Source: an optimization exercise on an open RTL-to-GDS flow (aim: small area). Production flows keep margins and buffers that such runs may drop.
At most, simulation tests tie the RTL to the original design; equivalence was not proved.
Not every run is shown, and edits may drop behaviour that the tests do not exercise.
For run 2, only the layout was checked, not whether the RTL still works.
Power and IR-drop figures of this design are not reliable: the tool's default activity estimate is inflated in some of its runs.

==> flow/design.v <==
`timescale 1ns / 1ps
module Delay
#(
    parameter Width = 1,
    parameter Delay = 1
)
(
    input [Width-1:0]Input,
    input CLK_in,
    output [Width-1:0]Output
);
wire [Width-1:0]chain[Delay:0];
assign chain[0] = Input;
assign Output = chain[Delay];
genvar i;
generate
    for(i=0;i<Delay;i=i+1)
    begin
        register #(.Width(Width)) reg_i
        (
            .CLK_in(CLK_in),
            .d(chain[i]),
            .q(chain[i+1])
        );
    end
endgenerate
endmodule
module register
#(
    parameter Width=1
)
(
input CLK_in,
input [Width-1:0]d,
output [Width-1:0]q
);
reg [Width-1:0] val;
always @(posedge CLK_in)
begin
    val<=d;
end
assign q=val;
endmodule
`timescale 1ns / 1ps
module mult_R
(
    input CLK,
    input [7:0] A,
    output [15:0] P
);
reg [7:0] a_q;
reg [15:0] p_q1;
reg [15:0] p_q2;
always @(posedge CLK)
begin
    a_q <= A;
    p_q1 <= a_q * 16'd77;
    p_q2 <= p_q1;
end
assign P = p_q2;
endmodule
`timescale 1ns / 1ps
module mult_G
(
    input CLK,
    input [7:0] A,
    output [15:0] P
);
reg [7:0] a_q;
reg [15:0] p_q1;
reg [15:0] p_q2;
always @(posedge CLK)
begin
    a_q <= A;
    p_q1 <= a_q * 16'd150;
    p_q2 <= p_q1;
end
assign P = p_q2;
endmodule
`timescale 1ns / 1ps
module mult_B
(
    input CLK,
    input [7:0] A,
    output [15:0] P
);
reg [7:0] a_q;
reg [15:0] p_q1;
reg [15:0] p_q2;
always @(posedge CLK)
begin
    a_q <= A;
    p_q1 <= a_q * 16'd29;
    p_q2 <= p_q1;
end
assign P = p_q2;
endmodule
`timescale 1ns / 1ps
module adder_rgb2gray
(
    input [15:0] A,
    input [15:0] B,
    input CLK,
    output [15:0] S
);
reg [15:0] s_q1;
reg [15:0] s_q2;
always @(posedge CLK)
begin
    s_q1 <= A + B;
    s_q2 <= s_q1;
end
assign S = s_q2;
endmodule
`timescale 1ns / 1ps
module Delay_B
(
    input [15:0] Input,
    input CLK_in,
    output [15:0] Output
);
Delay #(.Width(16), .Delay(2)) inst
(
    .Input(Input),
    .CLK_in(CLK_in),
    .Output(Output)
);
endmodule
`timescale 1ns / 1ps
module Delay_RGB2GraySync
(
    input [2:0] Input,
    input CLK_in,
    output [2:0] Output
);
Delay #(.Width(3), .Delay(7)) inst
(
    .Input(Input),
    .CLK_in(CLK_in),
    .Output(Output)
);
endmodule
`timescale 1ns / 1ps
module rgb2gray_uhd_4ppc
(
    input [95:0] VIDEO_IN_tdata,
    input VIDEO_IN_tlast,
    output VIDEO_IN_tready,
    input VIDEO_IN_tuser,
    input VIDEO_IN_tvalid,
    input s_axis_video_aclk,
    output [31:0] VIDEO_OUT_tdata,
    output VIDEO_OUT_tlast,
    input VIDEO_OUT_tready,
    output VIDEO_OUT_tuser,
    output VIDEO_OUT_tvalid
);
wire [23:0] px1 = VIDEO_IN_tdata[24*0+:24];
wire [23:0] px2 = VIDEO_IN_tdata[24*1+:24];
wire [23:0] px3 = VIDEO_IN_tdata[24*2+:24];
wire [23:0] px4 = VIDEO_IN_tdata[24*3+:24];
wire [15:0] R_1;
wire [15:0] R_2;
wire [15:0] R_3;
wire [15:0] R_4;
wire [15:0] G_1;
wire [15:0] G_2;
wire [15:0] G_3;
wire [15:0] G_4;
wire [15:0] B_1;
wire [15:0] B_2;
wire [15:0] B_3;
wire [15:0] B_4;
wire [15:0] delB_1;
wire [15:0] delB_2;
wire [15:0] delB_3;
wire [15:0] delB_4;
wire [15:0] RG_1;
wire [15:0] RG_2;
wire [15:0] RG_3;
wire [15:0] RG_4;
wire [15:0] Gray_1;
wire [15:0] Gray_2;
wire [15:0] Gray_3;
wire [15:0] Gray_4;
mult_R R1
(
    .CLK(s_axis_video_aclk),
    .A(px1[16+:8]),
    .P(R_1)
);
mult_R R2
(
    .CLK(s_axis_video_aclk),
    .A(px2[16+:8]),
    .P(R_2)
);
mult_R R3
(
    .CLK(s_axis_video_aclk),
    .A(px3[16+:8]),
    .P(R_3)
);
mult_R R4
(
    .CLK(s_axis_video_aclk),
    .A(px4[16+:8]),
    .P(R_4)
);
mult_B B1
(
    .CLK(s_axis_video_aclk),
    .A(px1[8+:8]),
    .P(B_1)
);
mult_B B2
(
    .CLK(s_axis_video_aclk),
    .A(px2[8+:8]),
    .P(B_2)
);
mult_B B3
(
    .CLK(s_axis_video_aclk),
    .A(px3[8+:8]),
    .P(B_3)
);
mult_B B4
(
    .CLK(s_axis_video_aclk),
    .A(px4[8+:8]),
    .P(B_4)
);
mult_G G1
(
    .CLK(s_axis_video_aclk),
    .A(px1[0+:8]),
    .P(G_1)
);
mult_G G2
(
    .CLK(s_axis_video_aclk),
    .A(px2[0+:8]),
    .P(G_2)
);
mult_G G3
(
    .CLK(s_axis_video_aclk),
    .A(px3[0+:8]),
    .P(G_3)
);
mult_G G4
(
    .CLK(s_axis_video_aclk),
    .A(px4[0+:8]),
    .P(G_4)
);
Delay_B delB1
(
    .Input(B_1),
    .CLK_in(s_axis_video_aclk),
    .Output(delB_1)
);
Delay_B delB2
(
    .Input(B_2),
    .CLK_in(s_axis_video_aclk),
    .Output(delB_2)
);
Delay_B delB3
(
    .Input(B_3),
    .CLK_in(s_axis_video_aclk),
    .Output(delB_3)
);
Delay_B delB4
(
    .Input(B_4),
    .CLK_in(s_axis_video_aclk),
    .Output(delB_4)
);
adder_rgb2gray RG1
(
    .A(R_1),
    .B(G_1),
    .CLK(s_axis_video_aclk),
    .S(RG_1)
);
adder_rgb2gray RG2
(
    .A(R_2),
    .B(G_2),
    .CLK(s_axis_video_aclk),
    .S(RG_2)
);
adder_rgb2gray RG3
(
    .A(R_3),
    .B(G_3),
    .CLK(s_axis_video_aclk),
    .S(RG_3)
);
adder_rgb2gray RG4
(
    .A(R_4),
    .B(G_4),
    .CLK(s_axis_video_aclk),
    .S(RG_4)
);
adder_rgb2gray Gray1
(
    .A(RG_1),
    .B(delB_1),
    .CLK(s_axis_video_aclk),
    .S(Gray_1)
);
adder_rgb2gray Gray2
(
    .A(RG_2),
    .B(delB_2),
    .CLK(s_axis_video_aclk),
    .S(Gray_2)
);
adder_rgb2gray Gray3
(
    .A(RG_3),
    .B(delB_3),
    .CLK(s_axis_video_aclk),
    .S(Gray_3)
);
adder_rgb2gray Gray4
(
    .A(RG_4),
    .B(delB_4),
    .CLK(s_axis_video_aclk),
    .S(Gray_4)
);
Delay_RGB2GraySync DelSync
(
    .Input({VIDEO_IN_tlast, VIDEO_IN_tuser, VIDEO_IN_tvalid}),
    .CLK_in(s_axis_video_aclk),
    .Output({VIDEO_OUT_tlast, VIDEO_OUT_tuser, VIDEO_OUT_tvalid})
);
assign VIDEO_OUT_tdata[0*8+:8] = Gray_1[15:8];
assign VIDEO_OUT_tdata[1*8+:8] = Gray_2[15:8];
assign VIDEO_OUT_tdata[2*8+:8] = Gray_3[15:8];
assign VIDEO_OUT_tdata[3*8+:8] = Gray_4[15:8];
assign VIDEO_IN_tready = VIDEO_OUT_tready;
endmodule
==> flow/run.sh <==
#!/bin/bash
# synth_recipe.tcl (not shown) runs the flow's synth.tcl, then flattens the netlist and writes it again
# the make line also repeats each setting of config.mk as NAME=value (left out here)
make -C /OpenROAD-flow-scripts/flow DESIGN_CONFIG=/design/flow/config.mk WORK_HOME=/design/flow/orfs CLKGATE_MAP_FILE= SYNTH_SCRIPT=/design/flow/synth_recipe.tcl finish
==> flow/config.mk <==
export PLATFORM = sky130hd
export DESIGN_NAME = rgb2gray_uhd_4ppc
export DESIGN_NICKNAME = rgb2gray_uhd_4ppc
export VERILOG_FILES = /design/flow/design.v
export SDC_FILE = /design/flow/constraint.sdc
export NUM_CORES = 4
export LEC_CHECK = 0
export CAP_MARGIN = 20
export CORE_MARGIN = 2
export CORE_UTILIZATION = 40
export SLEW_MARGIN = 20
==> flow/constraint.sdc <==
create_clock -name core_clock -period 4.0 [get_ports {s_axis_video_aclk}]
set_input_delay 0.8000 -clock core_clock [delete_from_list [all_inputs] [get_ports {s_axis_video_aclk}]]
set_output_delay 0.8000 -clock core_clock [all_outputs]
set_load 0.01 [all_outputs]
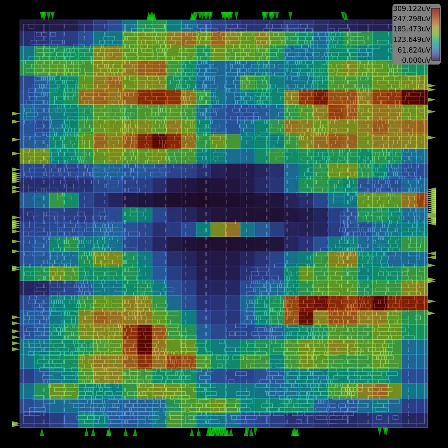
Fig. 1. IR drop over the die (run 1).

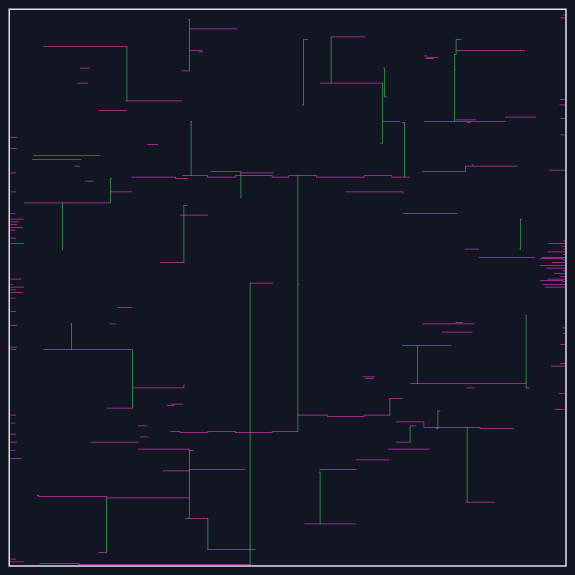
Fig. 2. Routed metal, one colour a layer (run 1).
(2 px per um) Only two layers are drawn.
Key: metal 3 = magenta [wire length 1910 um]; metal 4 = green [wire length 871 um]

==> reports/metrics.yaml, run 1 <==
synth:
  synth_cell_types: 54
  synth_area_um2: 30000
  yosysTopAreaCell: "dfxtp_1"
  synth_common_cells: "dfxtp_1, ha_1, inv_1"
  yosysSeqAreaShare_pct: 50.6
  synth_area_leaders: "dfxtp_1, ha_1, fa_1"
  synth_flop_cell: "dfxtp_1"
  synth.most_common_cell: "dfxtp_1"
  synthArstFlopShare_pct: 0
  synth.avg_cell_area_um2: 12.1
  synth_edf_count: 0
  ys_ff_latch: 757
  synth_top_cell_area_share_pct: 50.6
  netlist_instances: 2476
  yosys_warnings: 8
setup_path:
  cp.arrival_ps: 4170
  cp.required_ps: 4540
  critPathLaunchType: "flop"
  crit_path_max_fanout: 5
  end_kind: "flop"
  path_class: "reg -> reg"
detailed_routing:
  drt_pass1_iterations: 5
  wl_per_cell_um: 12.2
  wirelength_mm: 45.5
  drtIter0Drc: 509
  drc: 0
  vias: 16800
  antenna_left: 0
  vias_per_cell: 4.51
timing:
  timing.final.crit_share_pct: 90.6
  hold_slack_ps: 310
  final_hold_viol_count: 0
  fin_skew_ps: 18.2
  final-setup-viol-count: 0
  drv_slew: 0
  max_freq_mhz: 276
  finalCriticalPeriod_ps: 3620
  slew-limit-headroom_pct: 62.4
  tightest_slew_ps: 560
  setup_tns_ps: 0
  rsz0062_at_grt: "false"
die:
  std_cell_rows: 100
  ios: 137
  coreArea_um2: 74300
  dieArea_um2: 77100
  start_util_pct: 40.3
  die_x_um: 278
  die_h_um: 278
finish:
  fillers: 6651
  utilization_pct: 47.5
  drive_gt1_share_pct: 5.67
  layout.cells.non_filler: 3721
  layout-area-overhead-vs-synth_pct: 17.8
  finalNetCount: 3397
  antennaDiodeCount: 0
clock_network:
  ctsResizeCount: 0
  htree_levels: 3
  cts_tree: "yes"
  clk_pin_slew_ps: 60
  clkSinkCount: 757
  cts_made_buffers: 80
  clock_path_buffers: 3
  clock_latency_ps: 610
  post-cts-setup-buffers: 0
  cts_root_buf: "clkbuf_16"
  postCtsHoldBufs: 0
placement:
  place_congestion: 0.824
  placed_cells: 3579
  hpwl_mm: 34.9
  port_buffers: 134
global_routing:
  grt_max_degree: 16
  grt_pass1_wl_mm: 79.8
  grt_pass1_vias: 17500
  grtUsageTotal_pct: 12.3
  globalRouteOverflowTotal: 0
  antenna_found_initial: 1
flow_run:
  drv_cap: 0
status:
  outcome: "timing/DRC/antenna clean"
worst_hold_path:
  hold_path.class: "reg -> reg"
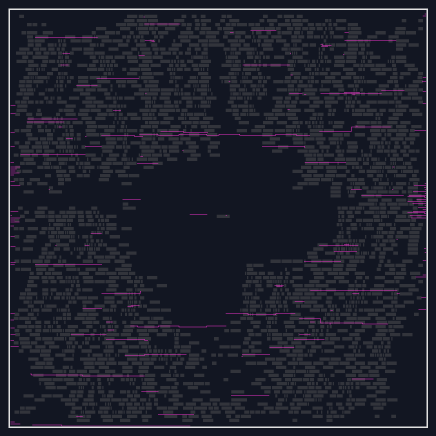
Fig. 3. Signal wires on met3 (run 1).
(1.5 px per um) Cells faint in the background.
The longest straight run is 85.6 um. 103 nets have wire on it. The layer holds 4.2% of the routed length. The layer carries 1910 um of wire. The wires run mostly horizontal.

==> run 1: worst paths after layout <==
| kind | startpoint | endpoint | slack (ps) | cells after the start |
|---|---|---|---|---|
| setup / recovery | R4.a_q[5] | R4.p_q1[12] | 380 | 13 |
| setup reg to reg | R4.a_q[5] | R4.p_q1[12] | 380 | 13 |
| hold reg to reg | RG4.s_q1[7] | RG4.s_q2[7] | 310 | 0 |
| hold / removal | RG4.s_q1[7] | RG4.s_q2[7] | 310 | 0 |
==> run 1: state kept, by name (all words and copies together) (netlist names), 16 cells and up <==
name and flops:
delB4.inst.genblk1.reg_i.val 26, DelSync.inst.genblk1.reg_i.val 21, delB3.inst.genblk1.reg_i.val 26, RG2.s_q2 16
RG3.s_q2 16, RG1.s_q1 16, RG1.s_q2 16, RG4.s_q2 16
RG2.s_q1 16, delB1.inst.genblk1.reg_i.val 26, RG4.s_q1 16, RG3.s_q1 16
delB2.inst.genblk1.reg_i.val 26
==> run 1: per-layer routing <==
| metal | track usage, % | routed length [um] | vias to the layer above |
|---|---|---|---|
| li1 | - | - | 8770 |
| met5 | 0 | 0 | - |
| met1 | 15.3 | 21100 | 7720 |
| met3 | 2.75 | 1910 | 67 |
| met2 | 21.1 | 21600 | 223 |
| met4 | 3.73 | 871 | 0 |
==> run 1: logic make-up after synthesis <==
group / share of synthesized area (%)
flops: 50.6
buf+inv: 3.62
xor+xnor: 5.38
compound gates: 8.09
fa+ha+maj: 27.9
simple gates: 4.39
==> run 1: critical path, cell delays in order (launching register included) <==
cell and delay, ps:
dfxtp_1 420, ha_1 270, ha_1 270, inv_1 60, fa_1 510, fa_1 520
inv_1 40, ha_1 350, nand2_1 90, o211ai_1 120, a21o_1 220, and4_1 230
o31ai_2 260, o41a_1 190
==> run 1: through the flow <==
| step | setup slack, ps | instance area (um2) |
|---|---|---|
| 2_1_floorplan | 629 | 30000 |
| 3_3_place_gp | 515 | 32500 |
| 3_5_place_dp | 410 | 32500 |
| 4_1_cts | 363 | 35300 |
| 5_1_grt | 177 | 35300 |
| 6_report | 377 | 35300 |
==> run 1: cell usage in the layout (no fill, tap or decap), drive strengths merged, types with 19 or more instances in the layout <==
cell type and n:
dfxtp 757, ha 496, inv 293, xnor2 136
clkdlybuf4s50 134, a21oi 121, fa 108, clkbuf 108
nand2 80, nor2 75, o21ai 67, a21o 56
xor2 48, o21bai 23, nor3 22, nand2b 20
nor2b 19
==> run 1: layout make-up <==
class	instances	area, um2	share of cell area, %
clock buffer	108	2250	6.38
clock inverter	34	542	1.53
inverter	287	1080	3.05
multi-input combinational	1431	13700	38.9
sequential	757	15200	42.9
tap	969	1210	3.43
timing repair buffer	135	1350	3.82
Fig. 4: run 1, signal wires on met2
(1.5 px per um) Cells faint in the background.
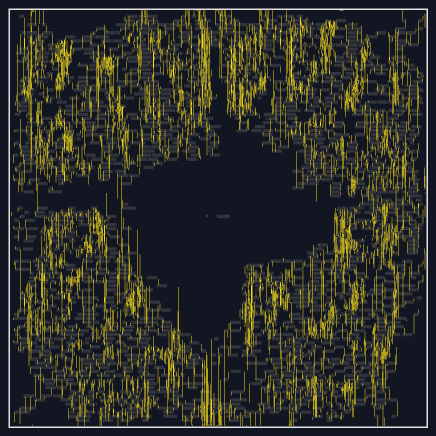

==> inputs of run 2 (changes only) <==
==> flow/design.v (replaced) <==
`timescale 1ns / 1ps
module Delay
#(
    parameter Width = 1,
    parameter Delay = 1
)
(
    input [Width-1:0]Input,
    input CLK_in,
    output [Width-1:0]Output
);
wire [Width-1:0]chain[Delay:0];
assign chain[0] = Input;
assign Output = chain[Delay];
genvar i;
generate
    for(i=0;i<Delay;i=i+1)
    begin
        register #(.Width(Width)) reg_i
        (
            .CLK_in(CLK_in),
            .d(chain[i]),
            .q(chain[i+1])
        );
    end
endgenerate
endmodule
module register
#(
    parameter Width=1
)
(
input CLK_in,
input [Width-1:0]d,
output [Width-1:0]q
);
reg [Width-1:0] val;
always @(posedge CLK_in)
begin
    val<=d;
end
assign q=val;
endmodule
`timescale 1ns / 1ps
module mult_R
(
    input CLK,
    input [7:0] A,
    output [15:0] P
);
reg [7:0] a_q;
reg [15:0] p_q1;
reg [15:0] p_q2;
always @(posedge CLK)
begin
    a_q <= A;
    p_q1 <= a_q * 16'd77;
    p_q2 <= p_q1;
end
assign P = p_q2;
endmodule
`timescale 1ns / 1ps
module mult_G
(
    input CLK,
    input [7:0] A,
    output [15:0] P
);
reg [7:0] a_q;
reg [15:0] p_q1;
reg [15:0] p_q2;
always @(posedge CLK)
begin
    a_q <= A;
    p_q1 <= a_q * 16'd150;
    p_q2 <= p_q1;
end
assign P = p_q2;
endmodule
`timescale 1ns / 1ps
module mult_B
(
    input CLK,
    input [7:0] A,
    output [15:0] P
);
reg [7:0] a_q;
reg [15:0] p_q1;
reg [15:0] p_q2;
always @(posedge CLK)
begin
    a_q <= A;
    p_q1 <= a_q * 16'd29;
    p_q2 <= p_q1;
end
assign P = p_q2;
endmodule
`timescale 1ns / 1ps
module adder_rgb2gray
(
    input [15:0] A,
    input [15:0] B,
    input CLK,
    output [15:0] S
);
reg [15:0] s_q1;
reg [15:0] s_q2;
always @(posedge CLK)
begin
    s_q1 <= A + B;
    s_q2 <= s_q1;
end
assign S = s_q2;
endmodule
`timescale 1ns / 1ps
module Delay_B
(
    input [15:0] Input,
    input CLK_in,
    output [15:0] Output
);
Delay #(.Width(16), .Delay(2)) inst
(
    .Input(Input),
    .CLK_in(CLK_in),
    .Output(Output)
);
endmodule
`timescale 1ns / 1ps
module Delay_RGB2GraySync
(
    input [2:0] Input,
    input CLK_in,
    output [2:0] Output
);
Delay #(.Width(3), .Delay(7)) inst
(
    .Input(Input),
    .CLK_in(CLK_in),
    .Output(Output)
);
endmodule
`timescale 1ns / 1ps
module rgb2gray_uhd_4ppc
(
    input [95:0] VIDEO_IN_tdata,
    input VIDEO_IN_tlast,
    output VIDEO_IN_tready,
    input VIDEO_IN_tuser,
    input VIDEO_IN_tvalid,
    input s_axis_video_aclk,
    output [31:0] VIDEO_OUT_tdata,
    output VIDEO_OUT_tlast,
    input VIDEO_OUT_tready,
    output VIDEO_OUT_tuser,
    output VIDEO_OUT_tvalid
);
wire [31:0] gray;
genvar k;
generate
    for (k = 0; k < 4; k = k + 1)
    begin : px
        wire [7:0] a = VIDEO_IN_tdata[24*k+16+:8];
        wire [7:0] b = VIDEO_IN_tdata[24*k+8+:8];
        wire [7:0] c = VIDEO_IN_tdata[24*k+0+:8];
        wire [15:0] s = a * 16'd77 + b * 16'd29 + c * 16'd150;
        assign gray[8*k+:8] = s[15:8];
    end
endgenerate
reg [34:0] r1, r2, r3, r4, r5, r6, r7;
always @(posedge s_axis_video_aclk)
begin
    r1 <= {VIDEO_IN_tlast, VIDEO_IN_tuser, VIDEO_IN_tvalid, gray};
    r2 <= r1;
    r3 <= r2;
    r4 <= r3;
    r5 <= r4;
    r6 <= r5;
    r7 <= r6;
end
assign VIDEO_OUT_tdata = r7[31:0];
assign {VIDEO_OUT_tlast, VIDEO_OUT_tuser, VIDEO_OUT_tvalid} = r7[34:32];
assign VIDEO_IN_tready = VIDEO_OUT_tready;
endmodule
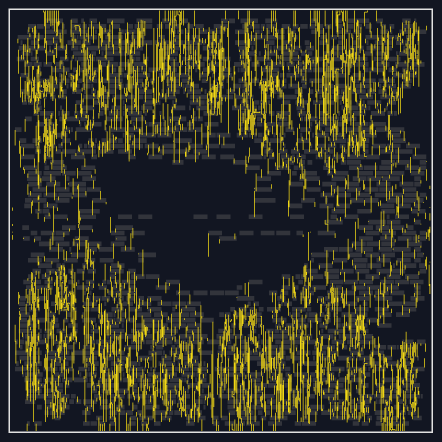
Fig. 5. Signal wires on met2 (run 2).
(2 px per um) Cells faint in the background.
The layer carries 15600 um of wire. 2220 nets have wire on it.

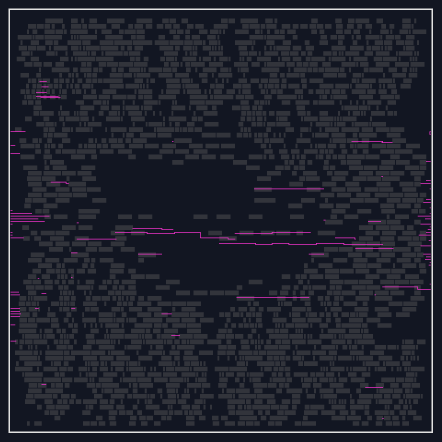
Fig. 6. Signal wires on met3 (run 2).
(2 px per um) Cells faint in the background.
The wires run mostly horizontal. 57 nets have wire on it. The layer holds 2.1% of the routed length. The layer carries 640 um of wire. The longest straight run is 36.1 um.

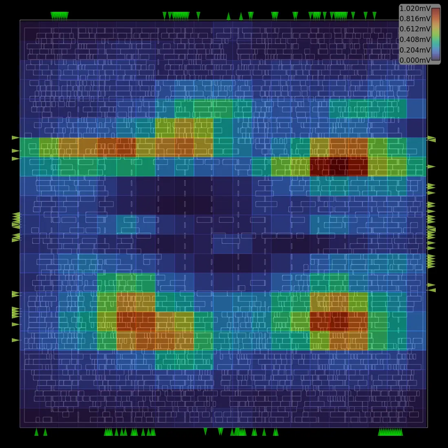
Fig. 7. IR drop over the die (run 2).

==> run 2 against run 1 <==
Die area decreased by 42%. Sequential share of layout area decreased by 22 points. Flip-flop and latch count decreased by 512. Register-to-register slack improved by 3200 ps. Worst hold slack got worse by 0.59 ps. The layout now fails its checks (negative setup slack). Critical endpoint is now r1[14].
==> reports/metrics.yaml, run 2 <==
setup_path:
  cpPeakStageDelay_ps: 540  # +20 ps
  worst-path-buf-inv: 6  # +4
  critPathLaunchType: "input port"
  crit_path_frequent_cell: "fa_1"
  cp_top_family: "adder cells"
  path_class: "in -> reg"
  crit_path_max_fanout: 3  # -2
die:
  dieArea_um2: 44400  # -42%
  coreArea_um2: 42000  # -43%
  ios: 137  # unchanged
  die_h_um: 211  # -24%
  start_util_pct: 40.7  # +0.39 points
finish:
  antennaDiodeCount: 0  # unchanged
  final_common_cell: "inv_1"
  final_cell_mix: "inv_1, ha_1, dfxtp_1"
  layout-area-overhead-vs-synth_pct: 34.9
  fillers: 3645  # -45%
global_routing:
  grt_pass1_vias: 12000  # -32%
  grtUsageTotal_pct: 14.6  # +2.4 points
  grt_max_degree: 17  # +1
timing:
  final_hold_viol_count: 0  # unchanged
  final-setup-viol-count: 32  # +32
  final.setup.worst_slack_ps: -2080  # -2460 ps
  finalCriticalPeriod_ps: 6080  # +2460 ps
  max_freq_mhz: 164  # -40%
  rsz0062_at_grt: "true"
  tightest_slew_ps: 401  # -159 ps
synth:
  synth_cell_types: 52  # -3.7%
  yosys_warnings: 1  # -7
  synth_area_um2: 17100  # -43%
  yosysTopAreaCell: "dfxtp_1"
  synth_top_cell_area_share_pct: 28.7  # -22 points
  yosysSeqAreaShare_pct: 28.7  # -22 points
  synth_edf_count: 0  # unchanged
  netlist_instances: 1503  # -39%
  synth.avg_cell_area_um2: 11.4  # -5.9%
  synth_common_cells: "inv_1, ha_1, dfxtp_1"
  ys_ff_latch: 245  # -68%
  synth.most_common_cell: "inv_1"
  synth_flop_cell: "dfxtp_1"
detailed_routing:
  drt_pass1_iterations: 4  # -1
  antenna_left: 0  # unchanged
  vias: 10900  # -35%
  vias_per_cell: 4.44  # -1.5%
  drc: 0  # unchanged
  drtIter0Drc: 185  # -64%
clock_network:
  clk_pin_slew_ps: 70  # about the same
  cts_tree: "yes"
  htree_levels: 1  # -2
  clock_path_buffers: 3  # unchanged
  clkSinkCount: 245  # -68%
placement:
  port_buffers: 134  # unchanged
  place_congestion: 0.841  # +2.2%
  hpwl_mm: 26.2  # -25%
flow_run:
  drv_cap: 0  # unchanged
status:
  outcome: "finished with violations"
  so_faults: "negative setup slack"
worst_hold_path:
  hold_path.class: "reg -> reg"
run 2: cell types whose count changed in the layout (fill, tap and decap cells not counted), moves of 54 or more:
cell / delta
xnor2_1: -99
a21oi_1: -85
ha_4: +54
nand2_1: -68
ha_1: -221
fa_1: +106
dfxtp_1: -512
clkbuf_16: -61
buf_4: +214
inv_1: +61
nor2_1: -54
run 2: layer usage:
layer	vias up	global-route usage, %	wire length [um]
li1	5540	-	-
met2	91	26.3	15600
met3	28	1.93	640
met5	-	0	0
met1	5256	19.4	14200
met4	0	1.70	332
run 2: area by class of cell:
| type | count | area, um2 | area share [%] |
|---|---|---|---|
| inverter | 383 | 1440 | 6.24 |
| multi-input combinational | 874 | 12100 | 52.3 |
| clock buffer | 25 | 572 | 2.48 |
| clock inverter | 13 | 144 | 0.624 |
| timing repair buffer | 379 | 3270 | 14.2 |
| tap | 539 | 674 | 2.92 |
| sequential | 245 | 4900 | 21.3 |
run 2: cells by family after synthesis:
family,count (synthesis),share of synthesized area [%]
fa+ha+maj,556,50.3
buf+inv,384,8.45
flops,245,28.7
compound gates,142,5.70
simple gates,102,3.06
xor+xnor,73,3.74
mux,1,0.0585
run 2: final timing paths:
check	cells past startpoint	slack [ps]	to	startpoint
hold / removal	0	310	r4[28]	r3[28]
setup reg to reg	0	3570	r6[25]	r5[25]
hold reg to reg	0	310	r4[28]	r3[28]
setup / recovery	26	-2080	r1[14]	VIDEO_IN_tdata[30]
run 2: through the flow:
step	cells	area, um2	utilization, %	worst slack, ps
2_1_floorplan	1503	17500	-	-2410
3_3_place_gp	2392	21200	50.4	-3050
3_5_place_dp	2392	21200	50.4	-3090
4_1_cts	2449	22700	54.1	-2060
5_1_grt	2458	23100	54.9	-2190
6_report	2458	23100	54.9	-2080
run 2: repair_timing:
| action | CTS | global route |
|---|---|---|
| resized for setup | 245 | 46 |
| pin swaps | 131 | 62 |
| endpoints found under the setup margin | 32 | 32 |
| hold buffers | 0 | 0 |
| setup buffers | 19 | 9 |
Fig. 8: run 2, routed metal per tile
(2 px per um) 21 x 21 tiles, from white (low) to dark blue (high), scaled to the fullest tile. Values are wire area over tile area, all layers added.
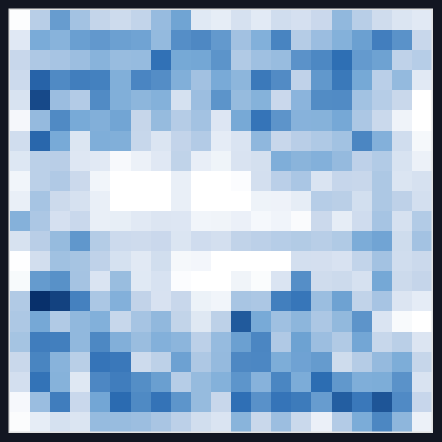

--- run 3 (changed files replaced; the others as in run 2) ---
==> flow/design.v <==
`timescale 1ns / 1ps
module Delay
#(
    parameter Width = 1,
    parameter Delay = 1
)
(
    input [Width-1:0]Input,
    input CLK_in,
    output [Width-1:0]Output
);
wire [Width-1:0]chain[Delay:0];
assign chain[0] = Input;
assign Output = chain[Delay];
genvar i;
generate
    for(i=0;i<Delay;i=i+1)
    begin
        register #(.Width(Width)) reg_i
        (
            .CLK_in(CLK_in),
            .d(chain[i]),
            .q(chain[i+1])
        );
    end
endgenerate
endmodule
module register
#(
    parameter Width=1
)
(
input CLK_in,
input [Width-1:0]d,
output [Width-1:0]q
);
reg [Width-1:0] val;
always @(posedge CLK_in)
begin
    val<=d;
end
assign q=val;
endmodule
`timescale 1ns / 1ps
module mult_R
(
    input CLK,
    input [7:0] A,
    output [15:0] P
);
reg [7:0] a_q;
reg [15:0] p_q1;
reg [15:0] p_q2;
always @(posedge CLK)
begin
    a_q <= A;
    p_q1 <= a_q * 16'd77;
    p_q2 <= p_q1;
end
assign P = p_q2;
endmodule
`timescale 1ns / 1ps
module mult_G
(
    input CLK,
    input [7:0] A,
    output [15:0] P
);
reg [7:0] a_q;
reg [15:0] p_q1;
reg [15:0] p_q2;
always @(posedge CLK)
begin
    a_q <= A;
    p_q1 <= a_q * 16'd150;
    p_q2 <= p_q1;
end
assign P = p_q2;
endmodule
`timescale 1ns / 1ps
module mult_B
(
    input CLK,
    input [7:0] A,
    output [15:0] P
);
reg [7:0] a_q;
reg [15:0] p_q1;
reg [15:0] p_q2;
always @(posedge CLK)
begin
    a_q <= A;
    p_q1 <= a_q * 16'd29;
    p_q2 <= p_q1;
end
assign P = p_q2;
endmodule
`timescale 1ns / 1ps
module adder_rgb2gray
(
    input [15:0] A,
    input [15:0] B,
    input CLK,
    output [15:0] S
);
reg [15:0] s_q1;
reg [15:0] s_q2;
always @(posedge CLK)
begin
    s_q1 <= A + B;
    s_q2 <= s_q1;
end
assign S = s_q2;
endmodule
`timescale 1ns / 1ps
module Delay_B
(
    input [15:0] Input,
    input CLK_in,
    output [15:0] Output
);
Delay #(.Width(16), .Delay(2)) inst
(
    .Input(Input),
    .CLK_in(CLK_in),
    .Output(Output)
);
endmodule
`timescale 1ns / 1ps
module Delay_RGB2GraySync
(
    input [2:0] Input,
    input CLK_in,
    output [2:0] Output
);
Delay #(.Width(3), .Delay(7)) inst
(
    .Input(Input),
    .CLK_in(CLK_in),
    .Output(Output)
);
endmodule
`timescale 1ns / 1ps
module rgb2gray_uhd_4ppc
(
    input [95:0] VIDEO_IN_tdata,
    input VIDEO_IN_tlast,
    output VIDEO_IN_tready,
    input VIDEO_IN_tuser,
    input VIDEO_IN_tvalid,
    input s_axis_video_aclk,
    output [31:0] VIDEO_OUT_tdata,
    output VIDEO_OUT_tlast,
    input VIDEO_OUT_tready,
    output VIDEO_OUT_tuser,
    output VIDEO_OUT_tvalid
);
wire [31:0] hx, hy;
wire [3:0] c8;
wire [31:0] gray;
reg [31:0] x1, y1;
reg [3:0] c1;
reg [2:0] s1;
reg [34:0] r2, r3, r4, r5, r6, r7;
genvar k;
generate
    for (k = 0; k < 4; k = k + 1)
    begin : px
        wire [7:0] a = VIDEO_IN_tdata[24*k+16+:8];
        wire [7:0] b = VIDEO_IN_tdata[24*k+8+:8];
        wire [7:0] c = VIDEO_IN_tdata[24*k+:8];
        wire hs1;
        wire hc2;
        wire fs3;
        wire fc4;
        wire fs5;
        wire fc6;
        wire hs7;
        wire hc8;
        wire fs9;
        wire fc10;
        wire fs11;
        wire fc12;
        wire hs13;
        wire hc14;
        wire fs15;
        wire fc16;
        wire fs17;
        wire fc18;
        wire fs19;
        wire fc20;
        wire fs21;
        wire fc22;
        wire fs23;
        wire fc24;
        wire fs25;
        wire fc26;
        wire fs27;
        wire fc28;
        wire fs29;
        wire fc30;
        wire hs31;
        wire hc32;
        wire fs33;
        wire fc34;
        wire fs35;
        wire fc36;
        wire fs37;
        wire fc38;
        wire fs39;
        wire fc40;
        wire fs41;
        wire fc42;
        wire fs43;
        wire fc44;
        wire fs45;
        wire fc46;
        wire fs47;
        wire fc48;
        wire fs49;
        wire fc50;
        wire fs51;
        wire fc52;
        wire fs53;
        wire fc54;
        wire fs55;
        wire fc56;
        wire fs57;
        wire fc58;
        wire fs59;
        wire fc60;
        wire fs61;
        wire fc62;
        wire fs63;
        wire fc64;
        wire hs65;
        wire hc66;
        wire fs67;
        wire fc68;
        wire fs69;
        wire fc70;
        wire fs71;
        wire fc72;
        wire fs73;
        wire fc74;
        wire fs75;
        wire fc76;
        wire fs77;
        wire fc78;
        wire fs79;
        wire fc80;
        wire fs81;
        wire fc82;
        wire fs83;
        wire fc84;
        wire fs85;
        wire fc86;
        wire fs87;
        wire fc88;
        wire fs89;
        wire fc90;
        wire fs91;
        wire fc92;
        wire fs93;
        wire fc94;
        wire fs95;
        wire fc96;
        wire fs97;
        wire fc98;
        wire hs99;
        wire hc100;
        wire fs101;
        wire fc102;
        wire fs103;
        wire fc104;
        wire fs105;
        wire fc106;
        wire fs107;
        wire fc108;
        wire fs109;
        wire fc110;
        wire fs111;
        wire fc112;
        wire fs113;
        wire fc114;
        wire fs115;
        wire fc116;
        wire fs117;
        wire fc118;
        wire fs119;
        wire fc120;
        wire hs121;
        wire hc122;
        wire fs123;
        wire fc124;
        wire fs125;
        wire fc126;
        wire fs127;
        wire fc128;
        wire fs129;
        wire fc130;
        wire fs131;
        wire fc132;
        wire fs133;
        wire fc134;
        wire fs135;
        wire fc136;
        wire fs137;
        wire fc138;
        wire fs139;
        wire fc140;
        wire fs141;
        wire fc142;
        wire fs143;
        wire fc144;
        wire fs145;
        wire fc146;
            rg_ha u2 (.a(a[4]), .b(a[2]), .s(hs1), .co(hc2));
            rg_fa u4 (.a(a[5]), .b(a[3]), .c(a[2]), .s(fs3), .co(fc4));
            rg_fa u6 (.a(a[6]), .b(a[4]), .c(a[3]), .s(fs5), .co(fc6));
            rg_ha u8 (.a(a[0]), .b(b[6]), .s(hs7), .co(hc8));
            rg_fa u10 (.a(a[7]), .b(a[5]), .c(a[4]), .s(fs9), .co(fc10));
            rg_fa u12 (.a(a[1]), .b(b[7]), .c(b[5]), .s(fs11), .co(fc12));
            rg_ha u14 (.a(b[4]), .b(b[3]), .s(hs13), .co(hc14));
            rg_fa u16 (.a(a[6]), .b(a[5]), .c(a[2]), .s(fs15), .co(fc16));
            rg_fa u18 (.a(b[6]), .b(b[5]), .c(b[4]), .s(fs17), .co(fc18));
            rg_fa u20 (.a(a[7]), .b(a[6]), .c(a[3]), .s(fs19), .co(fc20));
            rg_fa u22 (.a(a[3]), .b(a[1]), .c(a[0]), .s(fs21), .co(fc22));
            rg_fa u24 (.a(a[1]), .b(b[4]), .c(b[2]), .s(fs23), .co(fc24));
            rg_fa u26 (.a(b[1]), .b(b[0]), .c(c[3]), .s(fs25), .co(fc26));
            rg_fa u28 (.a(b[5]), .b(b[3]), .c(b[2]), .s(fs27), .co(fc28));
            rg_fa u30 (.a(b[1]), .b(c[4]), .c(c[3]), .s(fs29), .co(fc30));
            rg_ha u32 (.a(c[1]), .b(hc2), .s(hs31), .co(hc32));
            rg_fa u34 (.a(b[4]), .b(b[3]), .c(b[2]), .s(fs33), .co(fc34));
            rg_fa u36 (.a(c[5]), .b(c[4]), .c(c[2]), .s(fs35), .co(fc36));
            rg_fa u38 (.a(hs7), .b(fc4), .c(fs5), .s(fs37), .co(fc38));
            rg_fa u40 (.a(c[6]), .b(c[5]), .c(c[3]), .s(fs39), .co(fc40));
            rg_fa u42 (.a(c[0]), .b(hc8), .c(hs13), .s(fs41), .co(fc42));
            rg_fa u44 (.a(fc6), .b(fs9), .c(fs11), .s(fs43), .co(fc44));
            rg_fa u46 (.a(c[7]), .b(c[6]), .c(c[4]), .s(fs45), .co(fc46));
            rg_fa u48 (.a(c[1]), .b(hc14), .c(fc10), .s(fs47), .co(fc48));
            rg_fa u50 (.a(fc12), .b(fs15), .c(fs17), .s(fs49), .co(fc50));
            rg_fa u52 (.a(b[7]), .b(b[6]), .c(b[5]), .s(fs51), .co(fc52));
            rg_fa u54 (.a(c[7]), .b(c[5]), .c(c[2]), .s(fs53), .co(fc54));
            rg_fa u56 (.a(fc16), .b(fc18), .c(fs19), .s(fs55), .co(fc56));
            rg_fa u58 (.a(a[7]), .b(a[4]), .c(b[7]), .s(fs57), .co(fc58));
            rg_fa u60 (.a(b[6]), .b(c[6]), .c(c[3]), .s(fs59), .co(fc60));
            rg_fa u62 (.a(a[2]), .b(a[0]), .c(b[2]), .s(fs61), .co(fc62));
            rg_fa u64 (.a(b[3]), .b(b[1]), .c(b[0]), .s(fs63), .co(fc64));
            rg_ha u66 (.a(c[2]), .b(c[1]), .s(hs65), .co(hc66));
            rg_fa u68 (.a(c[2]), .b(c[0]), .c(hs1), .s(fs67), .co(fc68));
            rg_fa u70 (.a(fc22), .b(fs23), .c(fs25), .s(fs69), .co(fc70));
            rg_fa u72 (.a(fc24), .b(fc26), .c(fs27), .s(fs71), .co(fc72));
            rg_fa u74 (.a(fs29), .b(hs31), .c(fs3), .s(fs73), .co(fc74));
            rg_fa u76 (.a(hc32), .b(fc28), .c(fc30), .s(fs75), .co(fc76));
            rg_fa u78 (.a(fs33), .b(fs35), .c(fs37), .s(fs77), .co(fc78));
            rg_fa u80 (.a(fc34), .b(fc36), .c(fs39), .s(fs79), .co(fc80));
            rg_fa u82 (.a(fs41), .b(fc38), .c(fs43), .s(fs81), .co(fc82));
            rg_fa u84 (.a(fc40), .b(fs45), .c(fc42), .s(fs83), .co(fc84));
            rg_fa u86 (.a(fc44), .b(fs47), .c(fs49), .s(fs85), .co(fc86));
            rg_fa u88 (.a(fc46), .b(fs51), .c(fs53), .s(fs87), .co(fc88));
            rg_fa u90 (.a(fc48), .b(fc50), .c(fs55), .s(fs89), .co(fc90));
            rg_fa u92 (.a(fc52), .b(fc54), .c(fc20), .s(fs91), .co(fc92));
            rg_fa u94 (.a(fs57), .b(fs59), .c(fc56), .s(fs93), .co(fc94));
            rg_fa u96 (.a(a[5]), .b(b[7]), .c(c[7]), .s(fs95), .co(fc96));
            rg_fa u98 (.a(c[4]), .b(fc58), .c(fc60), .s(fs97), .co(fc98));
            rg_ha u100 (.a(b[0]), .b(c[1]), .s(hs99), .co(hc100));
            rg_fa u102 (.a(hs65), .b(fc62), .c(fs63), .s(fs101), .co(fc102));
            rg_fa u104 (.a(hc66), .b(fc64), .c(fs67), .s(fs103), .co(fc104));
            rg_fa u106 (.a(fc68), .b(fc70), .c(fs71), .s(fs105), .co(fc106));
            rg_fa u108 (.a(fc72), .b(fc74), .c(fs75), .s(fs107), .co(fc108));
            rg_fa u110 (.a(fc76), .b(fs79), .c(fc78), .s(fs109), .co(fc110));
            rg_fa u112 (.a(fc80), .b(fs83), .c(fc82), .s(fs111), .co(fc112));
            rg_fa u114 (.a(fs87), .b(fc84), .c(fc86), .s(fs113), .co(fc114));
            rg_fa u116 (.a(fc88), .b(fs91), .c(fc90), .s(fs115), .co(fc116));
            rg_fa u118 (.a(fs95), .b(fc92), .c(fs97), .s(fs117), .co(fc118));
            rg_fa u120 (.a(a[6]), .b(c[5]), .c(fc96), .s(fs119), .co(fc120));
            rg_ha u122 (.a(a[1]), .b(b[1]), .s(hs121), .co(hc122));
            rg_fa u124 (.a(c[0]), .b(hs99), .c(fs61), .s(fs123), .co(fc124));
            rg_fa u126 (.a(hc100), .b(fs21), .c(fs101), .s(fs125), .co(fc126));
            rg_fa u128 (.a(fc102), .b(fs69), .c(fs103), .s(fs127), .co(fc128));
            rg_fa u130 (.a(fs73), .b(fc104), .c(fs105), .s(fs129), .co(fc130));
            rg_fa u132 (.a(fc106), .b(fs107), .c(fs77), .s(fs131), .co(fc132));
            rg_fa u134 (.a(fc108), .b(fs81), .c(fs109), .s(fs133), .co(fc134));
            rg_fa u136 (.a(fs85), .b(fc110), .c(fs111), .s(fs135), .co(fc136));
            rg_fa u138 (.a(fs89), .b(fc112), .c(fs113), .s(fs137), .co(fc138));
            rg_fa u140 (.a(fs93), .b(fc114), .c(fs115), .s(fs139), .co(fc140));
            rg_fa u142 (.a(fc94), .b(fs117), .c(fc116), .s(fs141), .co(fc142));
            rg_fa u144 (.a(fc98), .b(fs119), .c(fc118), .s(fs143), .co(fc144));
            rg_fa u146 (.a(a[7]), .b(c[6]), .c(fc120), .s(fs145), .co(fc146));
        wire [8:0] lc;
        assign lc[0] = 1'b0;
        assign lc[1] = (a[0] & b[0]) | (lc[0] & (a[0] | b[0]));
        assign lc[2] = (c[0] & hs121) | (lc[1] & (c[0] | hs121));
        assign lc[3] = (hc122 & fs123) | (lc[2] & (hc122 | fs123));
        assign lc[4] = (fc124 & fs125) | (lc[3] & (fc124 | fs125));
        assign lc[5] = (fc126 & fs127) | (lc[4] & (fc126 | fs127));
        assign lc[6] = (fc128 & fs129) | (lc[5] & (fc128 | fs129));
        assign lc[7] = (fc130 & fs131) | (lc[6] & (fc130 | fs131));
        assign lc[8] = (fc132 & fs133) | (lc[7] & (fc132 | fs133));
        assign c8[k] = lc[8];
        assign hx[8*k+:8] = {1'b0, c[7], fs145, fs143, fc140, fc138, fc136, fc134};
        assign hy[8*k+:8] = {1'b0, fc146, fc144, fc142, fs141, fs139, fs137, fs135};
        wire [8:0] rc;
        assign rc[0] = c1[k];
        rg_fa f2_0 (.a(x1[8*k+0]), .b(y1[8*k+0]), .c(rc[0]), .s(gray[8*k+0]), .co(rc[1]));
        rg_fa f2_1 (.a(x1[8*k+1]), .b(y1[8*k+1]), .c(rc[1]), .s(gray[8*k+1]), .co(rc[2]));
        rg_fa f2_2 (.a(x1[8*k+2]), .b(y1[8*k+2]), .c(rc[2]), .s(gray[8*k+2]), .co(rc[3]));
        rg_fa f2_3 (.a(x1[8*k+3]), .b(y1[8*k+3]), .c(rc[3]), .s(gray[8*k+3]), .co(rc[4]));
        rg_fa f2_4 (.a(x1[8*k+4]), .b(y1[8*k+4]), .c(rc[4]), .s(gray[8*k+4]), .co(rc[5]));
        rg_fa f2_5 (.a(x1[8*k+5]), .b(y1[8*k+5]), .c(rc[5]), .s(gray[8*k+5]), .co(rc[6]));
        rg_fa f2_6 (.a(x1[8*k+6]), .b(y1[8*k+6]), .c(rc[6]), .s(gray[8*k+6]), .co(rc[7]));
        rg_fa f2_7 (.a(x1[8*k+7]), .b(y1[8*k+7]), .c(rc[7]), .s(gray[8*k+7]), .co(rc[8]));
    end
endgenerate
always @(posedge s_axis_video_aclk)
begin
    x1 <= hx;
    y1 <= hy;
    c1 <= c8;
    s1 <= {VIDEO_IN_tlast, VIDEO_IN_tuser, VIDEO_IN_tvalid};
    r2 <= {s1, gray};
    r3 <= r2;
    r4 <= r3;
    r5 <= r4;
    r6 <= r5;
    r7 <= r6;
end
assign VIDEO_OUT_tdata = r7[31:0];
assign {VIDEO_OUT_tlast, VIDEO_OUT_tuser, VIDEO_OUT_tvalid} = r7[34:32];
assign VIDEO_IN_tready = VIDEO_OUT_tready;
endmodule
module rg_fa (input a, input b, input c, output s, output co);
assign s = a ^ b ^ c;
assign co = (a & b) | (a & c) | (b & c);
endmodule
module rg_ha (input a, input b, output s, output co);
assign s = a ^ b;
assign co = a & b;
endmodule
==> flow/config.mk <==
export PLATFORM = sky130hd
export DESIGN_NAME = rgb2gray_uhd_4ppc
export DESIGN_NICKNAME = rgb2gray_uhd_4ppc
export VERILOG_FILES = /design/flow/design.v
export SDC_FILE = /design/flow/constraint.sdc
export NUM_CORES = 4
export LEC_CHECK = 0
export CAP_MARGIN = 20
export CORE_MARGIN = 2
export CORE_UTILIZATION = 40
export GPL_TIMING_DRIVEN = 0
export SLEW_MARGIN = 20
export SYNTH_HIERARCHICAL = 1
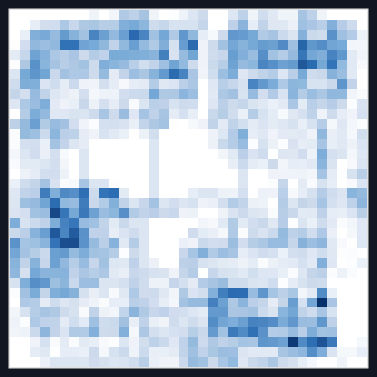
Fig. 9. Routed metal per tile (run 3).
(2 px per um) 36 x 36 tiles, from white (low) to dark blue (high), scaled to the fullest tile. Values are wire area over tile area, all layers added.
10% of the tiles are over half the peak. The fullest tile reaches 0.38. 15% of the tiles are nearly empty. The mean over all tiles is 0.090.

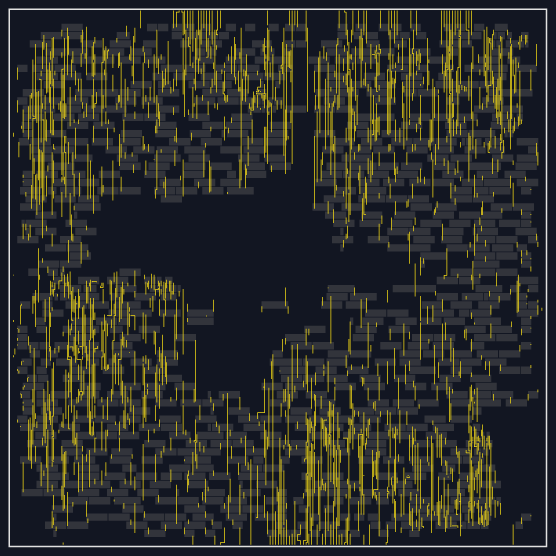
Fig. 10. Signal wires on met2 (run 3).
(3 px per um) Cells faint in the background.
The layer holds 51% of the routed length. The wires run mostly vertical. 1117 nets have wire on it. The longest straight run is 63.4 um.

==> run 3 against run 2 <==
The run now finishes clean. Cell area decreased by 35%. Global-route usage decreased by 2.0 points. Synthesized area decreased by 29%. Clock skew is 12 ps lower. Count of clock-buffer cells in the layout up 12. Worst hold slack improved by 11 ps. Fmax is 56% higher. Cell count down 49%. Die area shrank 28%. Via count shrank 49%. Register-to-register slack worse by 3300 ps.
==> reports/metrics.yaml, run 3 <==
status:
  outcome: "timing/DRC/antenna clean"
clock_network:
  htree_levels: 1  # unchanged
  post-cts-setup-buffers: 0  # -19
  clock_path_buffers: 3  # unchanged
  cts_tree: "yes"
  clkSinkCount: 273  # +11%
  postCtsHoldBufs: 0  # unchanged
setup_path:
  endpoint: "c1[0]"
  crit_path_max_fanout: 4  # +1
  cpPeakStageDelay_ps: 550  # about the same
  r2r_cells: 8  # +8
  crit_start: "VIDEO_IN_tdata[18]"
  path_class: "in -> reg"
  worst-r2r-setup-slack_ps: 300  # -3270 ps
  cp_top_family: "adder cells"
  crit_cells: 9  # -65%
  critPathLaunchType: "input port"
  r2r-start: "x1[24]"
worst_hold_path:
  hold_depth: 0  # unchanged
  hold_path.class: "reg -> reg"
timing:
  rsz0062_at_grt: "false"
  final-setup-viol-count: 0  # -100%
  finalCriticalPeriod_ps: 3890  # -2190 ps
  max_freq_mhz: 257  # +56%
  final.setup.worst_slack_ps: 107  # +2190 ps
finish:
  utilization_pct: 50.1  # -4.8 points
  final_cell_mix: "fa_1, dfxtp_1, clkdlybuf4s50_1"
  fillers: 2534  # -30%
synth:
  synth_edf_count: 0  # unchanged
  yosysSeqAreaShare_pct: 44.8  # +16 points
  synth_flop_cell: "dfxtp_1"
  synth.avg_cell_area_um2: 18.1  # +59%
  yosysTopAreaCell: "fa_1"
  netlist_instances: 673  # -55%
  yosys_warnings: 7  # +6
  synth_top_cell_area_share_pct: 48.6  # +20 points
detailed_routing:
  drc: 0  # unchanged
  drtIter0Drc: 139  # -25%
  antenna_left: 0  # unchanged
  drt_pass1_iterations: 4  # unchanged
  vias: 5549  # -49%
global_routing:
  grt_use_met3_pct: 1.79  # -0.14 points
  met1_usage_pct: 17.6  # -1.8 points
  grtUsageTotal_pct: 12.6  # -2.0 points
  grt_max_degree: 16  # -1
  grt_use_met2_pct: 21.1  # -5.1 points
die:
  die_h_um: 179  # -15%
  ios: 137  # unchanged
  start_util_pct: 40.9  # +0.21 points
  coreArea_um2: 29800  # -29%
placement:
  pre_cts_ws_ps: -562  # +2530 ps
  hpwl_mm: 15.7  # -40%
  port_buffers: 135  # +0.75%
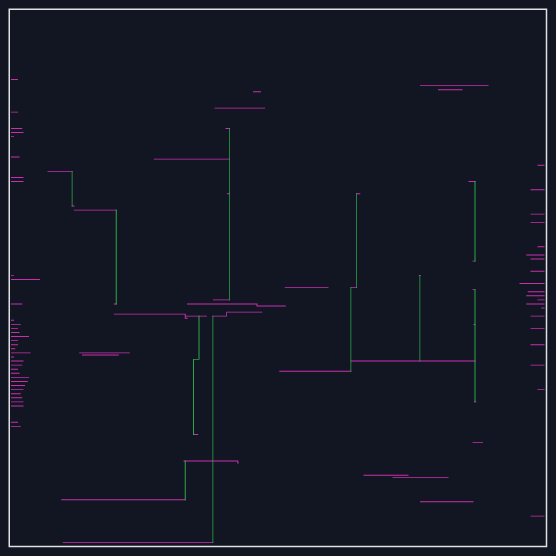
Fig. 11. Routed metal, one colour a layer (run 3).
(3 px per um) Only two layers are drawn.
Key: metal 3 = magenta [wire length 665 um]; metal 4 = green [wire length 381 um]

## run 3: changes by cell type in the layout (fill, tap and decap cells not counted), sizes merged, moves of 18 or more
cell / delta
a21o: -20
a21oi: -40
buf: -265
clkdlybuf4s50: +24
dfxtp: +28
fa: +76
ha: -308
inv: -379
nor2: -18
xnor2: -49
xor2: -24
## run 3: cell type report
type | instances | area, um2 | area share (%)
inverters | 3 | 11.3 | 0.0754
plain buffers | 1 | 7.51 | 0.0503
clock inverters | 11 | 128 | 0.854
multi-input cells | 403 | 6740 | 45.1
well taps | 390 | 488 | 3.27
flip-flops and latches | 273 | 5470 | 36.6
repair buffers | 135 | 1360 | 9.08
clock buffers | 37 | 743 | 4.98
## run 3: per-stage QoR
stage | cells | instance area [um2] | hold slack [ps] | TNS (ps)
floorplan | 680 | 12200 | 310 | 0
global placement | 1205 | 14100 | 310 | -1350
detailed placement | 1205 | 14100 | 312 | -1440
CTS | 1253 | 14900 | 322 | 0
global route | 1253 | 14900 | 323 | 0
finish | 1253 | 14900 | 321 | 0
## run 3: cell families (layout without fill, tap and decap cells)
| logic type | count (synthesis) | in the layout | share of synthesized area, % |
|---|---|---|---|
| other cells | 1 | 8 | 0.0308 |
| simple gates | 23 | 23 | 0.821 |
| fa+ha+maj | 324 | 324 | 51.5 |
| flops | 273 | 273 | 44.8 |
| compound gates | 48 | 48 | 2.66 |
| buf+inv | 4 | 187 | 0.154 |
## run 3: per-module statistics from Yosys, one instance, submodules excluded
module	flops+latches	times used
rg_ha	0	28
rg_fa	0	296
rgb2gray_uhd_4ppc	273	1
## run 3: repair_timing
action / in CTS / in global routing
resized for setup: 2 / 5
pin swaps: 0 / 0
setup endpoints to repair: 1 / 1
## run 3: worst min path at each step
stage          startpoint  endpoint  slack, ps
2_1_floorplan       s1[0]    r2[32]        310
4_1_cts            r2[22]    r3[22]        320
3_3_place_gp        r4[1]     r5[1]        310
5_1_grt            r4[15]    r5[15]        320
6_report           r3[25]    r4[25]        320
3_5_place_dp       r2[14]    r3[14]        310
## run 3: per-layer routing
layer / share of wire (%) / vias to the layer above
li1: - / 2500
met4: 2.0 / 0
met1: 44 / 2910
met5: 0 / -
met2: 51 / 112
met3: 3.6 / 27
Fig. 12: run 3, IR drop over the die
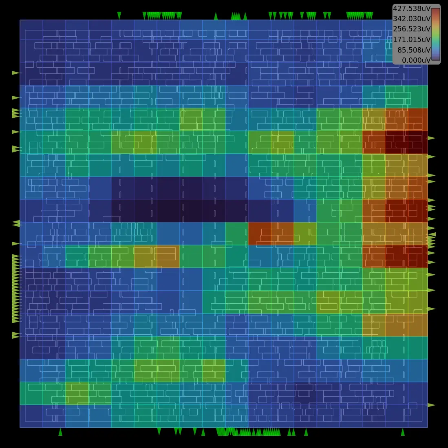

==> inputs of run 4 (changes only) <==
--- a/flow/config.mk
+++ b/flow/config.mk
@@ -8,6 +8,7 @@
 export CAP_MARGIN = 20
 export CORE_MARGIN = 2
 export CORE_UTILIZATION = 40
+export CTS_BUF_LIST = sky130_fd_sc_hd__clkbuf_4
 export GPL_TIMING_DRIVEN = 0
 export SLEW_MARGIN = 20
 export SYNTH_HIERARCHICAL = 1
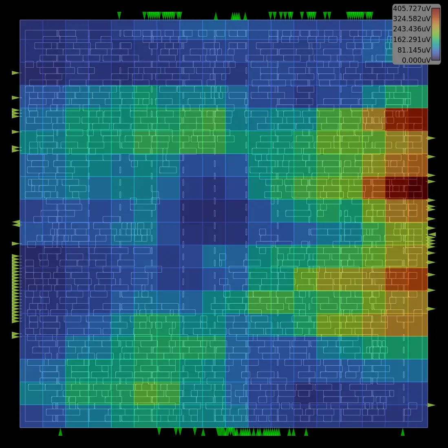
Fig. 13. IR drop over the die (run 4).

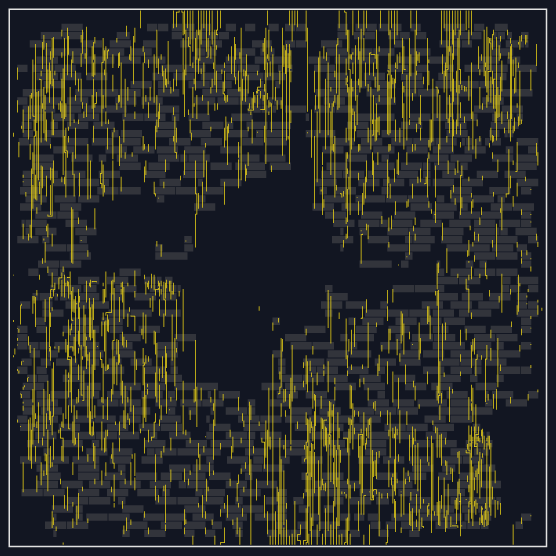
Fig. 14. Signal wires on met2 (run 4).
(3 px per um) Cells faint in the background.
The wires run mostly vertical. The layer holds 52% of the routed length. 1155 nets have wire on it.

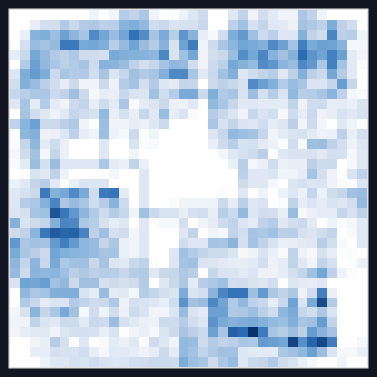
Fig. 15. Routed metal per tile (run 4).
(2 px per um) 36 x 36 tiles, from white (low) to dark blue (high), scaled to the fullest tile. Values are wire area over tile area, all layers added.
The emptiest ninth of the die: centre. The mean over all tiles is 0.091. 7.9% of the tiles are over half the peak. 14% of the tiles are nearly empty. The fullest tile reaches 0.40.

==> run 4 against run 3 <==
Global-route usage increased by 0.47 points. Via count increased by 4.2%. Non-clock buffer count unchanged. Critical path type unchanged.
==> reports/metrics.yaml, run 4 <==
synth:
  synth_common_cells: "fa_1, dfxtp_1, ha_1"
  synth_top_cell_area_share_pct: 48.6  # unchanged
  synthArstFlopShare_pct: 0
  synth_area_um2: 12200
  synth.most_common_cell: "fa_1"
  yosysSeqAreaShare_pct: 44.8  # unchanged
  synth_area_leaders: "fa_1, dfxtp_1, ha_1"
  synth_cell_types: 27
  netlist_instances: 673  # unchanged
  synth.avg_cell_area_um2: 18.1  # unchanged
  yosysTopAreaCell: "fa_1"
  yosys_warnings: 7  # unchanged
  synth_flop_cell: "dfxtp_1"
  ys_ff_latch: 273
  synth_edf_count: 0  # unchanged
finish:
  regArea_um2: 5470  # unchanged
  layout.cells.non_filler: 1307  # +4.3%
  finalNetCount: 1310
  utilization_pct: 49.9  # -0.21 points
  design_area_um2: 14900  # -0.41%
  final_common_cell: "fa_1"
  layout-area-overhead-vs-synth_pct: 22.0
  multi_input_area_um2: 6730  # about the same
  drive_gt1_share_pct: 10.6
  fillers: 2581  # +1.9%
  final_cell_mix: "fa_1, dfxtp_1, clkdlybuf4s50_1"
placement:
  place_congestion: 0.793
  placed_cells: 1205  # unchanged
  dpl_cell_area_um2: 14100  # unchanged
  hpwl_mm: 15.7  # unchanged
  port_buffers: 135  # unchanged
setup_path:
  cp_top_family: "adder cells"
  cpPeakStageDelay_ps: 660  # +110 ps
  cp_slowest_cell: "clkdlybuf4s50_1"
  crit_path_frequent_cell: "fa_1"
  cp.arrival_ps: 4420
  crit_path_max_fanout: 4  # unchanged
  critPathLaunchType: "input port"
  worst-path-buf-inv: 1
  cp.required_ps: 4480
  end_kind: "flop"
  critical_path.cell_chain: "clkdlybuf4s50_1 -> fa_1 -> fa_1 -> fa_1 -> fa_1 -> fa_1 -> and2_1 -> a2111oi_0 -> nor4_1"
  path_class: "in -> reg"
die:
  coreArea_um2: 29800  # unchanged
  die_h_um: 179  # unchanged
  start_util_pct: 40.9  # unchanged
  std_cell_rows: 63
  die_x_um: 179
  dieArea_um2: 31900
  ios: 137  # unchanged
timing:
  max_freq_mhz: 254  # -1.1%
  fin_skew_ps: 28.8
  hold_slack_ps: 304  # -16.5 ps
  rsz0062_at_grt: "false"
  final-setup-viol-count: 0  # unchanged
  finalCriticalPeriod_ps: 3940  # +44.4 ps
  final_hold_viol_count: 0
  drv_slew: 0
  timing.final.crit_share_pct: 98.4
clock_network:
  postCtsHoldBufs: 0  # unchanged
  clock_path_buffers: 3  # unchanged
  cts_made_buffers: 68
  clkSinkCount: 273  # unchanged
  cts_tree: "yes"
  ctsResizeCount: 0  # -2
  clock_latency_ps: 600
  post-cts-setup-buffers: 0  # unchanged
  htree_levels: 3  # +2
  cts_root_buf: "clkbuf_4"
worst_hold_path:
  hold_path.class: "reg -> reg"
detailed_routing:
  antenna_left: 0  # unchanged
  wirelength_mm: 18.7
  wl_per_cell_um: 14.3
  vias_per_cell: 4.42
  vias: 5782  # +4.2%
  drtIter0Drc: 146  # +5.0%
  drc: 0  # unchanged
  drt_pass1_iterations: 4  # unchanged
global_routing:
  antenna_found_initial: 1
  grt_pass1_wl_mm: 32.0
  grt_max_degree: 11  # -5
  globalRouteOverflowTotal: 0
  grtUsageTotal_pct: 13.1  # +0.47 points
status:
  outcome: "timing/DRC/antenna clean"
flow_run:
  drv_cap: 0
==> run 4: cell counts after synthesis <==
Identical to the previous run, type by type.
==> run 4: kinds of logic after synthesis <==
| logic type | Yosys count | synth area share [%] |
|---|---|---|
| fa+ha+maj | 324 | 51.5 |
| compound gates | 48 | 2.66 |
| simple gates | 23 | 0.821 |
| flops | 273 | 44.8 |
| buf+inv | 4 | 0.154 |
| other cells | 1 | 0.0308 |
==> run 4: stage by stage <==
| step | setup TNS, ps | setup WS (ps) |
|---|---|---|
| after CTS | 0 | 138 |
| after floorplan | 0 | 251 |
| after global routing | 0 | 24.4 |
| after detailed placement | -1440 | -562 |
| final | 0 | 62.4 |
| after global placement | -1350 | -510 |
==> run 4: layout make-up <==
type                            count  area share [%]
Sequential cell                   273            36.7
Clock inverter                     15            1.16
Multi-Input combinational cell    403            45.2
Clock buffer                       86            4.34
Timing Repair Buffer              135            9.08
Inverter                            3          0.0757
Antenna cell                        1          0.0168
Buffer                              1          0.0505
Tap cell                          390            3.28
==> run 4: path summary, 6_finish.rpt <==
kind / slack, ps / endpoint / cells after the start / from
max: 60 / c1[0] / 9 / VIDEO_IN_tdata[19]
min reg2reg: 300 / r6[24] / 0 / r5[24]
min: 300 / r6[24] / 0 / r5[24]
max reg2reg: 360 / r2[7] / 8 / x1[0]
==> run 4: per-module statistics from Yosys, one instance, submodules excluded <==
module             times used  cells inside  area [um2]  flip-flops and latches
rg_fa                     296             1        20.0                       0
rg_ha                      28             1        12.5                       0
rgb2gray_uhd_4ppc           1           349        5910                     273
==> run 4: layer usage <==
metal	wire, um	up-vias	track usage (%)
met5	0	-	0
li1	-	2608	-
met4	290	0	4.88
met2	9660	128	21.3
met3	743	27	3.01
met1	8030	3019	17.2
Fig. 16: run 4, routed metal, one colour a layer
(3 px per um) Only two layers are drawn.
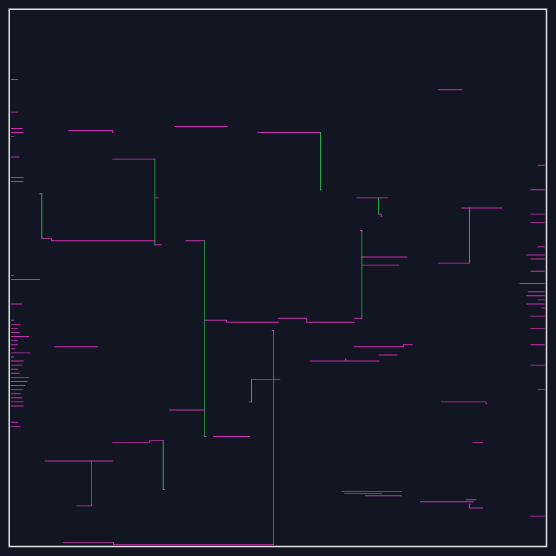

==> inputs of run 5 (changes only) <==
--- a/flow/config.mk
+++ b/flow/config.mk
@@ -8,7 +8,5 @@
 export CAP_MARGIN = 20
 export CORE_MARGIN = 2
 export CORE_UTILIZATION = 40
-export CTS_BUF_LIST = sky130_fd_sc_hd__clkbuf_4
-export GPL_TIMING_DRIVEN = 0
 export SLEW_MARGIN = 20
 export SYNTH_HIERARCHICAL = 1
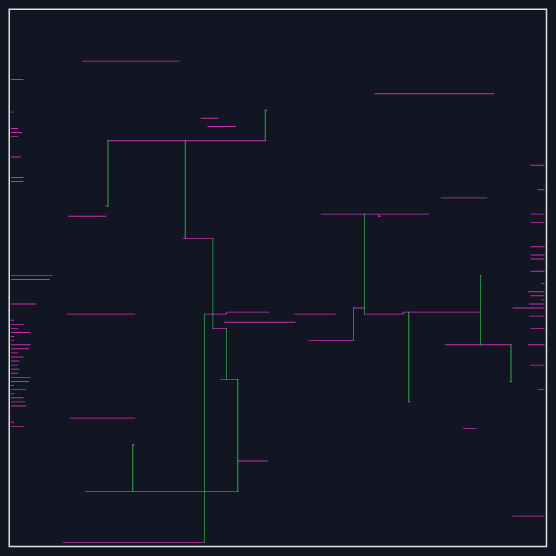
Fig. 17. Routed metal, one colour a layer (run 5).
(3 px per um) Only two layers are drawn.
Key: metal 4 = green [wire length 350 um]; metal 3 = magenta [wire length 746 um]

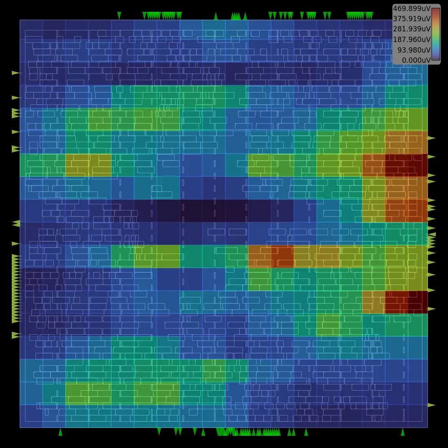
Fig. 18. IR drop over the die (run 5).

==> run 5 against run 4 <==
Critical path depth is the same. Worst setup slack gained 61 ps. First-iteration DRC count is 12% higher. Via count rose by 0.12%. Wire length rose by 3.2%. Cell count increased by 3.1%. Die area stayed put. Global-route usage is 0.17 points lower. Flip-flop and latch count is the same. Highest routed layer unchanged. Still clean on timing, DRC and antenna. Core utilization rose by 2.8 points. Register-to-register slack got worse by 20 ps.
==> reports/metrics.yaml, run 5 <==
finish:
  drive_gt1_share_pct: 14.8  # +4.2 points
  layout.cells.non_filler: 1347  # +3.1%
  fillers: 2517  # -2.5%
  final_cell_mix: "fa_1, dfxtp_1, clkdlybuf4s50_1"
  final_common_cell: "fa_1"
  antennaDiodeCount: 0  # -1
  finalNetCount: 1363  # +4.0%
  layout-area-overhead-vs-synth_pct: 28.9
  utilization_pct: 52.7  # +2.8 points
global_routing:
  globalRouteOverflowTotal: 0  # unchanged
  grt_max_degree: 16  # +5
  grtUsageTotal_pct: 12.9  # -0.17 points
  antenna_found_initial: 0  # -1
  grt_pass1_vias: 6608
  grt_pass1_wl_mm: 32.2  # +0.62%
synth:
  synth_top_cell_area_share_pct: 48.6  # unchanged
  ys_ff_latch: 273  # unchanged
  synth.most_common_cell: "fa_1"
  yosysTopAreaCell: "fa_1"
  synth.avg_cell_area_um2: 18.1  # unchanged
  yosysSeqAreaShare_pct: 44.8  # unchanged
  synthArstFlopShare_pct: 0  # unchanged
  synth_edf_count: 0  # unchanged
  synth_common_cells: "fa_1, dfxtp_1, ha_1"
  synth_flop_cell: "dfxtp_1"
  netlist_instances: 673  # unchanged
  synth_cell_types: 27  # unchanged
  synth_area_leaders: "fa_1, dfxtp_1, ha_1"
  synth_area_um2: 12200  # unchanged
  yosys_warnings: 7  # unchanged
status:
  outcome: "timing/DRC/antenna clean"
setup_path:
  critical_path.cell_chain: "clkdlybuf4s50_1 -> fa_1 -> fa_1 -> fa_1 -> fa_1 -> fa_1 -> and2_1 -> a2111oi_1 -> nor4_1"
  cp_top_family: "adder cells"
  cpPeakStageDelay_ps: 580  # -80 ps
  crit_path_max_fanout: 4  # unchanged
  worst-r2r-setup-slack_ps: 340  # -20 ps
  end_kind: "flop"
  cp.arrival_ps: 4270  # -150 ps
  path_class: "in -> reg"
  crit_path_frequent_cell: "fa_1"
  worst-path-buf-inv: 1  # unchanged
  cp_slowest_cell: "clkdlybuf4s50_1"
  cp.required_ps: 4390  # -90 ps
  critPathLaunchType: "input port"
detailed_routing:
  drt_pass1_iterations: 4  # unchanged
  wirelength_mm: 19.3  # +3.2%
  vias: 5789  # +0.12%
  vias_per_cell: 4.30  # -2.9%
  drc: 0  # unchanged
  antenna_left: 0  # unchanged
  wl_per_cell_um: 14.3  # about the same
  drtIter0Drc: 164  # +12%
timing:
  final_hold_viol_count: 0  # unchanged
  final-setup-viol-count: 0  # unchanged
  fin_skew_ps: 12.6  # -16.2 ps
  timing.final.crit_share_pct: 96.9  # -1.5 points
  finalCriticalPeriod_ps: 3880  # -60.7 ps
  max_freq_mhz: 258  # +1.6%
  drv_slew: 0  # unchanged
  hold_slack_ps: 318  # +13.9 ps
  rsz0062_at_grt: "false"
clock_network:
  clock_path_buffers: 3  # unchanged
  cts_root_buf: "clkbuf_16"
  clock_latency_ps: 510  # -90 ps
  cts_tree: "yes"
  postCtsHoldBufs: 0  # unchanged
  clk_pin_slew_ps: 70
  post-cts-setup-buffers: 0  # unchanged
  cts_made_buffers: 27  # -60%
  clkSinkCount: 273  # unchanged
  htree_levels: 1  # -2
die:
  die_h_um: 179  # unchanged
  ios: 137  # unchanged
  coreArea_um2: 29800  # unchanged
  std_cell_rows: 63  # unchanged
  dieArea_um2: 31900  # unchanged
  start_util_pct: 40.9  # unchanged
  die_x_um: 179  # unchanged
placement:
  place_congestion: 0.806  # +1.7%
  port_buffers: 134  # -0.74%
  hpwl_mm: 16.8  # +6.8%
  placed_cells: 1299  # +7.8%
flow_run:
  drv_cap: 0  # unchanged
worst_hold_path:
  hold_path.class: "reg -> reg"
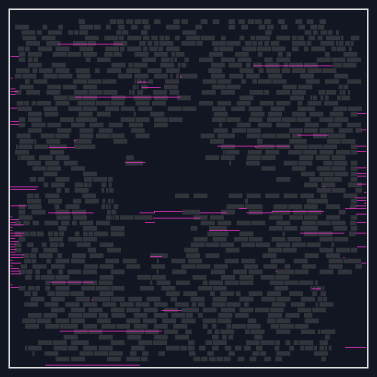
Fig. 19. Signal wires on met3 (run 5).
(2 px per um) Cells faint in the background.
The layer holds 3.9% of the routed length. The layer carries 746 um of wire. 66 nets have wire on it. The longest straight run is 52.4 um.

run 5: worst reg2reg max path, stage by stage (launching register included):
cell and delay (ps):
dfxtp_1 320, fa_1 440, fa_1 390, fa_1 390, fa_1 390, fa_1 390, fa_1 390, fa_1 400
fa_1 430
run 5: Yosys stat by module (local to each module, per instance):
module,times used,cells,flops+latches,cell area (um2)
rg_ha,28,1,0,12.5
rgb2gray_uhd_4ppc,1,349,273,5910
rg_fa,296,1,0,20.0
run 5: repair_timing:
| action | 4_1_cts | 5_1_grt |
|---|---|---|
| gates resized for setup | 0 | 2 |
| setup endpoints to repair | 0 | 1 |
| endpoints found under the hold margin | 0 | 0 |
run 5: worst paths after layout:
check	startpoint	end	cells after the start
max	VIDEO_IN_tdata[19]	c1[0]	9
min reg2reg	r6[27]	r7[27]	0
max reg2reg	x1[16]	r2[23]	8
min	r6[27]	r7[27]	0
run 5: kinds of logic after synthesis:
| kind of cell | share of synthesized area (%) |
|---|---|
| AO/OA/AOI/OAI | 2.66 |
| adder cells (fa/ha/maj) | 51.5 |
| buffers and inverters | 0.154 |
| flip-flops | 44.8 |
| other | 0.0308 |
| AND/OR/NAND/NOR | 0.821 |
run 5: area by class of cell:
| class | count | area [um2] | share of cell area [%] |
|---|---|---|---|
| clock buffer | 36 | 759 | 4.84 |
| clock inverter | 12 | 183 | 1.16 |
| inverter | 3 | 11.3 | 0.0717 |
| multi-input combinational | 403 | 6740 | 42.9 |
| sequential | 273 | 5470 | 34.8 |
| tap | 390 | 488 | 3.11 |
| timing repair buffer | 230 | 2060 | 13.1 |
run 5: layer usage:
layer | GRT usage (%) | part of all wire (%)
met3 | 2.26 | 3.9
met4 | 2.78 | 1.8
met5 | 0 | 0
met1 | 17.8 | 44
met2 | 21.7 | 50
run 5: per-stage QoR:
| step | TNS (ps) | area, um2 | setup WS [ps] |
|---|---|---|---|
| 2_1_floorplan | 0 | 12200 | 251 |
| 3_3_place_gp | -894 | 14800 | -416 |
| 3_5_place_dp | -1050 | 14800 | -431 |
| 4_1_cts | 0 | 15700 | 125 |
| 5_1_grt | 0 | 15700 | 29.9 |
| 6_report | 0 | 15700 | 123 |
Fig. 20: run 5, routed metal per tile
(2 px per um) 36 x 36 tiles, from white (low) to dark blue (high), scaled to the fullest tile. Values are wire area over tile area, all layers added.
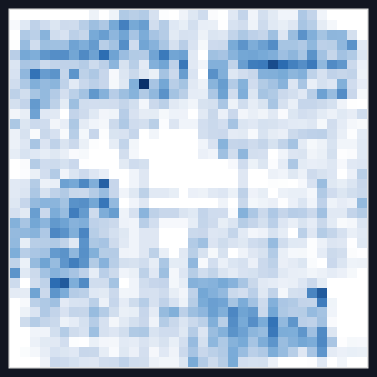

==> inputs of run 6 (changes only) <==
--- a/flow/config.mk
+++ b/flow/config.mk
@@ -8,5 +8,9 @@
 export CAP_MARGIN = 20
 export CORE_MARGIN = 2
 export CORE_UTILIZATION = 40
+export CTS_BUF_LIST = sky130_fd_sc_hd__clkbuf_8
+export CTS_CLUSTER_DIAMETER = 50
+export CTS_CLUSTER_SIZE = 15
+export GPL_TIMING_DRIVEN = 0
 export SLEW_MARGIN = 20
 export SYNTH_HIERARCHICAL = 1
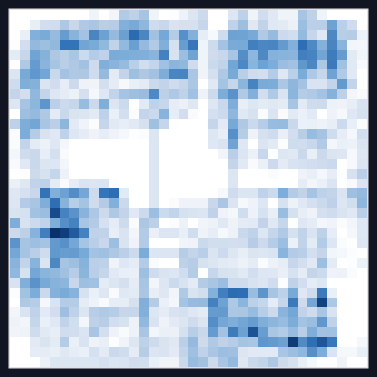
Fig. 21. Routed metal per tile (run 6).
(2 px per um) 36 x 36 tiles, from white (low) to dark blue (high), scaled to the fullest tile. Values are wire area over tile area, all layers added.
The fullest tile reaches 0.39. 9.1% of the tiles are over half the peak. 15% of the tiles are nearly empty.

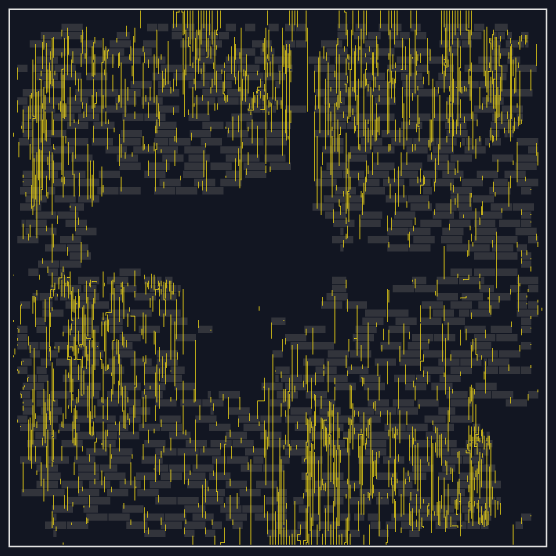
Fig. 22. Signal wires on met2 (run 6).
(3 px per um) Cells faint in the background.
The layer carries 9230 um of wire. 1115 nets have wire on it.

==> run 6 against run 5 <==
Still clean on timing, DRC and antenna. Wire length down 4.8%. Cell area down 7.5%. First-iteration DRC count up 6.7%. Critical path type unchanged.
==> reports/metrics.yaml, run 6 <==
status:
  outcome: "timing/DRC/antenna clean"
synth:
  synthArstFlopShare_pct: 0  # unchanged
  synth_compound_area_share_pct: 2.66  # unchanged
  synth_cell_types: 27  # unchanged
  synth_common_cells: "fa_1, dfxtp_1, ha_1"
  yosys_warnings: 7  # unchanged
  ys_ff_latch: 273  # unchanged
  synthSimpleGateAreaFrac_pct: 0.821  # unchanged
  yosysTopAreaCell: "fa_1"
  synth_flop_cell: "dfxtp_1"
  synth_area_um2: 12200  # unchanged
  yosysSeqAreaShare_pct: 44.8  # unchanged
  netlist_instances: 673  # unchanged
  yosys.area_share.adder_pct: 51.5  # unchanged
  synth_top_family_by_area: "adder cells"
  synthXorXnorAreaFrac_pct: 0  # unchanged
  synth_top_cell_area_share_pct: 48.6  # unchanged
  synthMuxAreaShare_pct: 0  # unchanged
clock_network:
  htree_levels: 1  # unchanged
  cts_tree: "yes"
  cts_made_buffers: 26  # -3.7%
  cts_root_buf: "clkbuf_8"
  clock_path_buffers: 3  # unchanged
  post-cts-setup-buffers: 0  # unchanged
  clk_pin_slew_ps: 80  # about the same
die:
  die_x_um: 179  # unchanged
  start_util_pct: 40.9  # unchanged
  std_cell_rows: 63  # unchanged
timing:
  drv_slew: 0  # unchanged
  rsz0062_at_grt: "false"
  max_freq_mhz: 256  # -0.63%
  fin_skew_ps: 22.0  # +9.43 ps
  final_hold_viol_count: 0  # unchanged
  finalCriticalPeriod_ps: 3900  # +24.5 ps
  hold_slack_ps: 324  # +5.83 ps
detailed_routing:
  wirelength_mm: 18.4  # -4.8%
  wl_per_cell_um: 14.8  # +3.2%
  drc: 0  # unchanged
  antenna_left: 0  # unchanged
  vias_per_cell: 4.43  # +3.0%
  drtIter0Drc: 175  # +6.7%
  drt_pass1_iterations: 4  # unchanged
  vias: 5496  # -5.1%
finish:
  final_common_cell: "fa_1"
  drive_gt1_share_pct: 4.23  # -11 points
  layout.cells.non_filler: 1242  # -7.8%
  layout-area-overhead-vs-synth_pct: 19.2
  antennaDiodeCount: 0  # unchanged
  finalNetCount: 1268  # -7.0%
  final_cell_mix: "fa_1, dfxtp_1, clkdlybuf4s50_1"
placement:
  hpwl_mm: 15.7  # -6.4%
  place_congestion: 0.793  # -1.7%
  placed_cells: 1205  # -7.2%
  port_buffers: 135  # +0.75%
  dpl_cell_area_um2: 14100  # -4.8%
flow_run:
  drv_cap: 0  # unchanged
setup_path:
  end_kind: "flop"
  r2r_cells: 8  # unchanged
  worst-path-buf-inv: 1  # unchanged
  cp.arrival_ps: 4300  # +30 ps
  cpPeakStageDelay_ps: 550  # -30 ps
  worst-r2r-setup-slack_ps: 310  # -30 ps
  path_class: "in -> reg"
  crit_path_max_fanout: 4  # unchanged
  cp_slowest_cell: "clkdlybuf4s50_1"
  cp_top_family: "adder cells"
  cp.required_ps: 4400  # about the same
  critPathLaunchType: "input port"
  r2r-start: "x1[24]"
  worst_r2r_endpoint: "r2[31]"
global_routing:
  grt_max_degree: 16  # unchanged
  antenna_found_initial: 0  # unchanged
  grtUsageTotal_pct: 12.6  # -0.39 points
  grt_pass1_wl_mm: 31.1  # -3.5%
  globalRouteOverflowTotal: 0  # unchanged
worst_hold_path:
  hold_path.class: "reg -> reg"
  hp-start: "r2[1]"
  hold_depth: 0  # unchanged
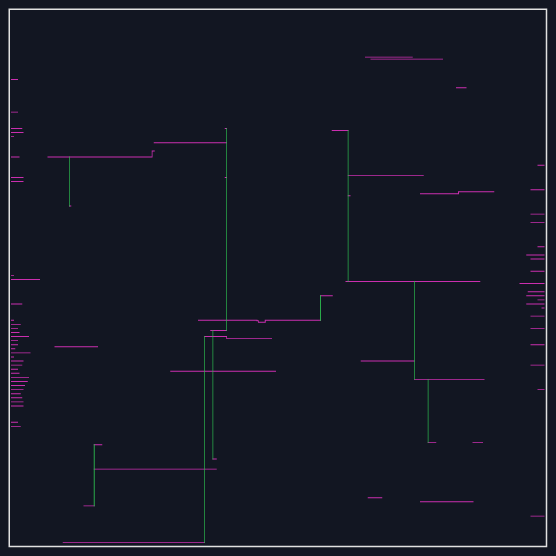
Fig. 23. Routed metal, one colour a layer (run 6).
(3 px per um) Only two layers are drawn.
Key: metal 4 = green [wire length 328 um]; metal 3 = magenta [wire length 689 um]

## run 6: cell count changes in the layout (fill, tap and decap cells not counted), moves of 3 or more
cell             before  now
clkbuf_1              4    0
buf_4                96    1
clkinv_2              3    0
clkbuf_16            27    0
inv_1                 3    6
clkinv_8              0    3
dlymetal6s2s_1        0    4
clkdlybuf4s50_1     134  131
bufinv_16             4    0
clkbuf_8              5   27
## run 6: modules after synthesis (local to each module, per instance)
module	times used	flops+latches	area, um2
rg_fa	296	0	20.0
rg_ha	28	0	12.5
rgb2gray_uhd_4ppc	1	273	5910
## run 6: repair_timing
action	CTS	global route
endpoints found under the setup margin	0	1
hold buffers	0	0
resized for setup	0	4
## run 6: cell families after synthesis
logic type | after synthesis
other | 1
buffers and inverters | 4
AO/OA/AOI/OAI | 48
flip-flops | 273
AND/OR/NAND/NOR | 23
adder cells (fa/ha/maj) | 324
## run 6: worst reg2reg max path, delay by kind of cell, from the launching register on
family	cells	cell delay, ps
fa+ha+maj	8	3250
flops	1	320
## run 6: final cells by class
class | instances | area [um2]
plain buffers | 1 | 7.51
multi-input cells | 403 | 6730
fillers | 2573 | 15300
repair buffers | 135 | 1360
well taps | 390 | 488
clock buffers | 27 | 372
inverters | 3 | 11.3
flip-flops and latches | 273 | 5470
clock inverters | 10 | 98.8
## run 6: through the flow
| step | worst slack, ps | TNS (ps) |
|---|---|---|
| after detailed placement | -562 | -1440 |
| after floorplan | 251 | 0 |
| final | 98.7 | 0 |
| after global routing | 36.3 | 0 |
| after CTS | 11.7 | 0 |
| after global placement | -510 | -1350 |
## run 6: metal layers
| layer | wire [um] | up-vias | global-route usage, % |
|---|---|---|---|
| li1 | - | 2483 | - |
| met5 | 0 | - | 0 |
| met1 | 8140 | 2887 | 17.6 |
| met3 | 689 | 25 | 1.90 |
| met2 | 9230 | 101 | 20.8 |
| met4 | 327 | 0 | 2.71 |
## run 6: worst max path at each step
stage	from	endpoint	slack, ps	cells after the start
finish	VIDEO_IN_tdata[18]	c1[0]	100	9
global route	VIDEO_IN_tdata[14]	c1[0]	40	9
detailed placement	VIDEO_IN_tdata[19]	c1[0]	-560	9
CTS	VIDEO_IN_tdata[19]	c1[0]	10	9
floorplan	VIDEO_IN_tdata[22]	c1[0]	250	8
global placement	VIDEO_IN_tdata[22]	c1[0]	-510	9
Fig. 24: run 6, IR drop over the die
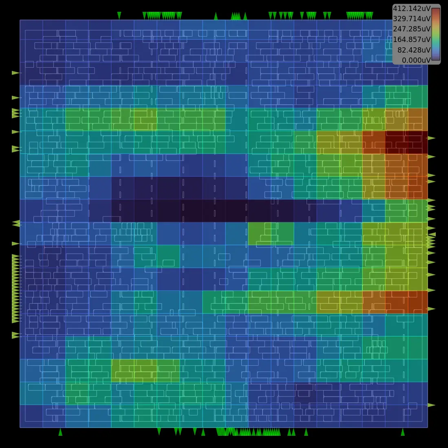

==> inputs of run 7 (changes only) <==
--- a/flow/config.mk
+++ b/flow/config.mk
@@ -8,9 +8,9 @@
 export CAP_MARGIN = 20
 export CORE_MARGIN = 2
 export CORE_UTILIZATION = 40
-export CTS_BUF_LIST = sky130_fd_sc_hd__clkbuf_8
-export CTS_CLUSTER_DIAMETER = 50
-export CTS_CLUSTER_SIZE = 15
+export CTS_BUF_LIST = sky130_fd_sc_hd__clkbuf_16
+export CTS_CLUSTER_DIAMETER = 80
+export CTS_CLUSTER_SIZE = 25
 export GPL_TIMING_DRIVEN = 0
 export SLEW_MARGIN = 20
 export SYNTH_HIERARCHICAL = 1
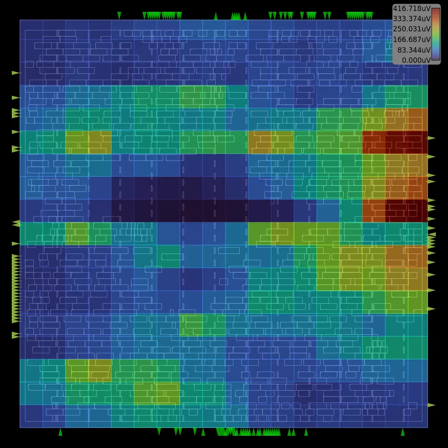
Fig. 25. IR drop over the die (run 7).

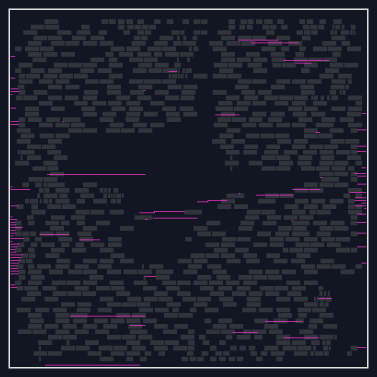
Fig. 26. Signal wires on met3 (run 7).
(2 px per um) Cells faint in the background.
GRT met3 Usage: 1.49%
WL final: 18.4 mm
DR vias: 5473

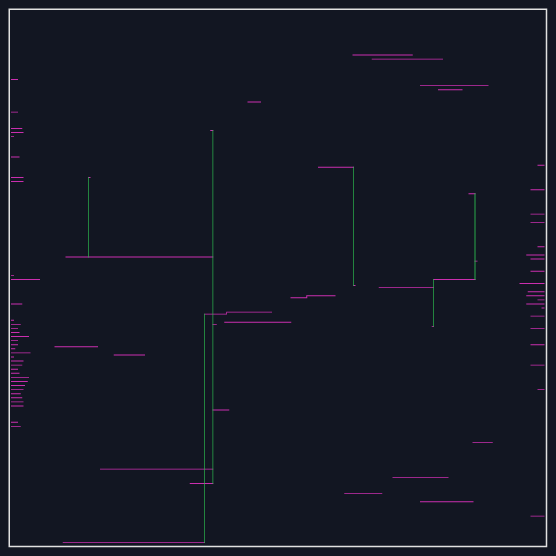
Fig. 27. Routed metal, one colour a layer (run 7).
(3 px per um) Only two layers are drawn.
Key: metal 4 = green [wire length 304 um]; metal 3 = magenta [wire length 609 um]

==> run 7 against run 6 <==
Synthesized area stayed put. Critical path depth did not move. Global-route usage barely moved. Worst hold slack got worse by 0.94 ps. Core utilization is 0.24 points lower. Flip-flop and latch count stayed put. Count of clock-buffer cells in the layout down 12. Sequential share of layout area up 0.19 points. Wire length about the same. Critical path type unchanged. Highest routed layer unchanged.
==> reports/metrics.yaml, run 7 <==
timing:
  final_hold_viol_count: 0  # unchanged
  drv_slew: 0  # unchanged
  final.setup.worst_slack_ps: 129  # +30.6 ps
  rsz0062_at_grt: "false"
  timing.final.crit_share_pct: 96.8
  max_freq_mhz: 258  # +0.79%
  fin_skew_ps: 11.9  # -10.1 ps
  finalCriticalPeriod_ps: 3870  # -30.6 ps
  final-setup-viol-count: 0
  setup_tns_ps: 0  # unchanged
synth:
  synth_cell_types: 27  # unchanged
  yosys_warnings: 7  # unchanged
  synth_top_cell_area_share_pct: 48.6  # unchanged
  ys_ff_latch: 273  # unchanged
  synth.avg_cell_area_um2: 18.1
  synth.most_common_cell: "fa_1"
  yosysTopAreaCell: "fa_1"
  netlist_instances: 673  # unchanged
  synthArstFlopShare_pct: 0  # unchanged
  synth_edf_count: 0
  synth_flop_cell: "dfxtp_1"
  yosysSeqAreaShare_pct: 44.8  # unchanged
  synth_area_leaders: "fa_1, dfxtp_1, ha_1"
  synth_common_cells: "fa_1, dfxtp_1, ha_1"
  synth_area_um2: 12200  # unchanged
finish:
  multi_input_area_um2: 6730  # about the same
  drive_gt1_share_pct: 2.40  # -1.8 points
  final_common_cell: "fa_1"
  utilization_pct: 48.5
  finalNetCount: 1257  # -0.87%
  antennaDiodeCount: 0  # unchanged
  layout-area-overhead-vs-synth_pct: 18.7
  final_cell_mix: "fa_1, dfxtp_1, clkdlybuf4s50_1"
  regArea_um2: 5470  # unchanged
  layout.cells.non_filler: 1223  # -1.5%
  fillers: 2569  # -0.16%
die:
  std_cell_rows: 63  # unchanged
  ios: 137
  die_h_um: 179
  die_x_um: 179  # unchanged
  coreArea_um2: 29800
  start_util_pct: 40.9  # unchanged
  dieArea_um2: 31900
clock_network:
  clkSinkCount: 273
  htree_levels: 1  # unchanged
  clk_pin_slew_ps: 90  # about the same
  cts_made_buffers: 15  # -42%
  clock_latency_ps: 470
  cts_root_buf: "clkbuf_16"
  postCtsHoldBufs: 0  # unchanged
  clock_path_buffers: 3  # unchanged
  cts_tree: "yes"
worst_hold_path:
  hold_path.class: "reg -> reg"
detailed_routing:
  antenna_left: 0  # unchanged
  drtIter0Drc: 176  # +0.57%
  wl_per_cell_um: 15.0  # +1.6%
  drt_pass1_iterations: 4  # unchanged
  drc: 0  # unchanged
  vias_per_cell: 4.48  # +1.1%
global_routing:
  grt_max_degree: 26  # +10
  grtUsageTotal_pct: 12.6  # about the same
  grt_pass1_vias: 6174
  grt_pass1_wl_mm: 31.0  # -0.26%
  globalRouteOverflowTotal: 0  # unchanged
  antenna_found_initial: 0  # unchanged
setup_path:
  critPathLaunchType: "input port"
  end_kind: "flop"
  cp.arrival_ps: 4210  # -90 ps
  path_class: "in -> reg"
  cp.required_ps: 4340  # -60 ps
  crit_path_max_fanout: 4  # unchanged
flow_run:
  drv_cap: 0  # unchanged
placement:
  place_congestion: 0.793  # unchanged
  hpwl_mm: 15.7  # unchanged
  placed_cells: 1205  # unchanged
  port_buffers: 135  # unchanged
  pre_cts_ws_ps: -562  # unchanged
status:
  outcome: "timing/DRC/antenna clean"
[run 7: modules after synthesis (local to each module, per instance)]
module             flip-flops and latches  copies in the design  area [um2]  cells
rg_ha                                   0                    28        12.5      1
rg_fa                                   0                   296        20.0      1
rgb2gray_uhd_4ppc                     273                     1        5910    349
[run 7: logic make-up after synthesis]
logic type               share of synthesized area [%]
adder cells (fa/ha/maj)                           51.5
AO/OA/AOI/OAI                                     2.66
AND/OR/NAND/NOR                                  0.821
buffers and inverters                            0.154
flip-flops                                        44.8
other                                           0.0308
[run 7: timing repair]
action,CTS,global route
setup endpoints to repair,1,1
resized for setup,4,4
buffers inserted,0,0
[run 7: stage by stage]
stage               area (um2)  hold slack [ps]
finish                   14500              323
global route             14500              313
CTS                      14500              322
detailed placement       14100              312
global placement         14100              310
floorplan                12200              310
[run 7: cell type report]
type                            instances  area share, %
Buffer                                  1         0.0519
Clock buffer                           15           2.60
Clock inverter                          3          0.208
Inverter                                3         0.0779
Multi-Input combinational cell        403           46.5
Sequential cell                       273           37.8
Tap cell                              390           3.37
Timing Repair Buffer                  135           9.36
[run 7: final timing paths]
check,from,end,slack (ps),cells after the start
hold / removal,r4[30],r5[30],320,0
setup reg to reg,x1[24],r2[31],310,8
hold reg to reg,r4[30],r5[30],320,0
setup / recovery,VIDEO_IN_tdata[17],c1[0],130,9
[run 7: layer usage]
metal | global-route usage [%] | vias to the layer above | wire (um)
li1 | - | 2455 | -
met3 | 1.49 | 18 | 609
met5 | 0 | - | 0
met1 | 17.8 | 2902 | 8170
met2 | 21.0 | 98 | 9310
met4 | 2.54 | 0 | 303
[run 7: critical path, cell delays in order]
cell,delay [ps]
clkdlybuf4s50_1,580
fa_1,520
fa_1,570
fa_1,430
fa_1,460
o22ai_1,260
a211oi_2,80
a2111oi_1,410
nor4_1,100
Fig. 28: run 7, signal wires on met2
(3 px per um) Cells faint in the background.
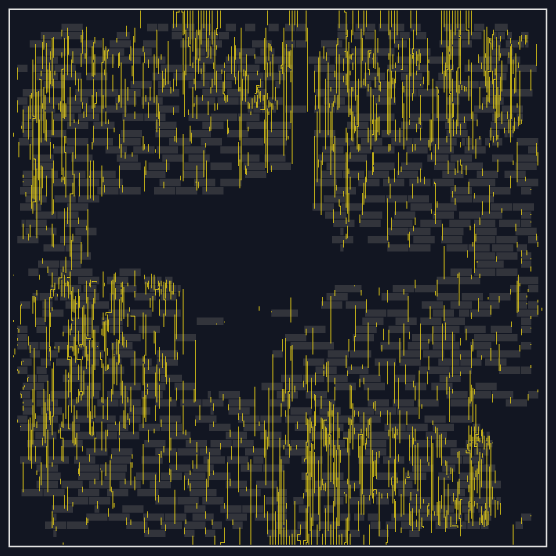

==> inputs of run 8 (changes only) <==
==> flow/flow/run.sh (new file) <==
#!/bin/bash
# Standard layout, with plain buf_1 cells as the port buffers.
set -euo pipefail
export BUFFER_PORTS_ARGS="-buffer_cell sky130_fd_sc_hd__buf_1"
bash standard.sh > standard.log 2>&1
==> flow/standard.sh (new file) <==
#!/bin/bash
# synth_recipe.tcl (not shown) runs the flow's synth.tcl, then flattens the netlist and writes it again
# the make line also repeats each setting of config.mk as NAME=value (left out here)
make -C /OpenROAD-flow-scripts/flow DESIGN_CONFIG=/design/flow/config.mk WORK_HOME=/design/flow/orfs CLKGATE_MAP_FILE= SYNTH_SCRIPT=/design/flow/synth_recipe.tcl "${@:-finish}"
removed: flow/run.sh
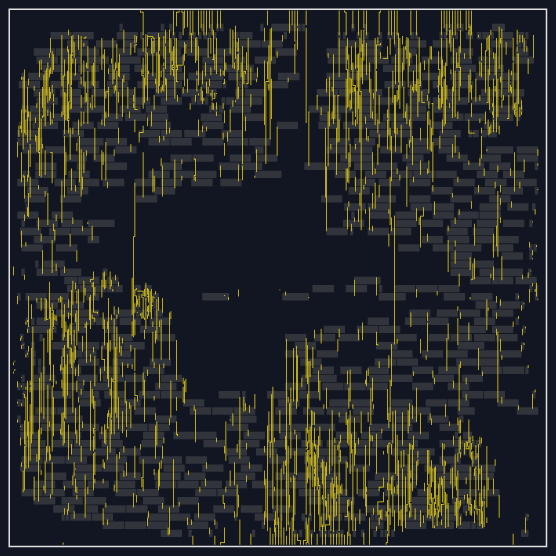
Fig. 29. Signal wires on met2 (run 8).
(3 px per um) Cells faint in the background.
The layer holds 51% of the routed length. The layer carries 9070 um of wire. The longest straight run is 63.9 um. 1111 nets have wire on it.

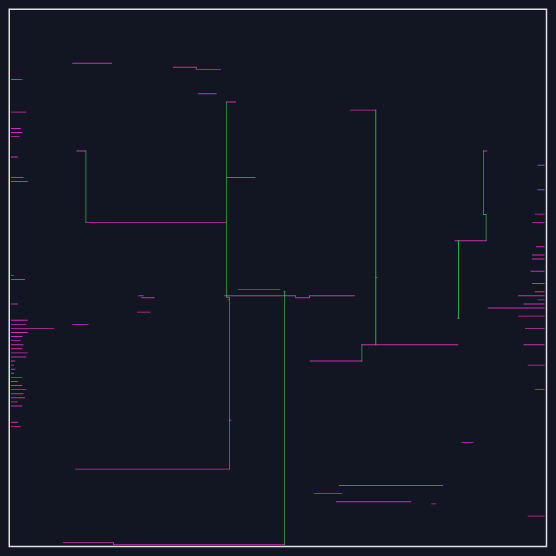
Fig. 30. Routed metal, one colour a layer (run 8).
(3 px per um) Only two layers are drawn.
Key: metal 3 = magenta [wire length 669 um]; metal 4 = green [wire length 372 um]

==> run 8 against run 7 <==
Die area did not move. Worst setup slack improved by 210 ps. Flip-flop and latch count is the same. Register-to-register slack gained 30 ps. Worst hold slack about the same. Critical path depth is the same. First-iteration DRC count is 0.57% higher. Cell area decreased by 5.0%. Fmax rose by 5.7%. Core utilization fell by 2.4 points. Global-route usage decreased by 0.38 points. Critical endpoint unchanged.
==> reports/metrics.yaml, run 8 <==
placement:
  pre_cts_ws_ps: -189  # +373 ps
  place_congestion: 0.815  # +2.8%
  dpl_cell_area_um2: 13200  # -6.0%
setup_path:
  r2r_cells: 8  # unchanged
  cp.required_ps: 4360  # +20 ps
  cpPeakStageDelay_ps: 520  # -60 ps
  crit_path_frequent_cell: "fa_1"
  cp_slowest_cell: "fa_1"
  cp.arrival_ps: 4020  # -190 ps
  critical_path.cell_chain: "buf_1 -> fa_1 -> fa_1 -> fa_1 -> fa_1 -> fa_1 -> and2_1 -> a2111oi_0 -> nor4_1"
  crit_path_max_fanout: 4  # unchanged
die:
  die_h_um: 179  # unchanged
  start_util_pct: 40.9  # unchanged
  ios: 137  # unchanged
  coreArea_um2: 29800  # unchanged
  dieArea_um2: 31900  # unchanged
  die_x_um: 179  # unchanged
detailed_routing:
  drc: 0  # unchanged
  drt_pass1_iterations: 4  # unchanged
  vias_per_cell: 4.42  # -1.1%
  vias: 5447  # -0.48%
  antenna_left: 0  # unchanged
  drtIter0Drc: 177  # +0.57%
timing:
  final-setup-viol-count: 0  # unchanged
  finalCriticalPeriod_ps: 3660  # -210 ps
  final_hold_viol_count: 0  # unchanged
  drv_slew: 0  # unchanged
  rsz0062_at_grt: "false"
  hold_slack_ps: 323  # -0.221 ps
synth:
  synth.avg_cell_area_um2: 18.1  # unchanged
  yosysSeqAreaShare_pct: 44.8  # unchanged
  synth_top_cell_area_share_pct: 48.6  # unchanged
  synth_area_um2: 12200  # unchanged
  synth.most_common_cell: "fa_1"
  synth_flop_cell: "dfxtp_1"
  synthArstFlopShare_pct: 0  # unchanged
  yosysTopAreaCell: "fa_1"
  synth_common_cells: "fa_1, dfxtp_1, ha_1"
  yosys_warnings: 7  # unchanged
  synth_edf_count: 0  # unchanged
clock_network:
  htree_levels: 1  # unchanged
  clock_path_buffers: 3  # unchanged
  clk_pin_slew_ps: 90  # about the same
  cts_root_buf: "clkbuf_16"
  ctsResizeCount: 0  # -4
  cts_tree: "yes"
  clkSinkCount: 273  # unchanged
  cts_made_buffers: 17  # +2
global_routing:
  grt_pass1_wl_mm: 30.4  # -2.0%
  grt_max_degree: 26  # unchanged
  grt_pass1_vias: 6274  # +1.6%
  grtUsageTotal_pct: 12.2  # -0.38 points
  antenna_found_initial: 1  # +1
  globalRouteOverflowTotal: 0  # unchanged
finish:
  utilization_pct: 46.1  # -2.4 points
  layout.cells.non_filler: 1231  # +0.65%
  final_cell_mix: "fa_1, dfxtp_1, buf_1"
  antennaDiodeCount: 0  # unchanged
  design_area_um2: 13700  # -5.0%
  finalNetCount: 1259  # +0.16%
  drive_gt1_share_pct: 3.21  # +0.81 points
status:
  outcome: "timing/DRC/antenna clean"
flow_run:
  drv_cap: 0  # unchanged
worst_hold_path:
  hold_path.class: "reg -> reg"
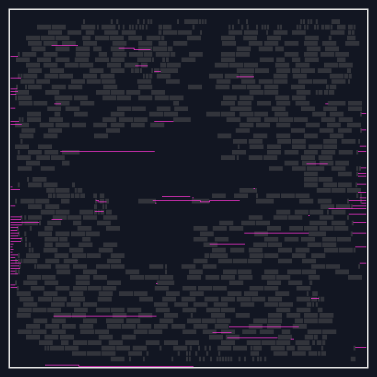
Fig. 31. Signal wires on met3 (run 8).
(2 px per um) Cells faint in the background.
The layer holds 3.7% of the routed length. The layer carries 669 um of wire. 71 nets have wire on it. The longest straight run is 57.0 um. The wires run mostly horizontal.

## run 8: cell type report
class / count / area [um2]
repair buffers: 135 / 507
clock buffers: 17 / 425
fillers: 2663 / 16100
multi-input cells: 403 / 6730
clock inverters: 9 / 106
plain buffers: 1 / 7.51
inverters: 3 / 11.3
well taps: 390 / 488
flip-flops and latches: 273 / 5470
## run 8: critical path: cells and delay by family
kind            cells  cell delay, ps
compound gates      1             350
fa+ha+maj           5            2320
buf+inv             1             290
simple gates        2             260
## run 8: modules after synthesis (local to each module, per instance)
module,flip-flops and latches,times used,cells
rgb2gray_uhd_4ppc,273,1,349
rg_ha,0,28,1
rg_fa,0,296,1
## run 8: cells by family after synthesis
kind of cell               share of synthesized area (%)
adders and majority gates                           51.5
buffers and inverters                              0.154
AOI/OAI and AO/OA                                   2.66
other                                             0.0308
DFF                                                 44.8
and+or+nand+nor                                    0.821
## run 8: final timing paths
kind	endpoint	startpoint	slack [ps]
max	c1[0]	VIDEO_IN_tdata[20]	340
min	r7[9]	r6[9]	320
max reg2reg	r2[15]	x1[8]	340
min reg2reg	r7[9]	r6[9]	320
## run 8: metal layers
layer / part of all wire [%] / track usage (%) / vias up
met3: 3.7 / 1.85 / 19
li1: - / - / 2472
met5: 0 / 0 / -
met2: 51 / 20.6 / 103
met1: 44 / 16.6 / 2853
met4: 2.1 / 2.95 / 0
## run 8: stage by stage
stage,setup TNS [ps]
after floorplan,0
final,0
after global routing,0
after detailed placement,-189
after global placement,-136
after CTS,0
Fig. 32: run 8, routed metal per tile
(2 px per um) 36 x 36 tiles, from white (low) to dark blue (high), scaled to the fullest tile. Values are wire area over tile area, all layers added.
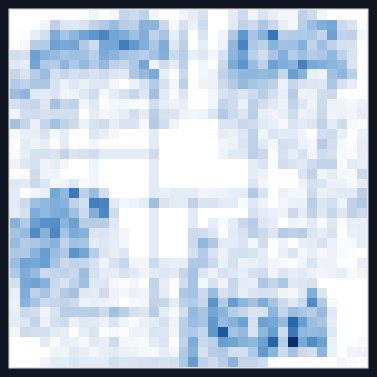

==> inputs of run 9 (changes only) <==
--- a/flow/design.v
+++ b/flow/design.v
@@ -410,7 +410,7 @@
         rg_fa f2_4 (.a(x1[8*k+4]), .b(y1[8*k+4]), .c(rc[4]), .s(gray[8*k+4]), .co(rc[5]));
         rg_fa f2_5 (.a(x1[8*k+5]), .b(y1[8*k+5]), .c(rc[5]), .s(gray[8*k+5]), .co(rc[6]));
         rg_fa f2_6 (.a(x1[8*k+6]), .b(y1[8*k+6]), .c(rc[6]), .s(gray[8*k+6]), .co(rc[7]));
-        rg_fa f2_7 (.a(x1[8*k+7]), .b(y1[8*k+7]), .c(rc[7]), .s(gray[8*k+7]), .co(rc[8]));
+        assign gray[8*k+7] = rc[7];
     end
 endgenerate
 always @(posedge s_axis_video_aclk)
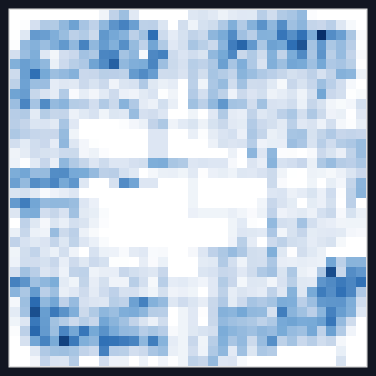
Fig. 33. Routed metal per tile (run 9).
(2 px per um) 36 x 36 tiles, from white (low) to dark blue (high), scaled to the fullest tile. Values are wire area over tile area, all layers added.
The fullest tile reaches 0.40. The mean over all tiles is 0.090. 10% of the tiles are over half the peak.

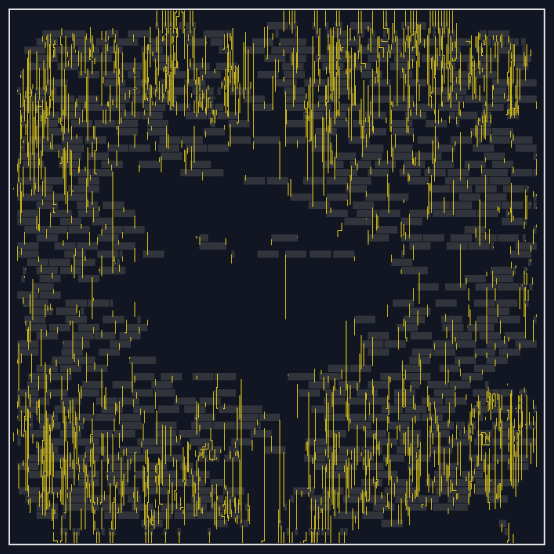
Fig. 34. Signal wires on met2 (run 9).
(3 px per um) Cells faint in the background.
WL final: 18.2 mm
DR vias: 5486
met2 global-route usage: 20.8%

==> run 9 against run 8 <==
Synthesized cell count shrank 0.74%. Core utilization shrank 0.64 points. Wire length grew 1.2%. Synthesized area shrank 0.69%. Cell count shrank 1.5%. Die area shrank 0.67%. Critical endpoint unchanged. Highest routed layer is now met5.
==> reports/metrics.yaml, run 9 <==
status:
  outcome: "timing/DRC/antenna clean"
die:
  die_h_um: 178  # -0.34%
  start_util_pct: 40.7  # -0.17 points
  ios: 137  # unchanged
  dieArea_um2: 31700  # -0.67%
global_routing:
  globalRouteOverflowTotal: 0  # unchanged
  grt_pass1_vias: 6102  # -2.7%
  grt_pass1_wl_mm: 30.6  # +0.77%
  antenna_found_initial: 1  # unchanged
  grtUsageTotal_pct: 12.4  # +0.19 points
detailed_routing:
  vias_per_cell: 4.52  # +2.2%
  drtIter0Drc: 187  # +5.6%
  drc: 0  # unchanged
  drt_pass1_iterations: 4  # unchanged
  antenna_left: 0  # unchanged
synth:
  synth.most_common_cell: "fa_1"
  synth_flop_cell: "dfxtp_1"
  synth_compound_area_share_pct: 2.68  # +0.018 points
  synthSimpleGateAreaFrac_pct: 0.827  # +0.0057 points
  synth_area_um2: 12100  # -0.69%
  yosysTopAreaCell: "fa_1"
  synth_area_leaders: "fa_1, dfxtp_1, ha_1"
  yosysSeqAreaShare_pct: 45.2  # +0.31 points
  synth_top_cell_area_share_pct: 48.3  # -0.32 points
  synthArstFlopShare_pct: 0  # unchanged
  synthMuxAreaShare_pct: 0  # unchanged
  synth_common_cells: "fa_1, dfxtp_1, ha_1"
  synth.avg_cell_area_um2: 18.1  # about the same
  yosys_warnings: 7  # unchanged
  synth_top_family_by_area: "adder cells"
  yosys.area_share.adder_pct: 51.2  # -0.30 points
clock_network:
  cts_tree: "yes"
  ctsResizeCount: 0  # unchanged
  clk_pin_slew_ps: 90  # about the same
  clkSinkCount: 273  # unchanged
  clock_path_buffers: 3  # unchanged
  cts_root_buf: "clkbuf_16"
  cts_made_buffers: 15  # -2
  htree_levels: 1  # unchanged
timing:
  finalCriticalPeriod_ps: 3660  # +2.63 ps
  final-setup-viol-count: 0  # unchanged
  rsz0062_at_grt: "false"
  final_hold_viol_count: 0  # unchanged
  setup_tns_ps: 0  # unchanged
  drv_slew: 0  # unchanged
finish:
  fillers: 2648  # -0.56%
  layout.cells.non_filler: 1213  # -1.5%
  design_area_um2: 13500  # -1.6%
  antennaDiodeCount: 0  # unchanged
  finalNetCount: 1241  # -1.4%
setup_path:
  cp.required_ps: 4360  # about the same
  cp.arrival_ps: 4030  # about the same
  crit_path_max_fanout: 4  # unchanged
placement:
  place_congestion: 0.768  # -5.8%
  dpl_cell_area_um2: 13100  # -0.83%
worst_hold_path:
  hold_path.class: "reg -> reg"
flow_run:
  drv_cap: 0  # unchanged
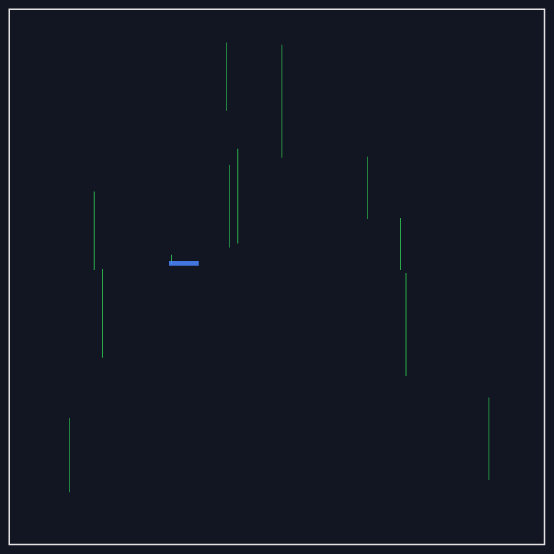
Fig. 35. Routed metal, one colour a layer (run 9).
(3 px per um) Only two layers are drawn.
Key: metal 4 = green [wire length 299 um]; metal 5 = blue [wire length 8.30 um]

run 9: changes by cell type after synthesis, sizes merged:
cell / before / now
fa: 296 / 292
conb: 1 / 0
run 9: final cells by class:
class                      count  area (um2)  area share (%)
buffer                         1        7.51          0.0555
sequential                   273        5470            40.4
timing repair buffer         135         507            3.75
inverter                       3        11.3          0.0833
multi-input combinational    391        6620            49.0
clock inverter                 5        41.3           0.305
clock buffer                  15         375            2.78
tap                          390         488            3.61
run 9: path summary, 6_finish.rpt:
kind | slack, ps | endpoint | start | cells after the start
worst min-delay path | 320 | r5[16] | r4[16] | 0
worst min register to register | 320 | r5[16] | r4[16] | 0
worst max register to register | 710 | r2[6] | x1[0] | 7
worst max-delay path | 340 | c1[0] | VIDEO_IN_tdata[19] | 9
run 9: per-layer routing:
layer | GRT usage, % | wire, um | vias up
met3 | 2.76 | 956 | 27
met5 | 0 | 8 | -
li1 | - | - | 2443
met2 | 20.8 | 9050 | 101
met1 | 16.8 | 7830 | 2913
met4 | 1.98 | 299 | 2
run 9: cell families (layout without fill, tap and decap cells):
| logic type | after synthesis | count (layout) |
|---|---|---|
| adders and majority gates | 320 | 320 |
| buffers and inverters | 4 | 159 |
| and+or+nand+nor | 23 | 23 |
| AOI/OAI and AO/OA | 48 | 48 |
| DFF | 273 | 273 |
run 9: per-stage QoR:
| stage | hold WS [ps] | utilization (%) |
|---|---|---|
| final | 323 | 45.5 |
| after global placement | 310 | 44.1 |
| after global routing | 317 | 45.5 |
| after floorplan | 310 | - |
| after detailed placement | 312 | 44.1 |
| after CTS | 306 | 45.5 |
run 9: Yosys stat by module, one instance, submodules excluded:
module             cell area, um2  times used
rg_fa                        20.0         292
rg_ha                        12.5          28
rgb2gray_uhd_4ppc            5910           1
run 9: worst max-delay path: stages:
cell	delay, ps
buf_1	300
fa_1	500
fa_1	480
fa_1	390
fa_1	510
fa_1	420
and2_1	180
a2111oi_0	350
nor4_1	90
Fig. 36: run 9, signal wires on met3
(2 px per um) Cells faint in the background.
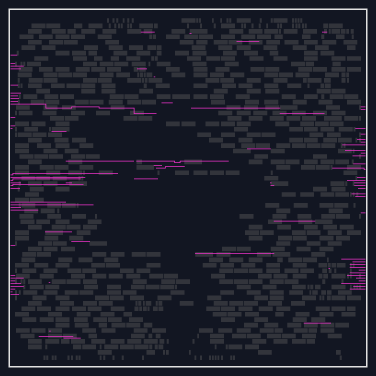

==> inputs of run 10 (changes only) <==
--- a/flow/config.mk
+++ b/flow/config.mk
@@ -9,8 +9,8 @@
 export CORE_MARGIN = 2
 export CORE_UTILIZATION = 40
 export CTS_BUF_LIST = sky130_fd_sc_hd__clkbuf_16
-export CTS_CLUSTER_DIAMETER = 80
-export CTS_CLUSTER_SIZE = 25
+export CTS_CLUSTER_DIAMETER = 100
+export CTS_CLUSTER_SIZE = 35
 export GPL_TIMING_DRIVEN = 0
 export SLEW_MARGIN = 20
 export SYNTH_HIERARCHICAL = 1
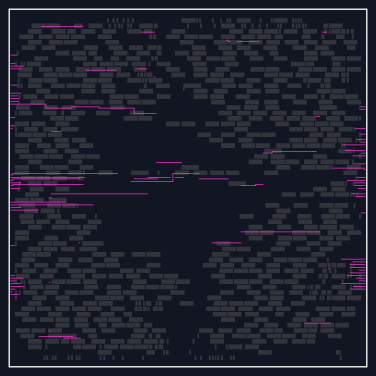
Fig. 37. Signal wires on met3 (run 10).
(2 px per um) Cells faint in the background.
The wires run mostly horizontal. 78 nets have wire on it. The layer holds 5.3% of the routed length. The layer carries 948 um of wire. The longest straight run is 52.4 um.

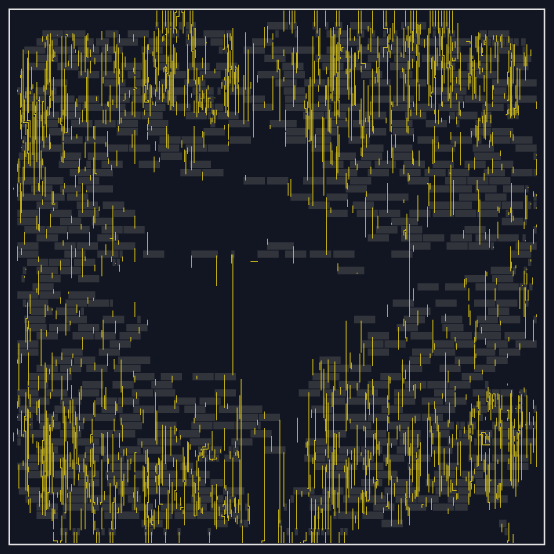
Fig. 38. Signal wires on met2 (run 10).
(3 px per um) Cells faint in the background.
1123 nets have wire on it. The layer carries 9030 um of wire.

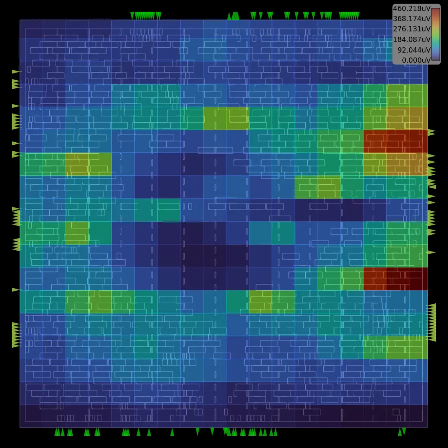
Fig. 39. IR drop over the die (run 10).

==> run 10 against run 9 <==
Still clean on timing, DRC and antenna. Synthesized area did not move. Via count fell by 0.22%. Worst setup slack got worse by 25 ps. Die area did not move. Core utilization fell by 0.36 points. Cell count fell by 0.58%. Register-to-register slack improved by 30 ps. Worst hold slack got worse by 4.6 ps. Wire length fell by 1.2%. First-iteration DRC count rose by 4.3%. Highest routed layer unchanged.
==> reports/metrics.yaml, run 10 <==
status:
  outcome: "timing/DRC/antenna clean"
finish:
  layout.cells.non_filler: 1206  # -0.58%
  finalNetCount: 1237  # -0.32%
  antennaDiodeCount: 0  # unchanged
synth:
  yosysSeqAreaShare_pct: 45.2  # unchanged
  synth_area_um2: 12100  # unchanged
  synth_area_leaders: "fa_1, dfxtp_1, ha_1"
  synth_common_cells: "fa_1, dfxtp_1, ha_1"
  yosysTopAreaCell: "fa_1"
  synth_flop_cell: "dfxtp_1"
  synth.most_common_cell: "fa_1"
  synth_top_cell_area_share_pct: 48.3  # unchanged
  yosys_warnings: 7  # unchanged
  synthArstFlopShare_pct: 0  # unchanged
  synth.avg_cell_area_um2: 18.1  # unchanged
die:
  die_x_um: 178
  die_h_um: 178  # unchanged
  start_util_pct: 40.7  # unchanged
  dieArea_um2: 31700  # unchanged
  ios: 137  # unchanged
worst_hold_path:
  hold_path.class: "reg -> reg"
  hold_depth: 0  # unchanged
  hp-start: "r4[0]"
  min_to: "r5[0]"
detailed_routing:
  drtIter0Drc: 195  # +4.3%
  drt_pass1_iterations: 4  # unchanged
  antenna_left: 0  # unchanged
  vias: 5474  # -0.22%
  wirelength_mm: 17.9  # -1.2%
  vias_per_cell: 4.54  # +0.36%
  drc: 0  # unchanged
setup_path:
  cp.arrival_ps: 4040  # about the same
  cp.required_ps: 4350  # about the same
  cp_slowest_cell: "fa_1"
  cp_top_family: "adder cells"
  r2r-start: "x1[0]"
  r2r_cells: 7  # unchanged
  crit_path_max_fanout: 4  # unchanged
  worst-r2r-setup-slack_ps: 740  # +30 ps
  cpPeakStageDelay_ps: 510  # about the same
  critical_path.cell_chain: "buf_1 -> fa_1 -> fa_1 -> fa_1 -> fa_1 -> fa_1 -> and2_1 -> a2111oi_0 -> nor4_1"
  crit_start: "VIDEO_IN_tdata[19]"
  worst-path-buf-inv: 1  # unchanged
  crit_path_frequent_cell: "fa_1"
flow_run:
  drv_cap: 0  # unchanged
clock_network:
  clkSinkCount: 273  # unchanged
  cts_tree: "yes"
  clk_pin_slew_ps: 120  # +30 ps
  postCtsHoldBufs: 0
  ctsResizeCount: 0  # unchanged
  cts_made_buffers: 11  # -4
  cts_root_buf: "clkbuf_16"
  htree_levels: 1  # unchanged
global_routing:
  antenna_found_initial: 1  # unchanged
  grt_pass1_wl_mm: 30.3  # -1.1%
  globalRouteOverflowTotal: 0  # unchanged
  grt_pass1_vias: 6050  # -0.85%
  grtUsageTotal_pct: 12.2  # -0.14 points
placement:
  pre_cts_ws_ps: -191
  placed_cells: 1193
  port_buffers: 135
  place_congestion: 0.768  # unchanged
timing:
  final_hold_viol_count: 0  # unchanged
  setup_tns_ps: 0  # unchanged
  rsz0062_at_grt: "false"
  finalCriticalPeriod_ps: 3690  # +25.4 ps
  final-setup-viol-count: 0  # unchanged
## run 10: cell types whose count changed in the layout (fill, tap and decap cells not counted), sizes merged
cell | previous run | this run
inv | 6 | 3
bufinv | 0 | 1
clkbuf | 15 | 11
clkinv | 2 | 1
## run 10: stage by stage
stage / util (%) / hold WS, ps / area [um2]
after CTS: 45.1 / 329 / 13400
after floorplan: - / 310 / 12100
after detailed placement: 44.1 / 312 / 13100
after global routing: 45.1 / 335 / 13400
after global placement: 44.1 / 310 / 13100
final: 45.1 / 318 / 13400
## run 10: modules after synthesis (local to each module, per instance)
module | area, um2 | times used
rgb2gray_uhd_4ppc | 5910 | 1
rg_fa | 20.0 | 292
rg_ha | 12.5 | 28
## run 10: how the worst max path moves through the flow
stage / end / slack (ps) / cells past startpoint
after detailed placement: c1[0] / -190 / 9
final: c1[0] / 310 / 9
after global placement: c1[0] / -140 / 9
after floorplan: c1[0] / 250 / 8
after CTS: c1[0] / 330 / 9
after global routing: c1[0] / 220 / 9
## run 10: layout make-up
| cell class | count | area (um2) |
|---|---|---|
| Clock inverter | 2 | 35.0 |
| Buffer | 1 | 7.51 |
| Fill cell | 2653 | 16300 |
| Clock buffer | 11 | 275 |
| Tap cell | 390 | 488 |
| Sequential cell | 273 | 5470 |
| Inverter | 3 | 11.3 |
| Timing Repair Buffer | 135 | 507 |
| Multi-Input combinational cell | 391 | 6620 |
## run 10: worst reg2reg max path, delay by kind of cell (launching register included)
kind                       cells  cell delay, ps
DFF                            1             330
adders and majority gates      7            2820
## run 10: routing by layer
metal  vias to the layer above  GRT usage (%)  wire length, um
met4                         2           1.84              267
met1                      2913           16.8             7680
met5                         -              0                8
met3                        24           2.61              947
met2                       104           20.5             9030
li1                       2431              -                -
## run 10: logic make-up (layout without fill, tap and decap cells)
logic type                 count (synthesis)  count (layout)  synth area share (%)
buffers and inverters                      4             152                 0.155
DFF                                      273             273                  45.2
and+or+nand+nor                           23              23                 0.827
adders and majority gates                320             320                  51.2
AOI/OAI and AO/OA                         48              48                  2.68
Fig. 40: run 10, routed metal per tile
(2 px per um) 36 x 36 tiles, from white (low) to dark blue (high), scaled to the fullest tile. Values are wire area over tile area, all layers added.
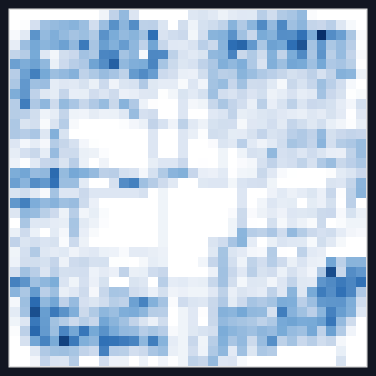

==> inputs of run 11 (changes only) <==
--- a/flow/config.mk
+++ b/flow/config.mk
@@ -9,8 +9,8 @@
 export CORE_MARGIN = 2
 export CORE_UTILIZATION = 40
 export CTS_BUF_LIST = sky130_fd_sc_hd__clkbuf_16
-export CTS_CLUSTER_DIAMETER = 100
-export CTS_CLUSTER_SIZE = 35
+export CTS_CLUSTER_DIAMETER = 90
+export CTS_CLUSTER_SIZE = 30
 export GPL_TIMING_DRIVEN = 0
 export SLEW_MARGIN = 20
 export SYNTH_HIERARCHICAL = 1
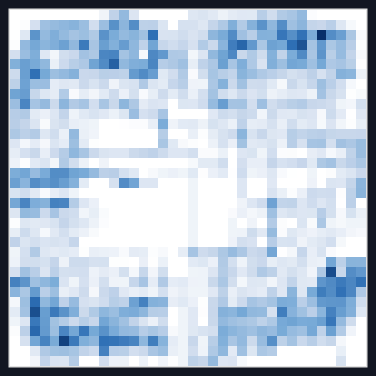
Fig. 41. Routed metal per tile (run 11).
(2 px per um) 36 x 36 tiles, from white (low) to dark blue (high), scaled to the fullest tile. Values are wire area over tile area, all layers added.
The mean over all tiles is 0.090. The emptiest ninth of the die: centre. 10% of the tiles are over half the peak.

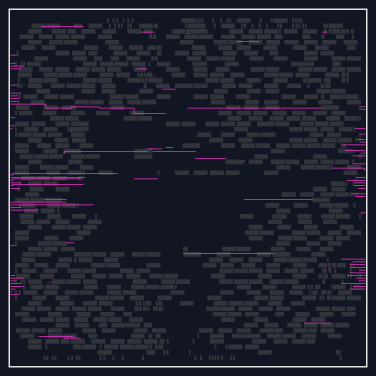
Fig. 42. Signal wires on met3 (run 11).
(2 px per um) Cells faint in the background.
DR vias: 5468
GRT met3 Usage: 2.68%
WL final: 18.0 mm

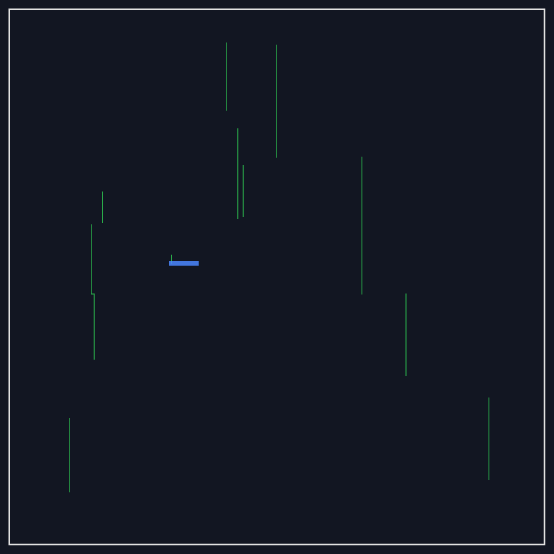
Fig. 43. Routed metal, one colour a layer (run 11).
(3 px per um) Only two layers are drawn.
Key: metal 5 = blue [wire length 8.30 um]; metal 4 = green [wire length 290 um]

==> run 11 against run 10 <==
Critical path type unchanged. Largest cell class unchanged. Cell area is 1.0% higher. Critical path depth unchanged. Fmax is 0.72% higher. Critical endpoint unchanged.
==> reports/metrics.yaml, run 11 <==
status:
  outcome: "timing/DRC/antenna clean"
synth:
  synth_area_leaders: "fa_1, dfxtp_1, ha_1"
  synth_common_cells: "fa_1, dfxtp_1, ha_1"
  yosysTopAreaCell: "fa_1"
  synth_flop_cell: "dfxtp_1"
  yosysSeqAreaShare_pct: 45.2  # unchanged
  synth.most_common_cell: "fa_1"
die:
  ios: 137  # unchanged
  dieArea_um2: 31700  # unchanged
  start_util_pct: 40.7  # unchanged
  die_h_um: 178  # unchanged
finish:
  multi_input_area_um2: 6620  # unchanged
  finalNetCount: 1240  # +0.24%
  antennaDiodeCount: 0  # unchanged
  fillers: 2625  # -1.1%
  regArea_um2: 5470  # unchanged
clock_network:
  ctsResizeCount: 0  # unchanged
  clkSinkCount: 273  # unchanged
  cts_made_buffers: 14  # +3
  cts_tree: "yes"
  htree_levels: 1  # unchanged
  postCtsHoldBufs: 0  # unchanged
  cts_root_buf: "clkbuf_16"
global_routing:
  antenna_found_initial: 1  # unchanged
  grtUsageTotal_pct: 12.3  # +0.063 points
  grt_pass1_wl_mm: 30.4  # +0.61%
setup_path:
  cp_slowest_cell: "fa_1"
  r2r_cells: 7  # unchanged
  worst-r2r-setup-slack_ps: 720  # -20 ps
  cp.required_ps: 4370  # +20 ps
  crit_path_frequent_cell: "fa_1"
  cp.arrival_ps: 4030  # about the same
  crit_path_max_fanout: 4  # unchanged
worst_hold_path:
  hold_depth: 0  # unchanged
  hold_path.class: "reg -> reg"
timing:
  setup_tns_ps: 0  # unchanged
  finalCriticalPeriod_ps: 3660  # -26.2 ps
  final-setup-viol-count: 0  # unchanged
detailed_routing:
  drc: 0  # unchanged
  vias_per_cell: 4.51  # -0.60%
  drt_pass1_iterations: 4  # unchanged
  drtIter0Drc: 203  # +4.1%
placement:
  port_buffers: 135  # unchanged
flow_run:
  drv_cap: 0  # unchanged
## run 11: cell counts after synthesis
Identical to the previous run, type by type.
## run 11: final timing paths
| path | start | to |
|---|---|---|
| min | r3[17] | r4[17] |
| max | VIDEO_IN_tdata[19] | c1[0] |
| min reg2reg | r3[17] | r4[17] |
| max reg2reg | x1[0] | r2[6] |
## run 11: critical path, delay by kind of cell
kind / cells / cell delay (ps)
buffers and inverters: 1 / 300
adders and majority gates: 5 / 2300
AOI/OAI and AO/OA: 1 / 350
and+or+nand+nor: 2 / 270
## run 11: layer usage
metal	global-route usage, %	vias up	wire (um)	part of all wire [%]
li1	-	2438	-	-
met1	16.7	2902	7690	43
met2	20.7	102	9060	50
met3	2.68	24	962	5.3
met4	1.98	2	289	1.6
met5	0	-	8	0.044
## run 11: kinds of logic after synthesis
family	after synthesis	synth area share [%]
fa+ha+maj	320	51.2
flops	273	45.2
compound gates	48	2.68
simple gates	23	0.827
buf+inv	4	0.155
## run 11: area by class of cell
| cell class | instances | share of cell area, % |
|---|---|---|
| Buffer | 1 | 0.0554 |
| Multi-Input combinational cell | 391 | 48.9 |
| Timing Repair Buffer | 135 | 3.74 |
| Clock buffer | 15 | 2.77 |
| Inverter | 3 | 0.0831 |
| Clock inverter | 4 | 0.536 |
| Tap cell | 390 | 3.60 |
| Sequential cell | 273 | 40.3 |
## run 11: modules after synthesis, one instance, submodules excluded
module / copies in the design / flip-flops and latches / cells inside
rgb2gray_uhd_4ppc: 1 / 273 / 348
rg_fa: 292 / 0 / 1
rg_ha: 28 / 0 / 1
## run 11: per-stage QoR
stage	cells	instance area, um2	hold slack (ps)	worst slack (ps)	utilization (%)
after floorplan	668	12100	310	251	-
after global placement	1193	13100	310	-140	44.1
after detailed placement	1193	13100	312	-191	44.1
after CTS	1212	13500	306	353	45.6
after global routing	1212	13500	315	242	45.6
final	1212	13500	316	338	45.6

[afterwards: timing with drivers on the ports]
Ports are ideal in the flow. The routed layouts listed here were re-timed in OpenROAD.
Step 1 assumes that a clkbuf_16 drives the clock port and a buf_2 every other input.
Step 2 times the ports against the registers' clock, not the clock port: input delays grow and output delays shrink by t, the midpoint of the rising clock arrivals with the driver on.
Three values: ideal ports, drivers, drivers and shift; two values: the first two.
run | shift t [ns] | setup WS [ns] | worst setup path after step 2 | worst slew at a driven data input, ns
run 1 | 0.649 | 0.377 / 0.377 / 0.377 | register to register | 0.06
run 2 | 0.544 | -2.079 / -2.071 / -2.615 | input to register | 0.06
run 3 | 0.546 | 0.107 / 0.121 / -0.425 | input to register | 0.05
run 4 | 0.629 | 0.062 / 0.077 / -0.551 | input to register | 0.05
run 5 | 0.545 | 0.123 / 0.139 / -0.406 | input to register | 0.07
run 6 | 0.558 | 0.099 / 0.109 / -0.449 | input to register | 0.05
run 7 | 0.504 | 0.129 / 0.149 / -0.355 | input to register | 0.05
run 8 | 0.520 | 0.339 / 0.340 / -0.160 | input to register | 0.04
run 9 | 0.516 | 0.337 / 0.354 / -0.162 | input to register | 0.07
run 10 | 0.507 | 0.311 / 0.328 / -0.179 | input to register | 0.07
run 11 | 0.508 | 0.338 / 0.353 / -0.155 | input to register | 0.07
With both steps, setup timing fails in 9 of these runs, where it was met with ideal ports. The setup slack of run 4, which loses most, moves by +0.015 ns with the drivers and by -0.613 ns with both steps.
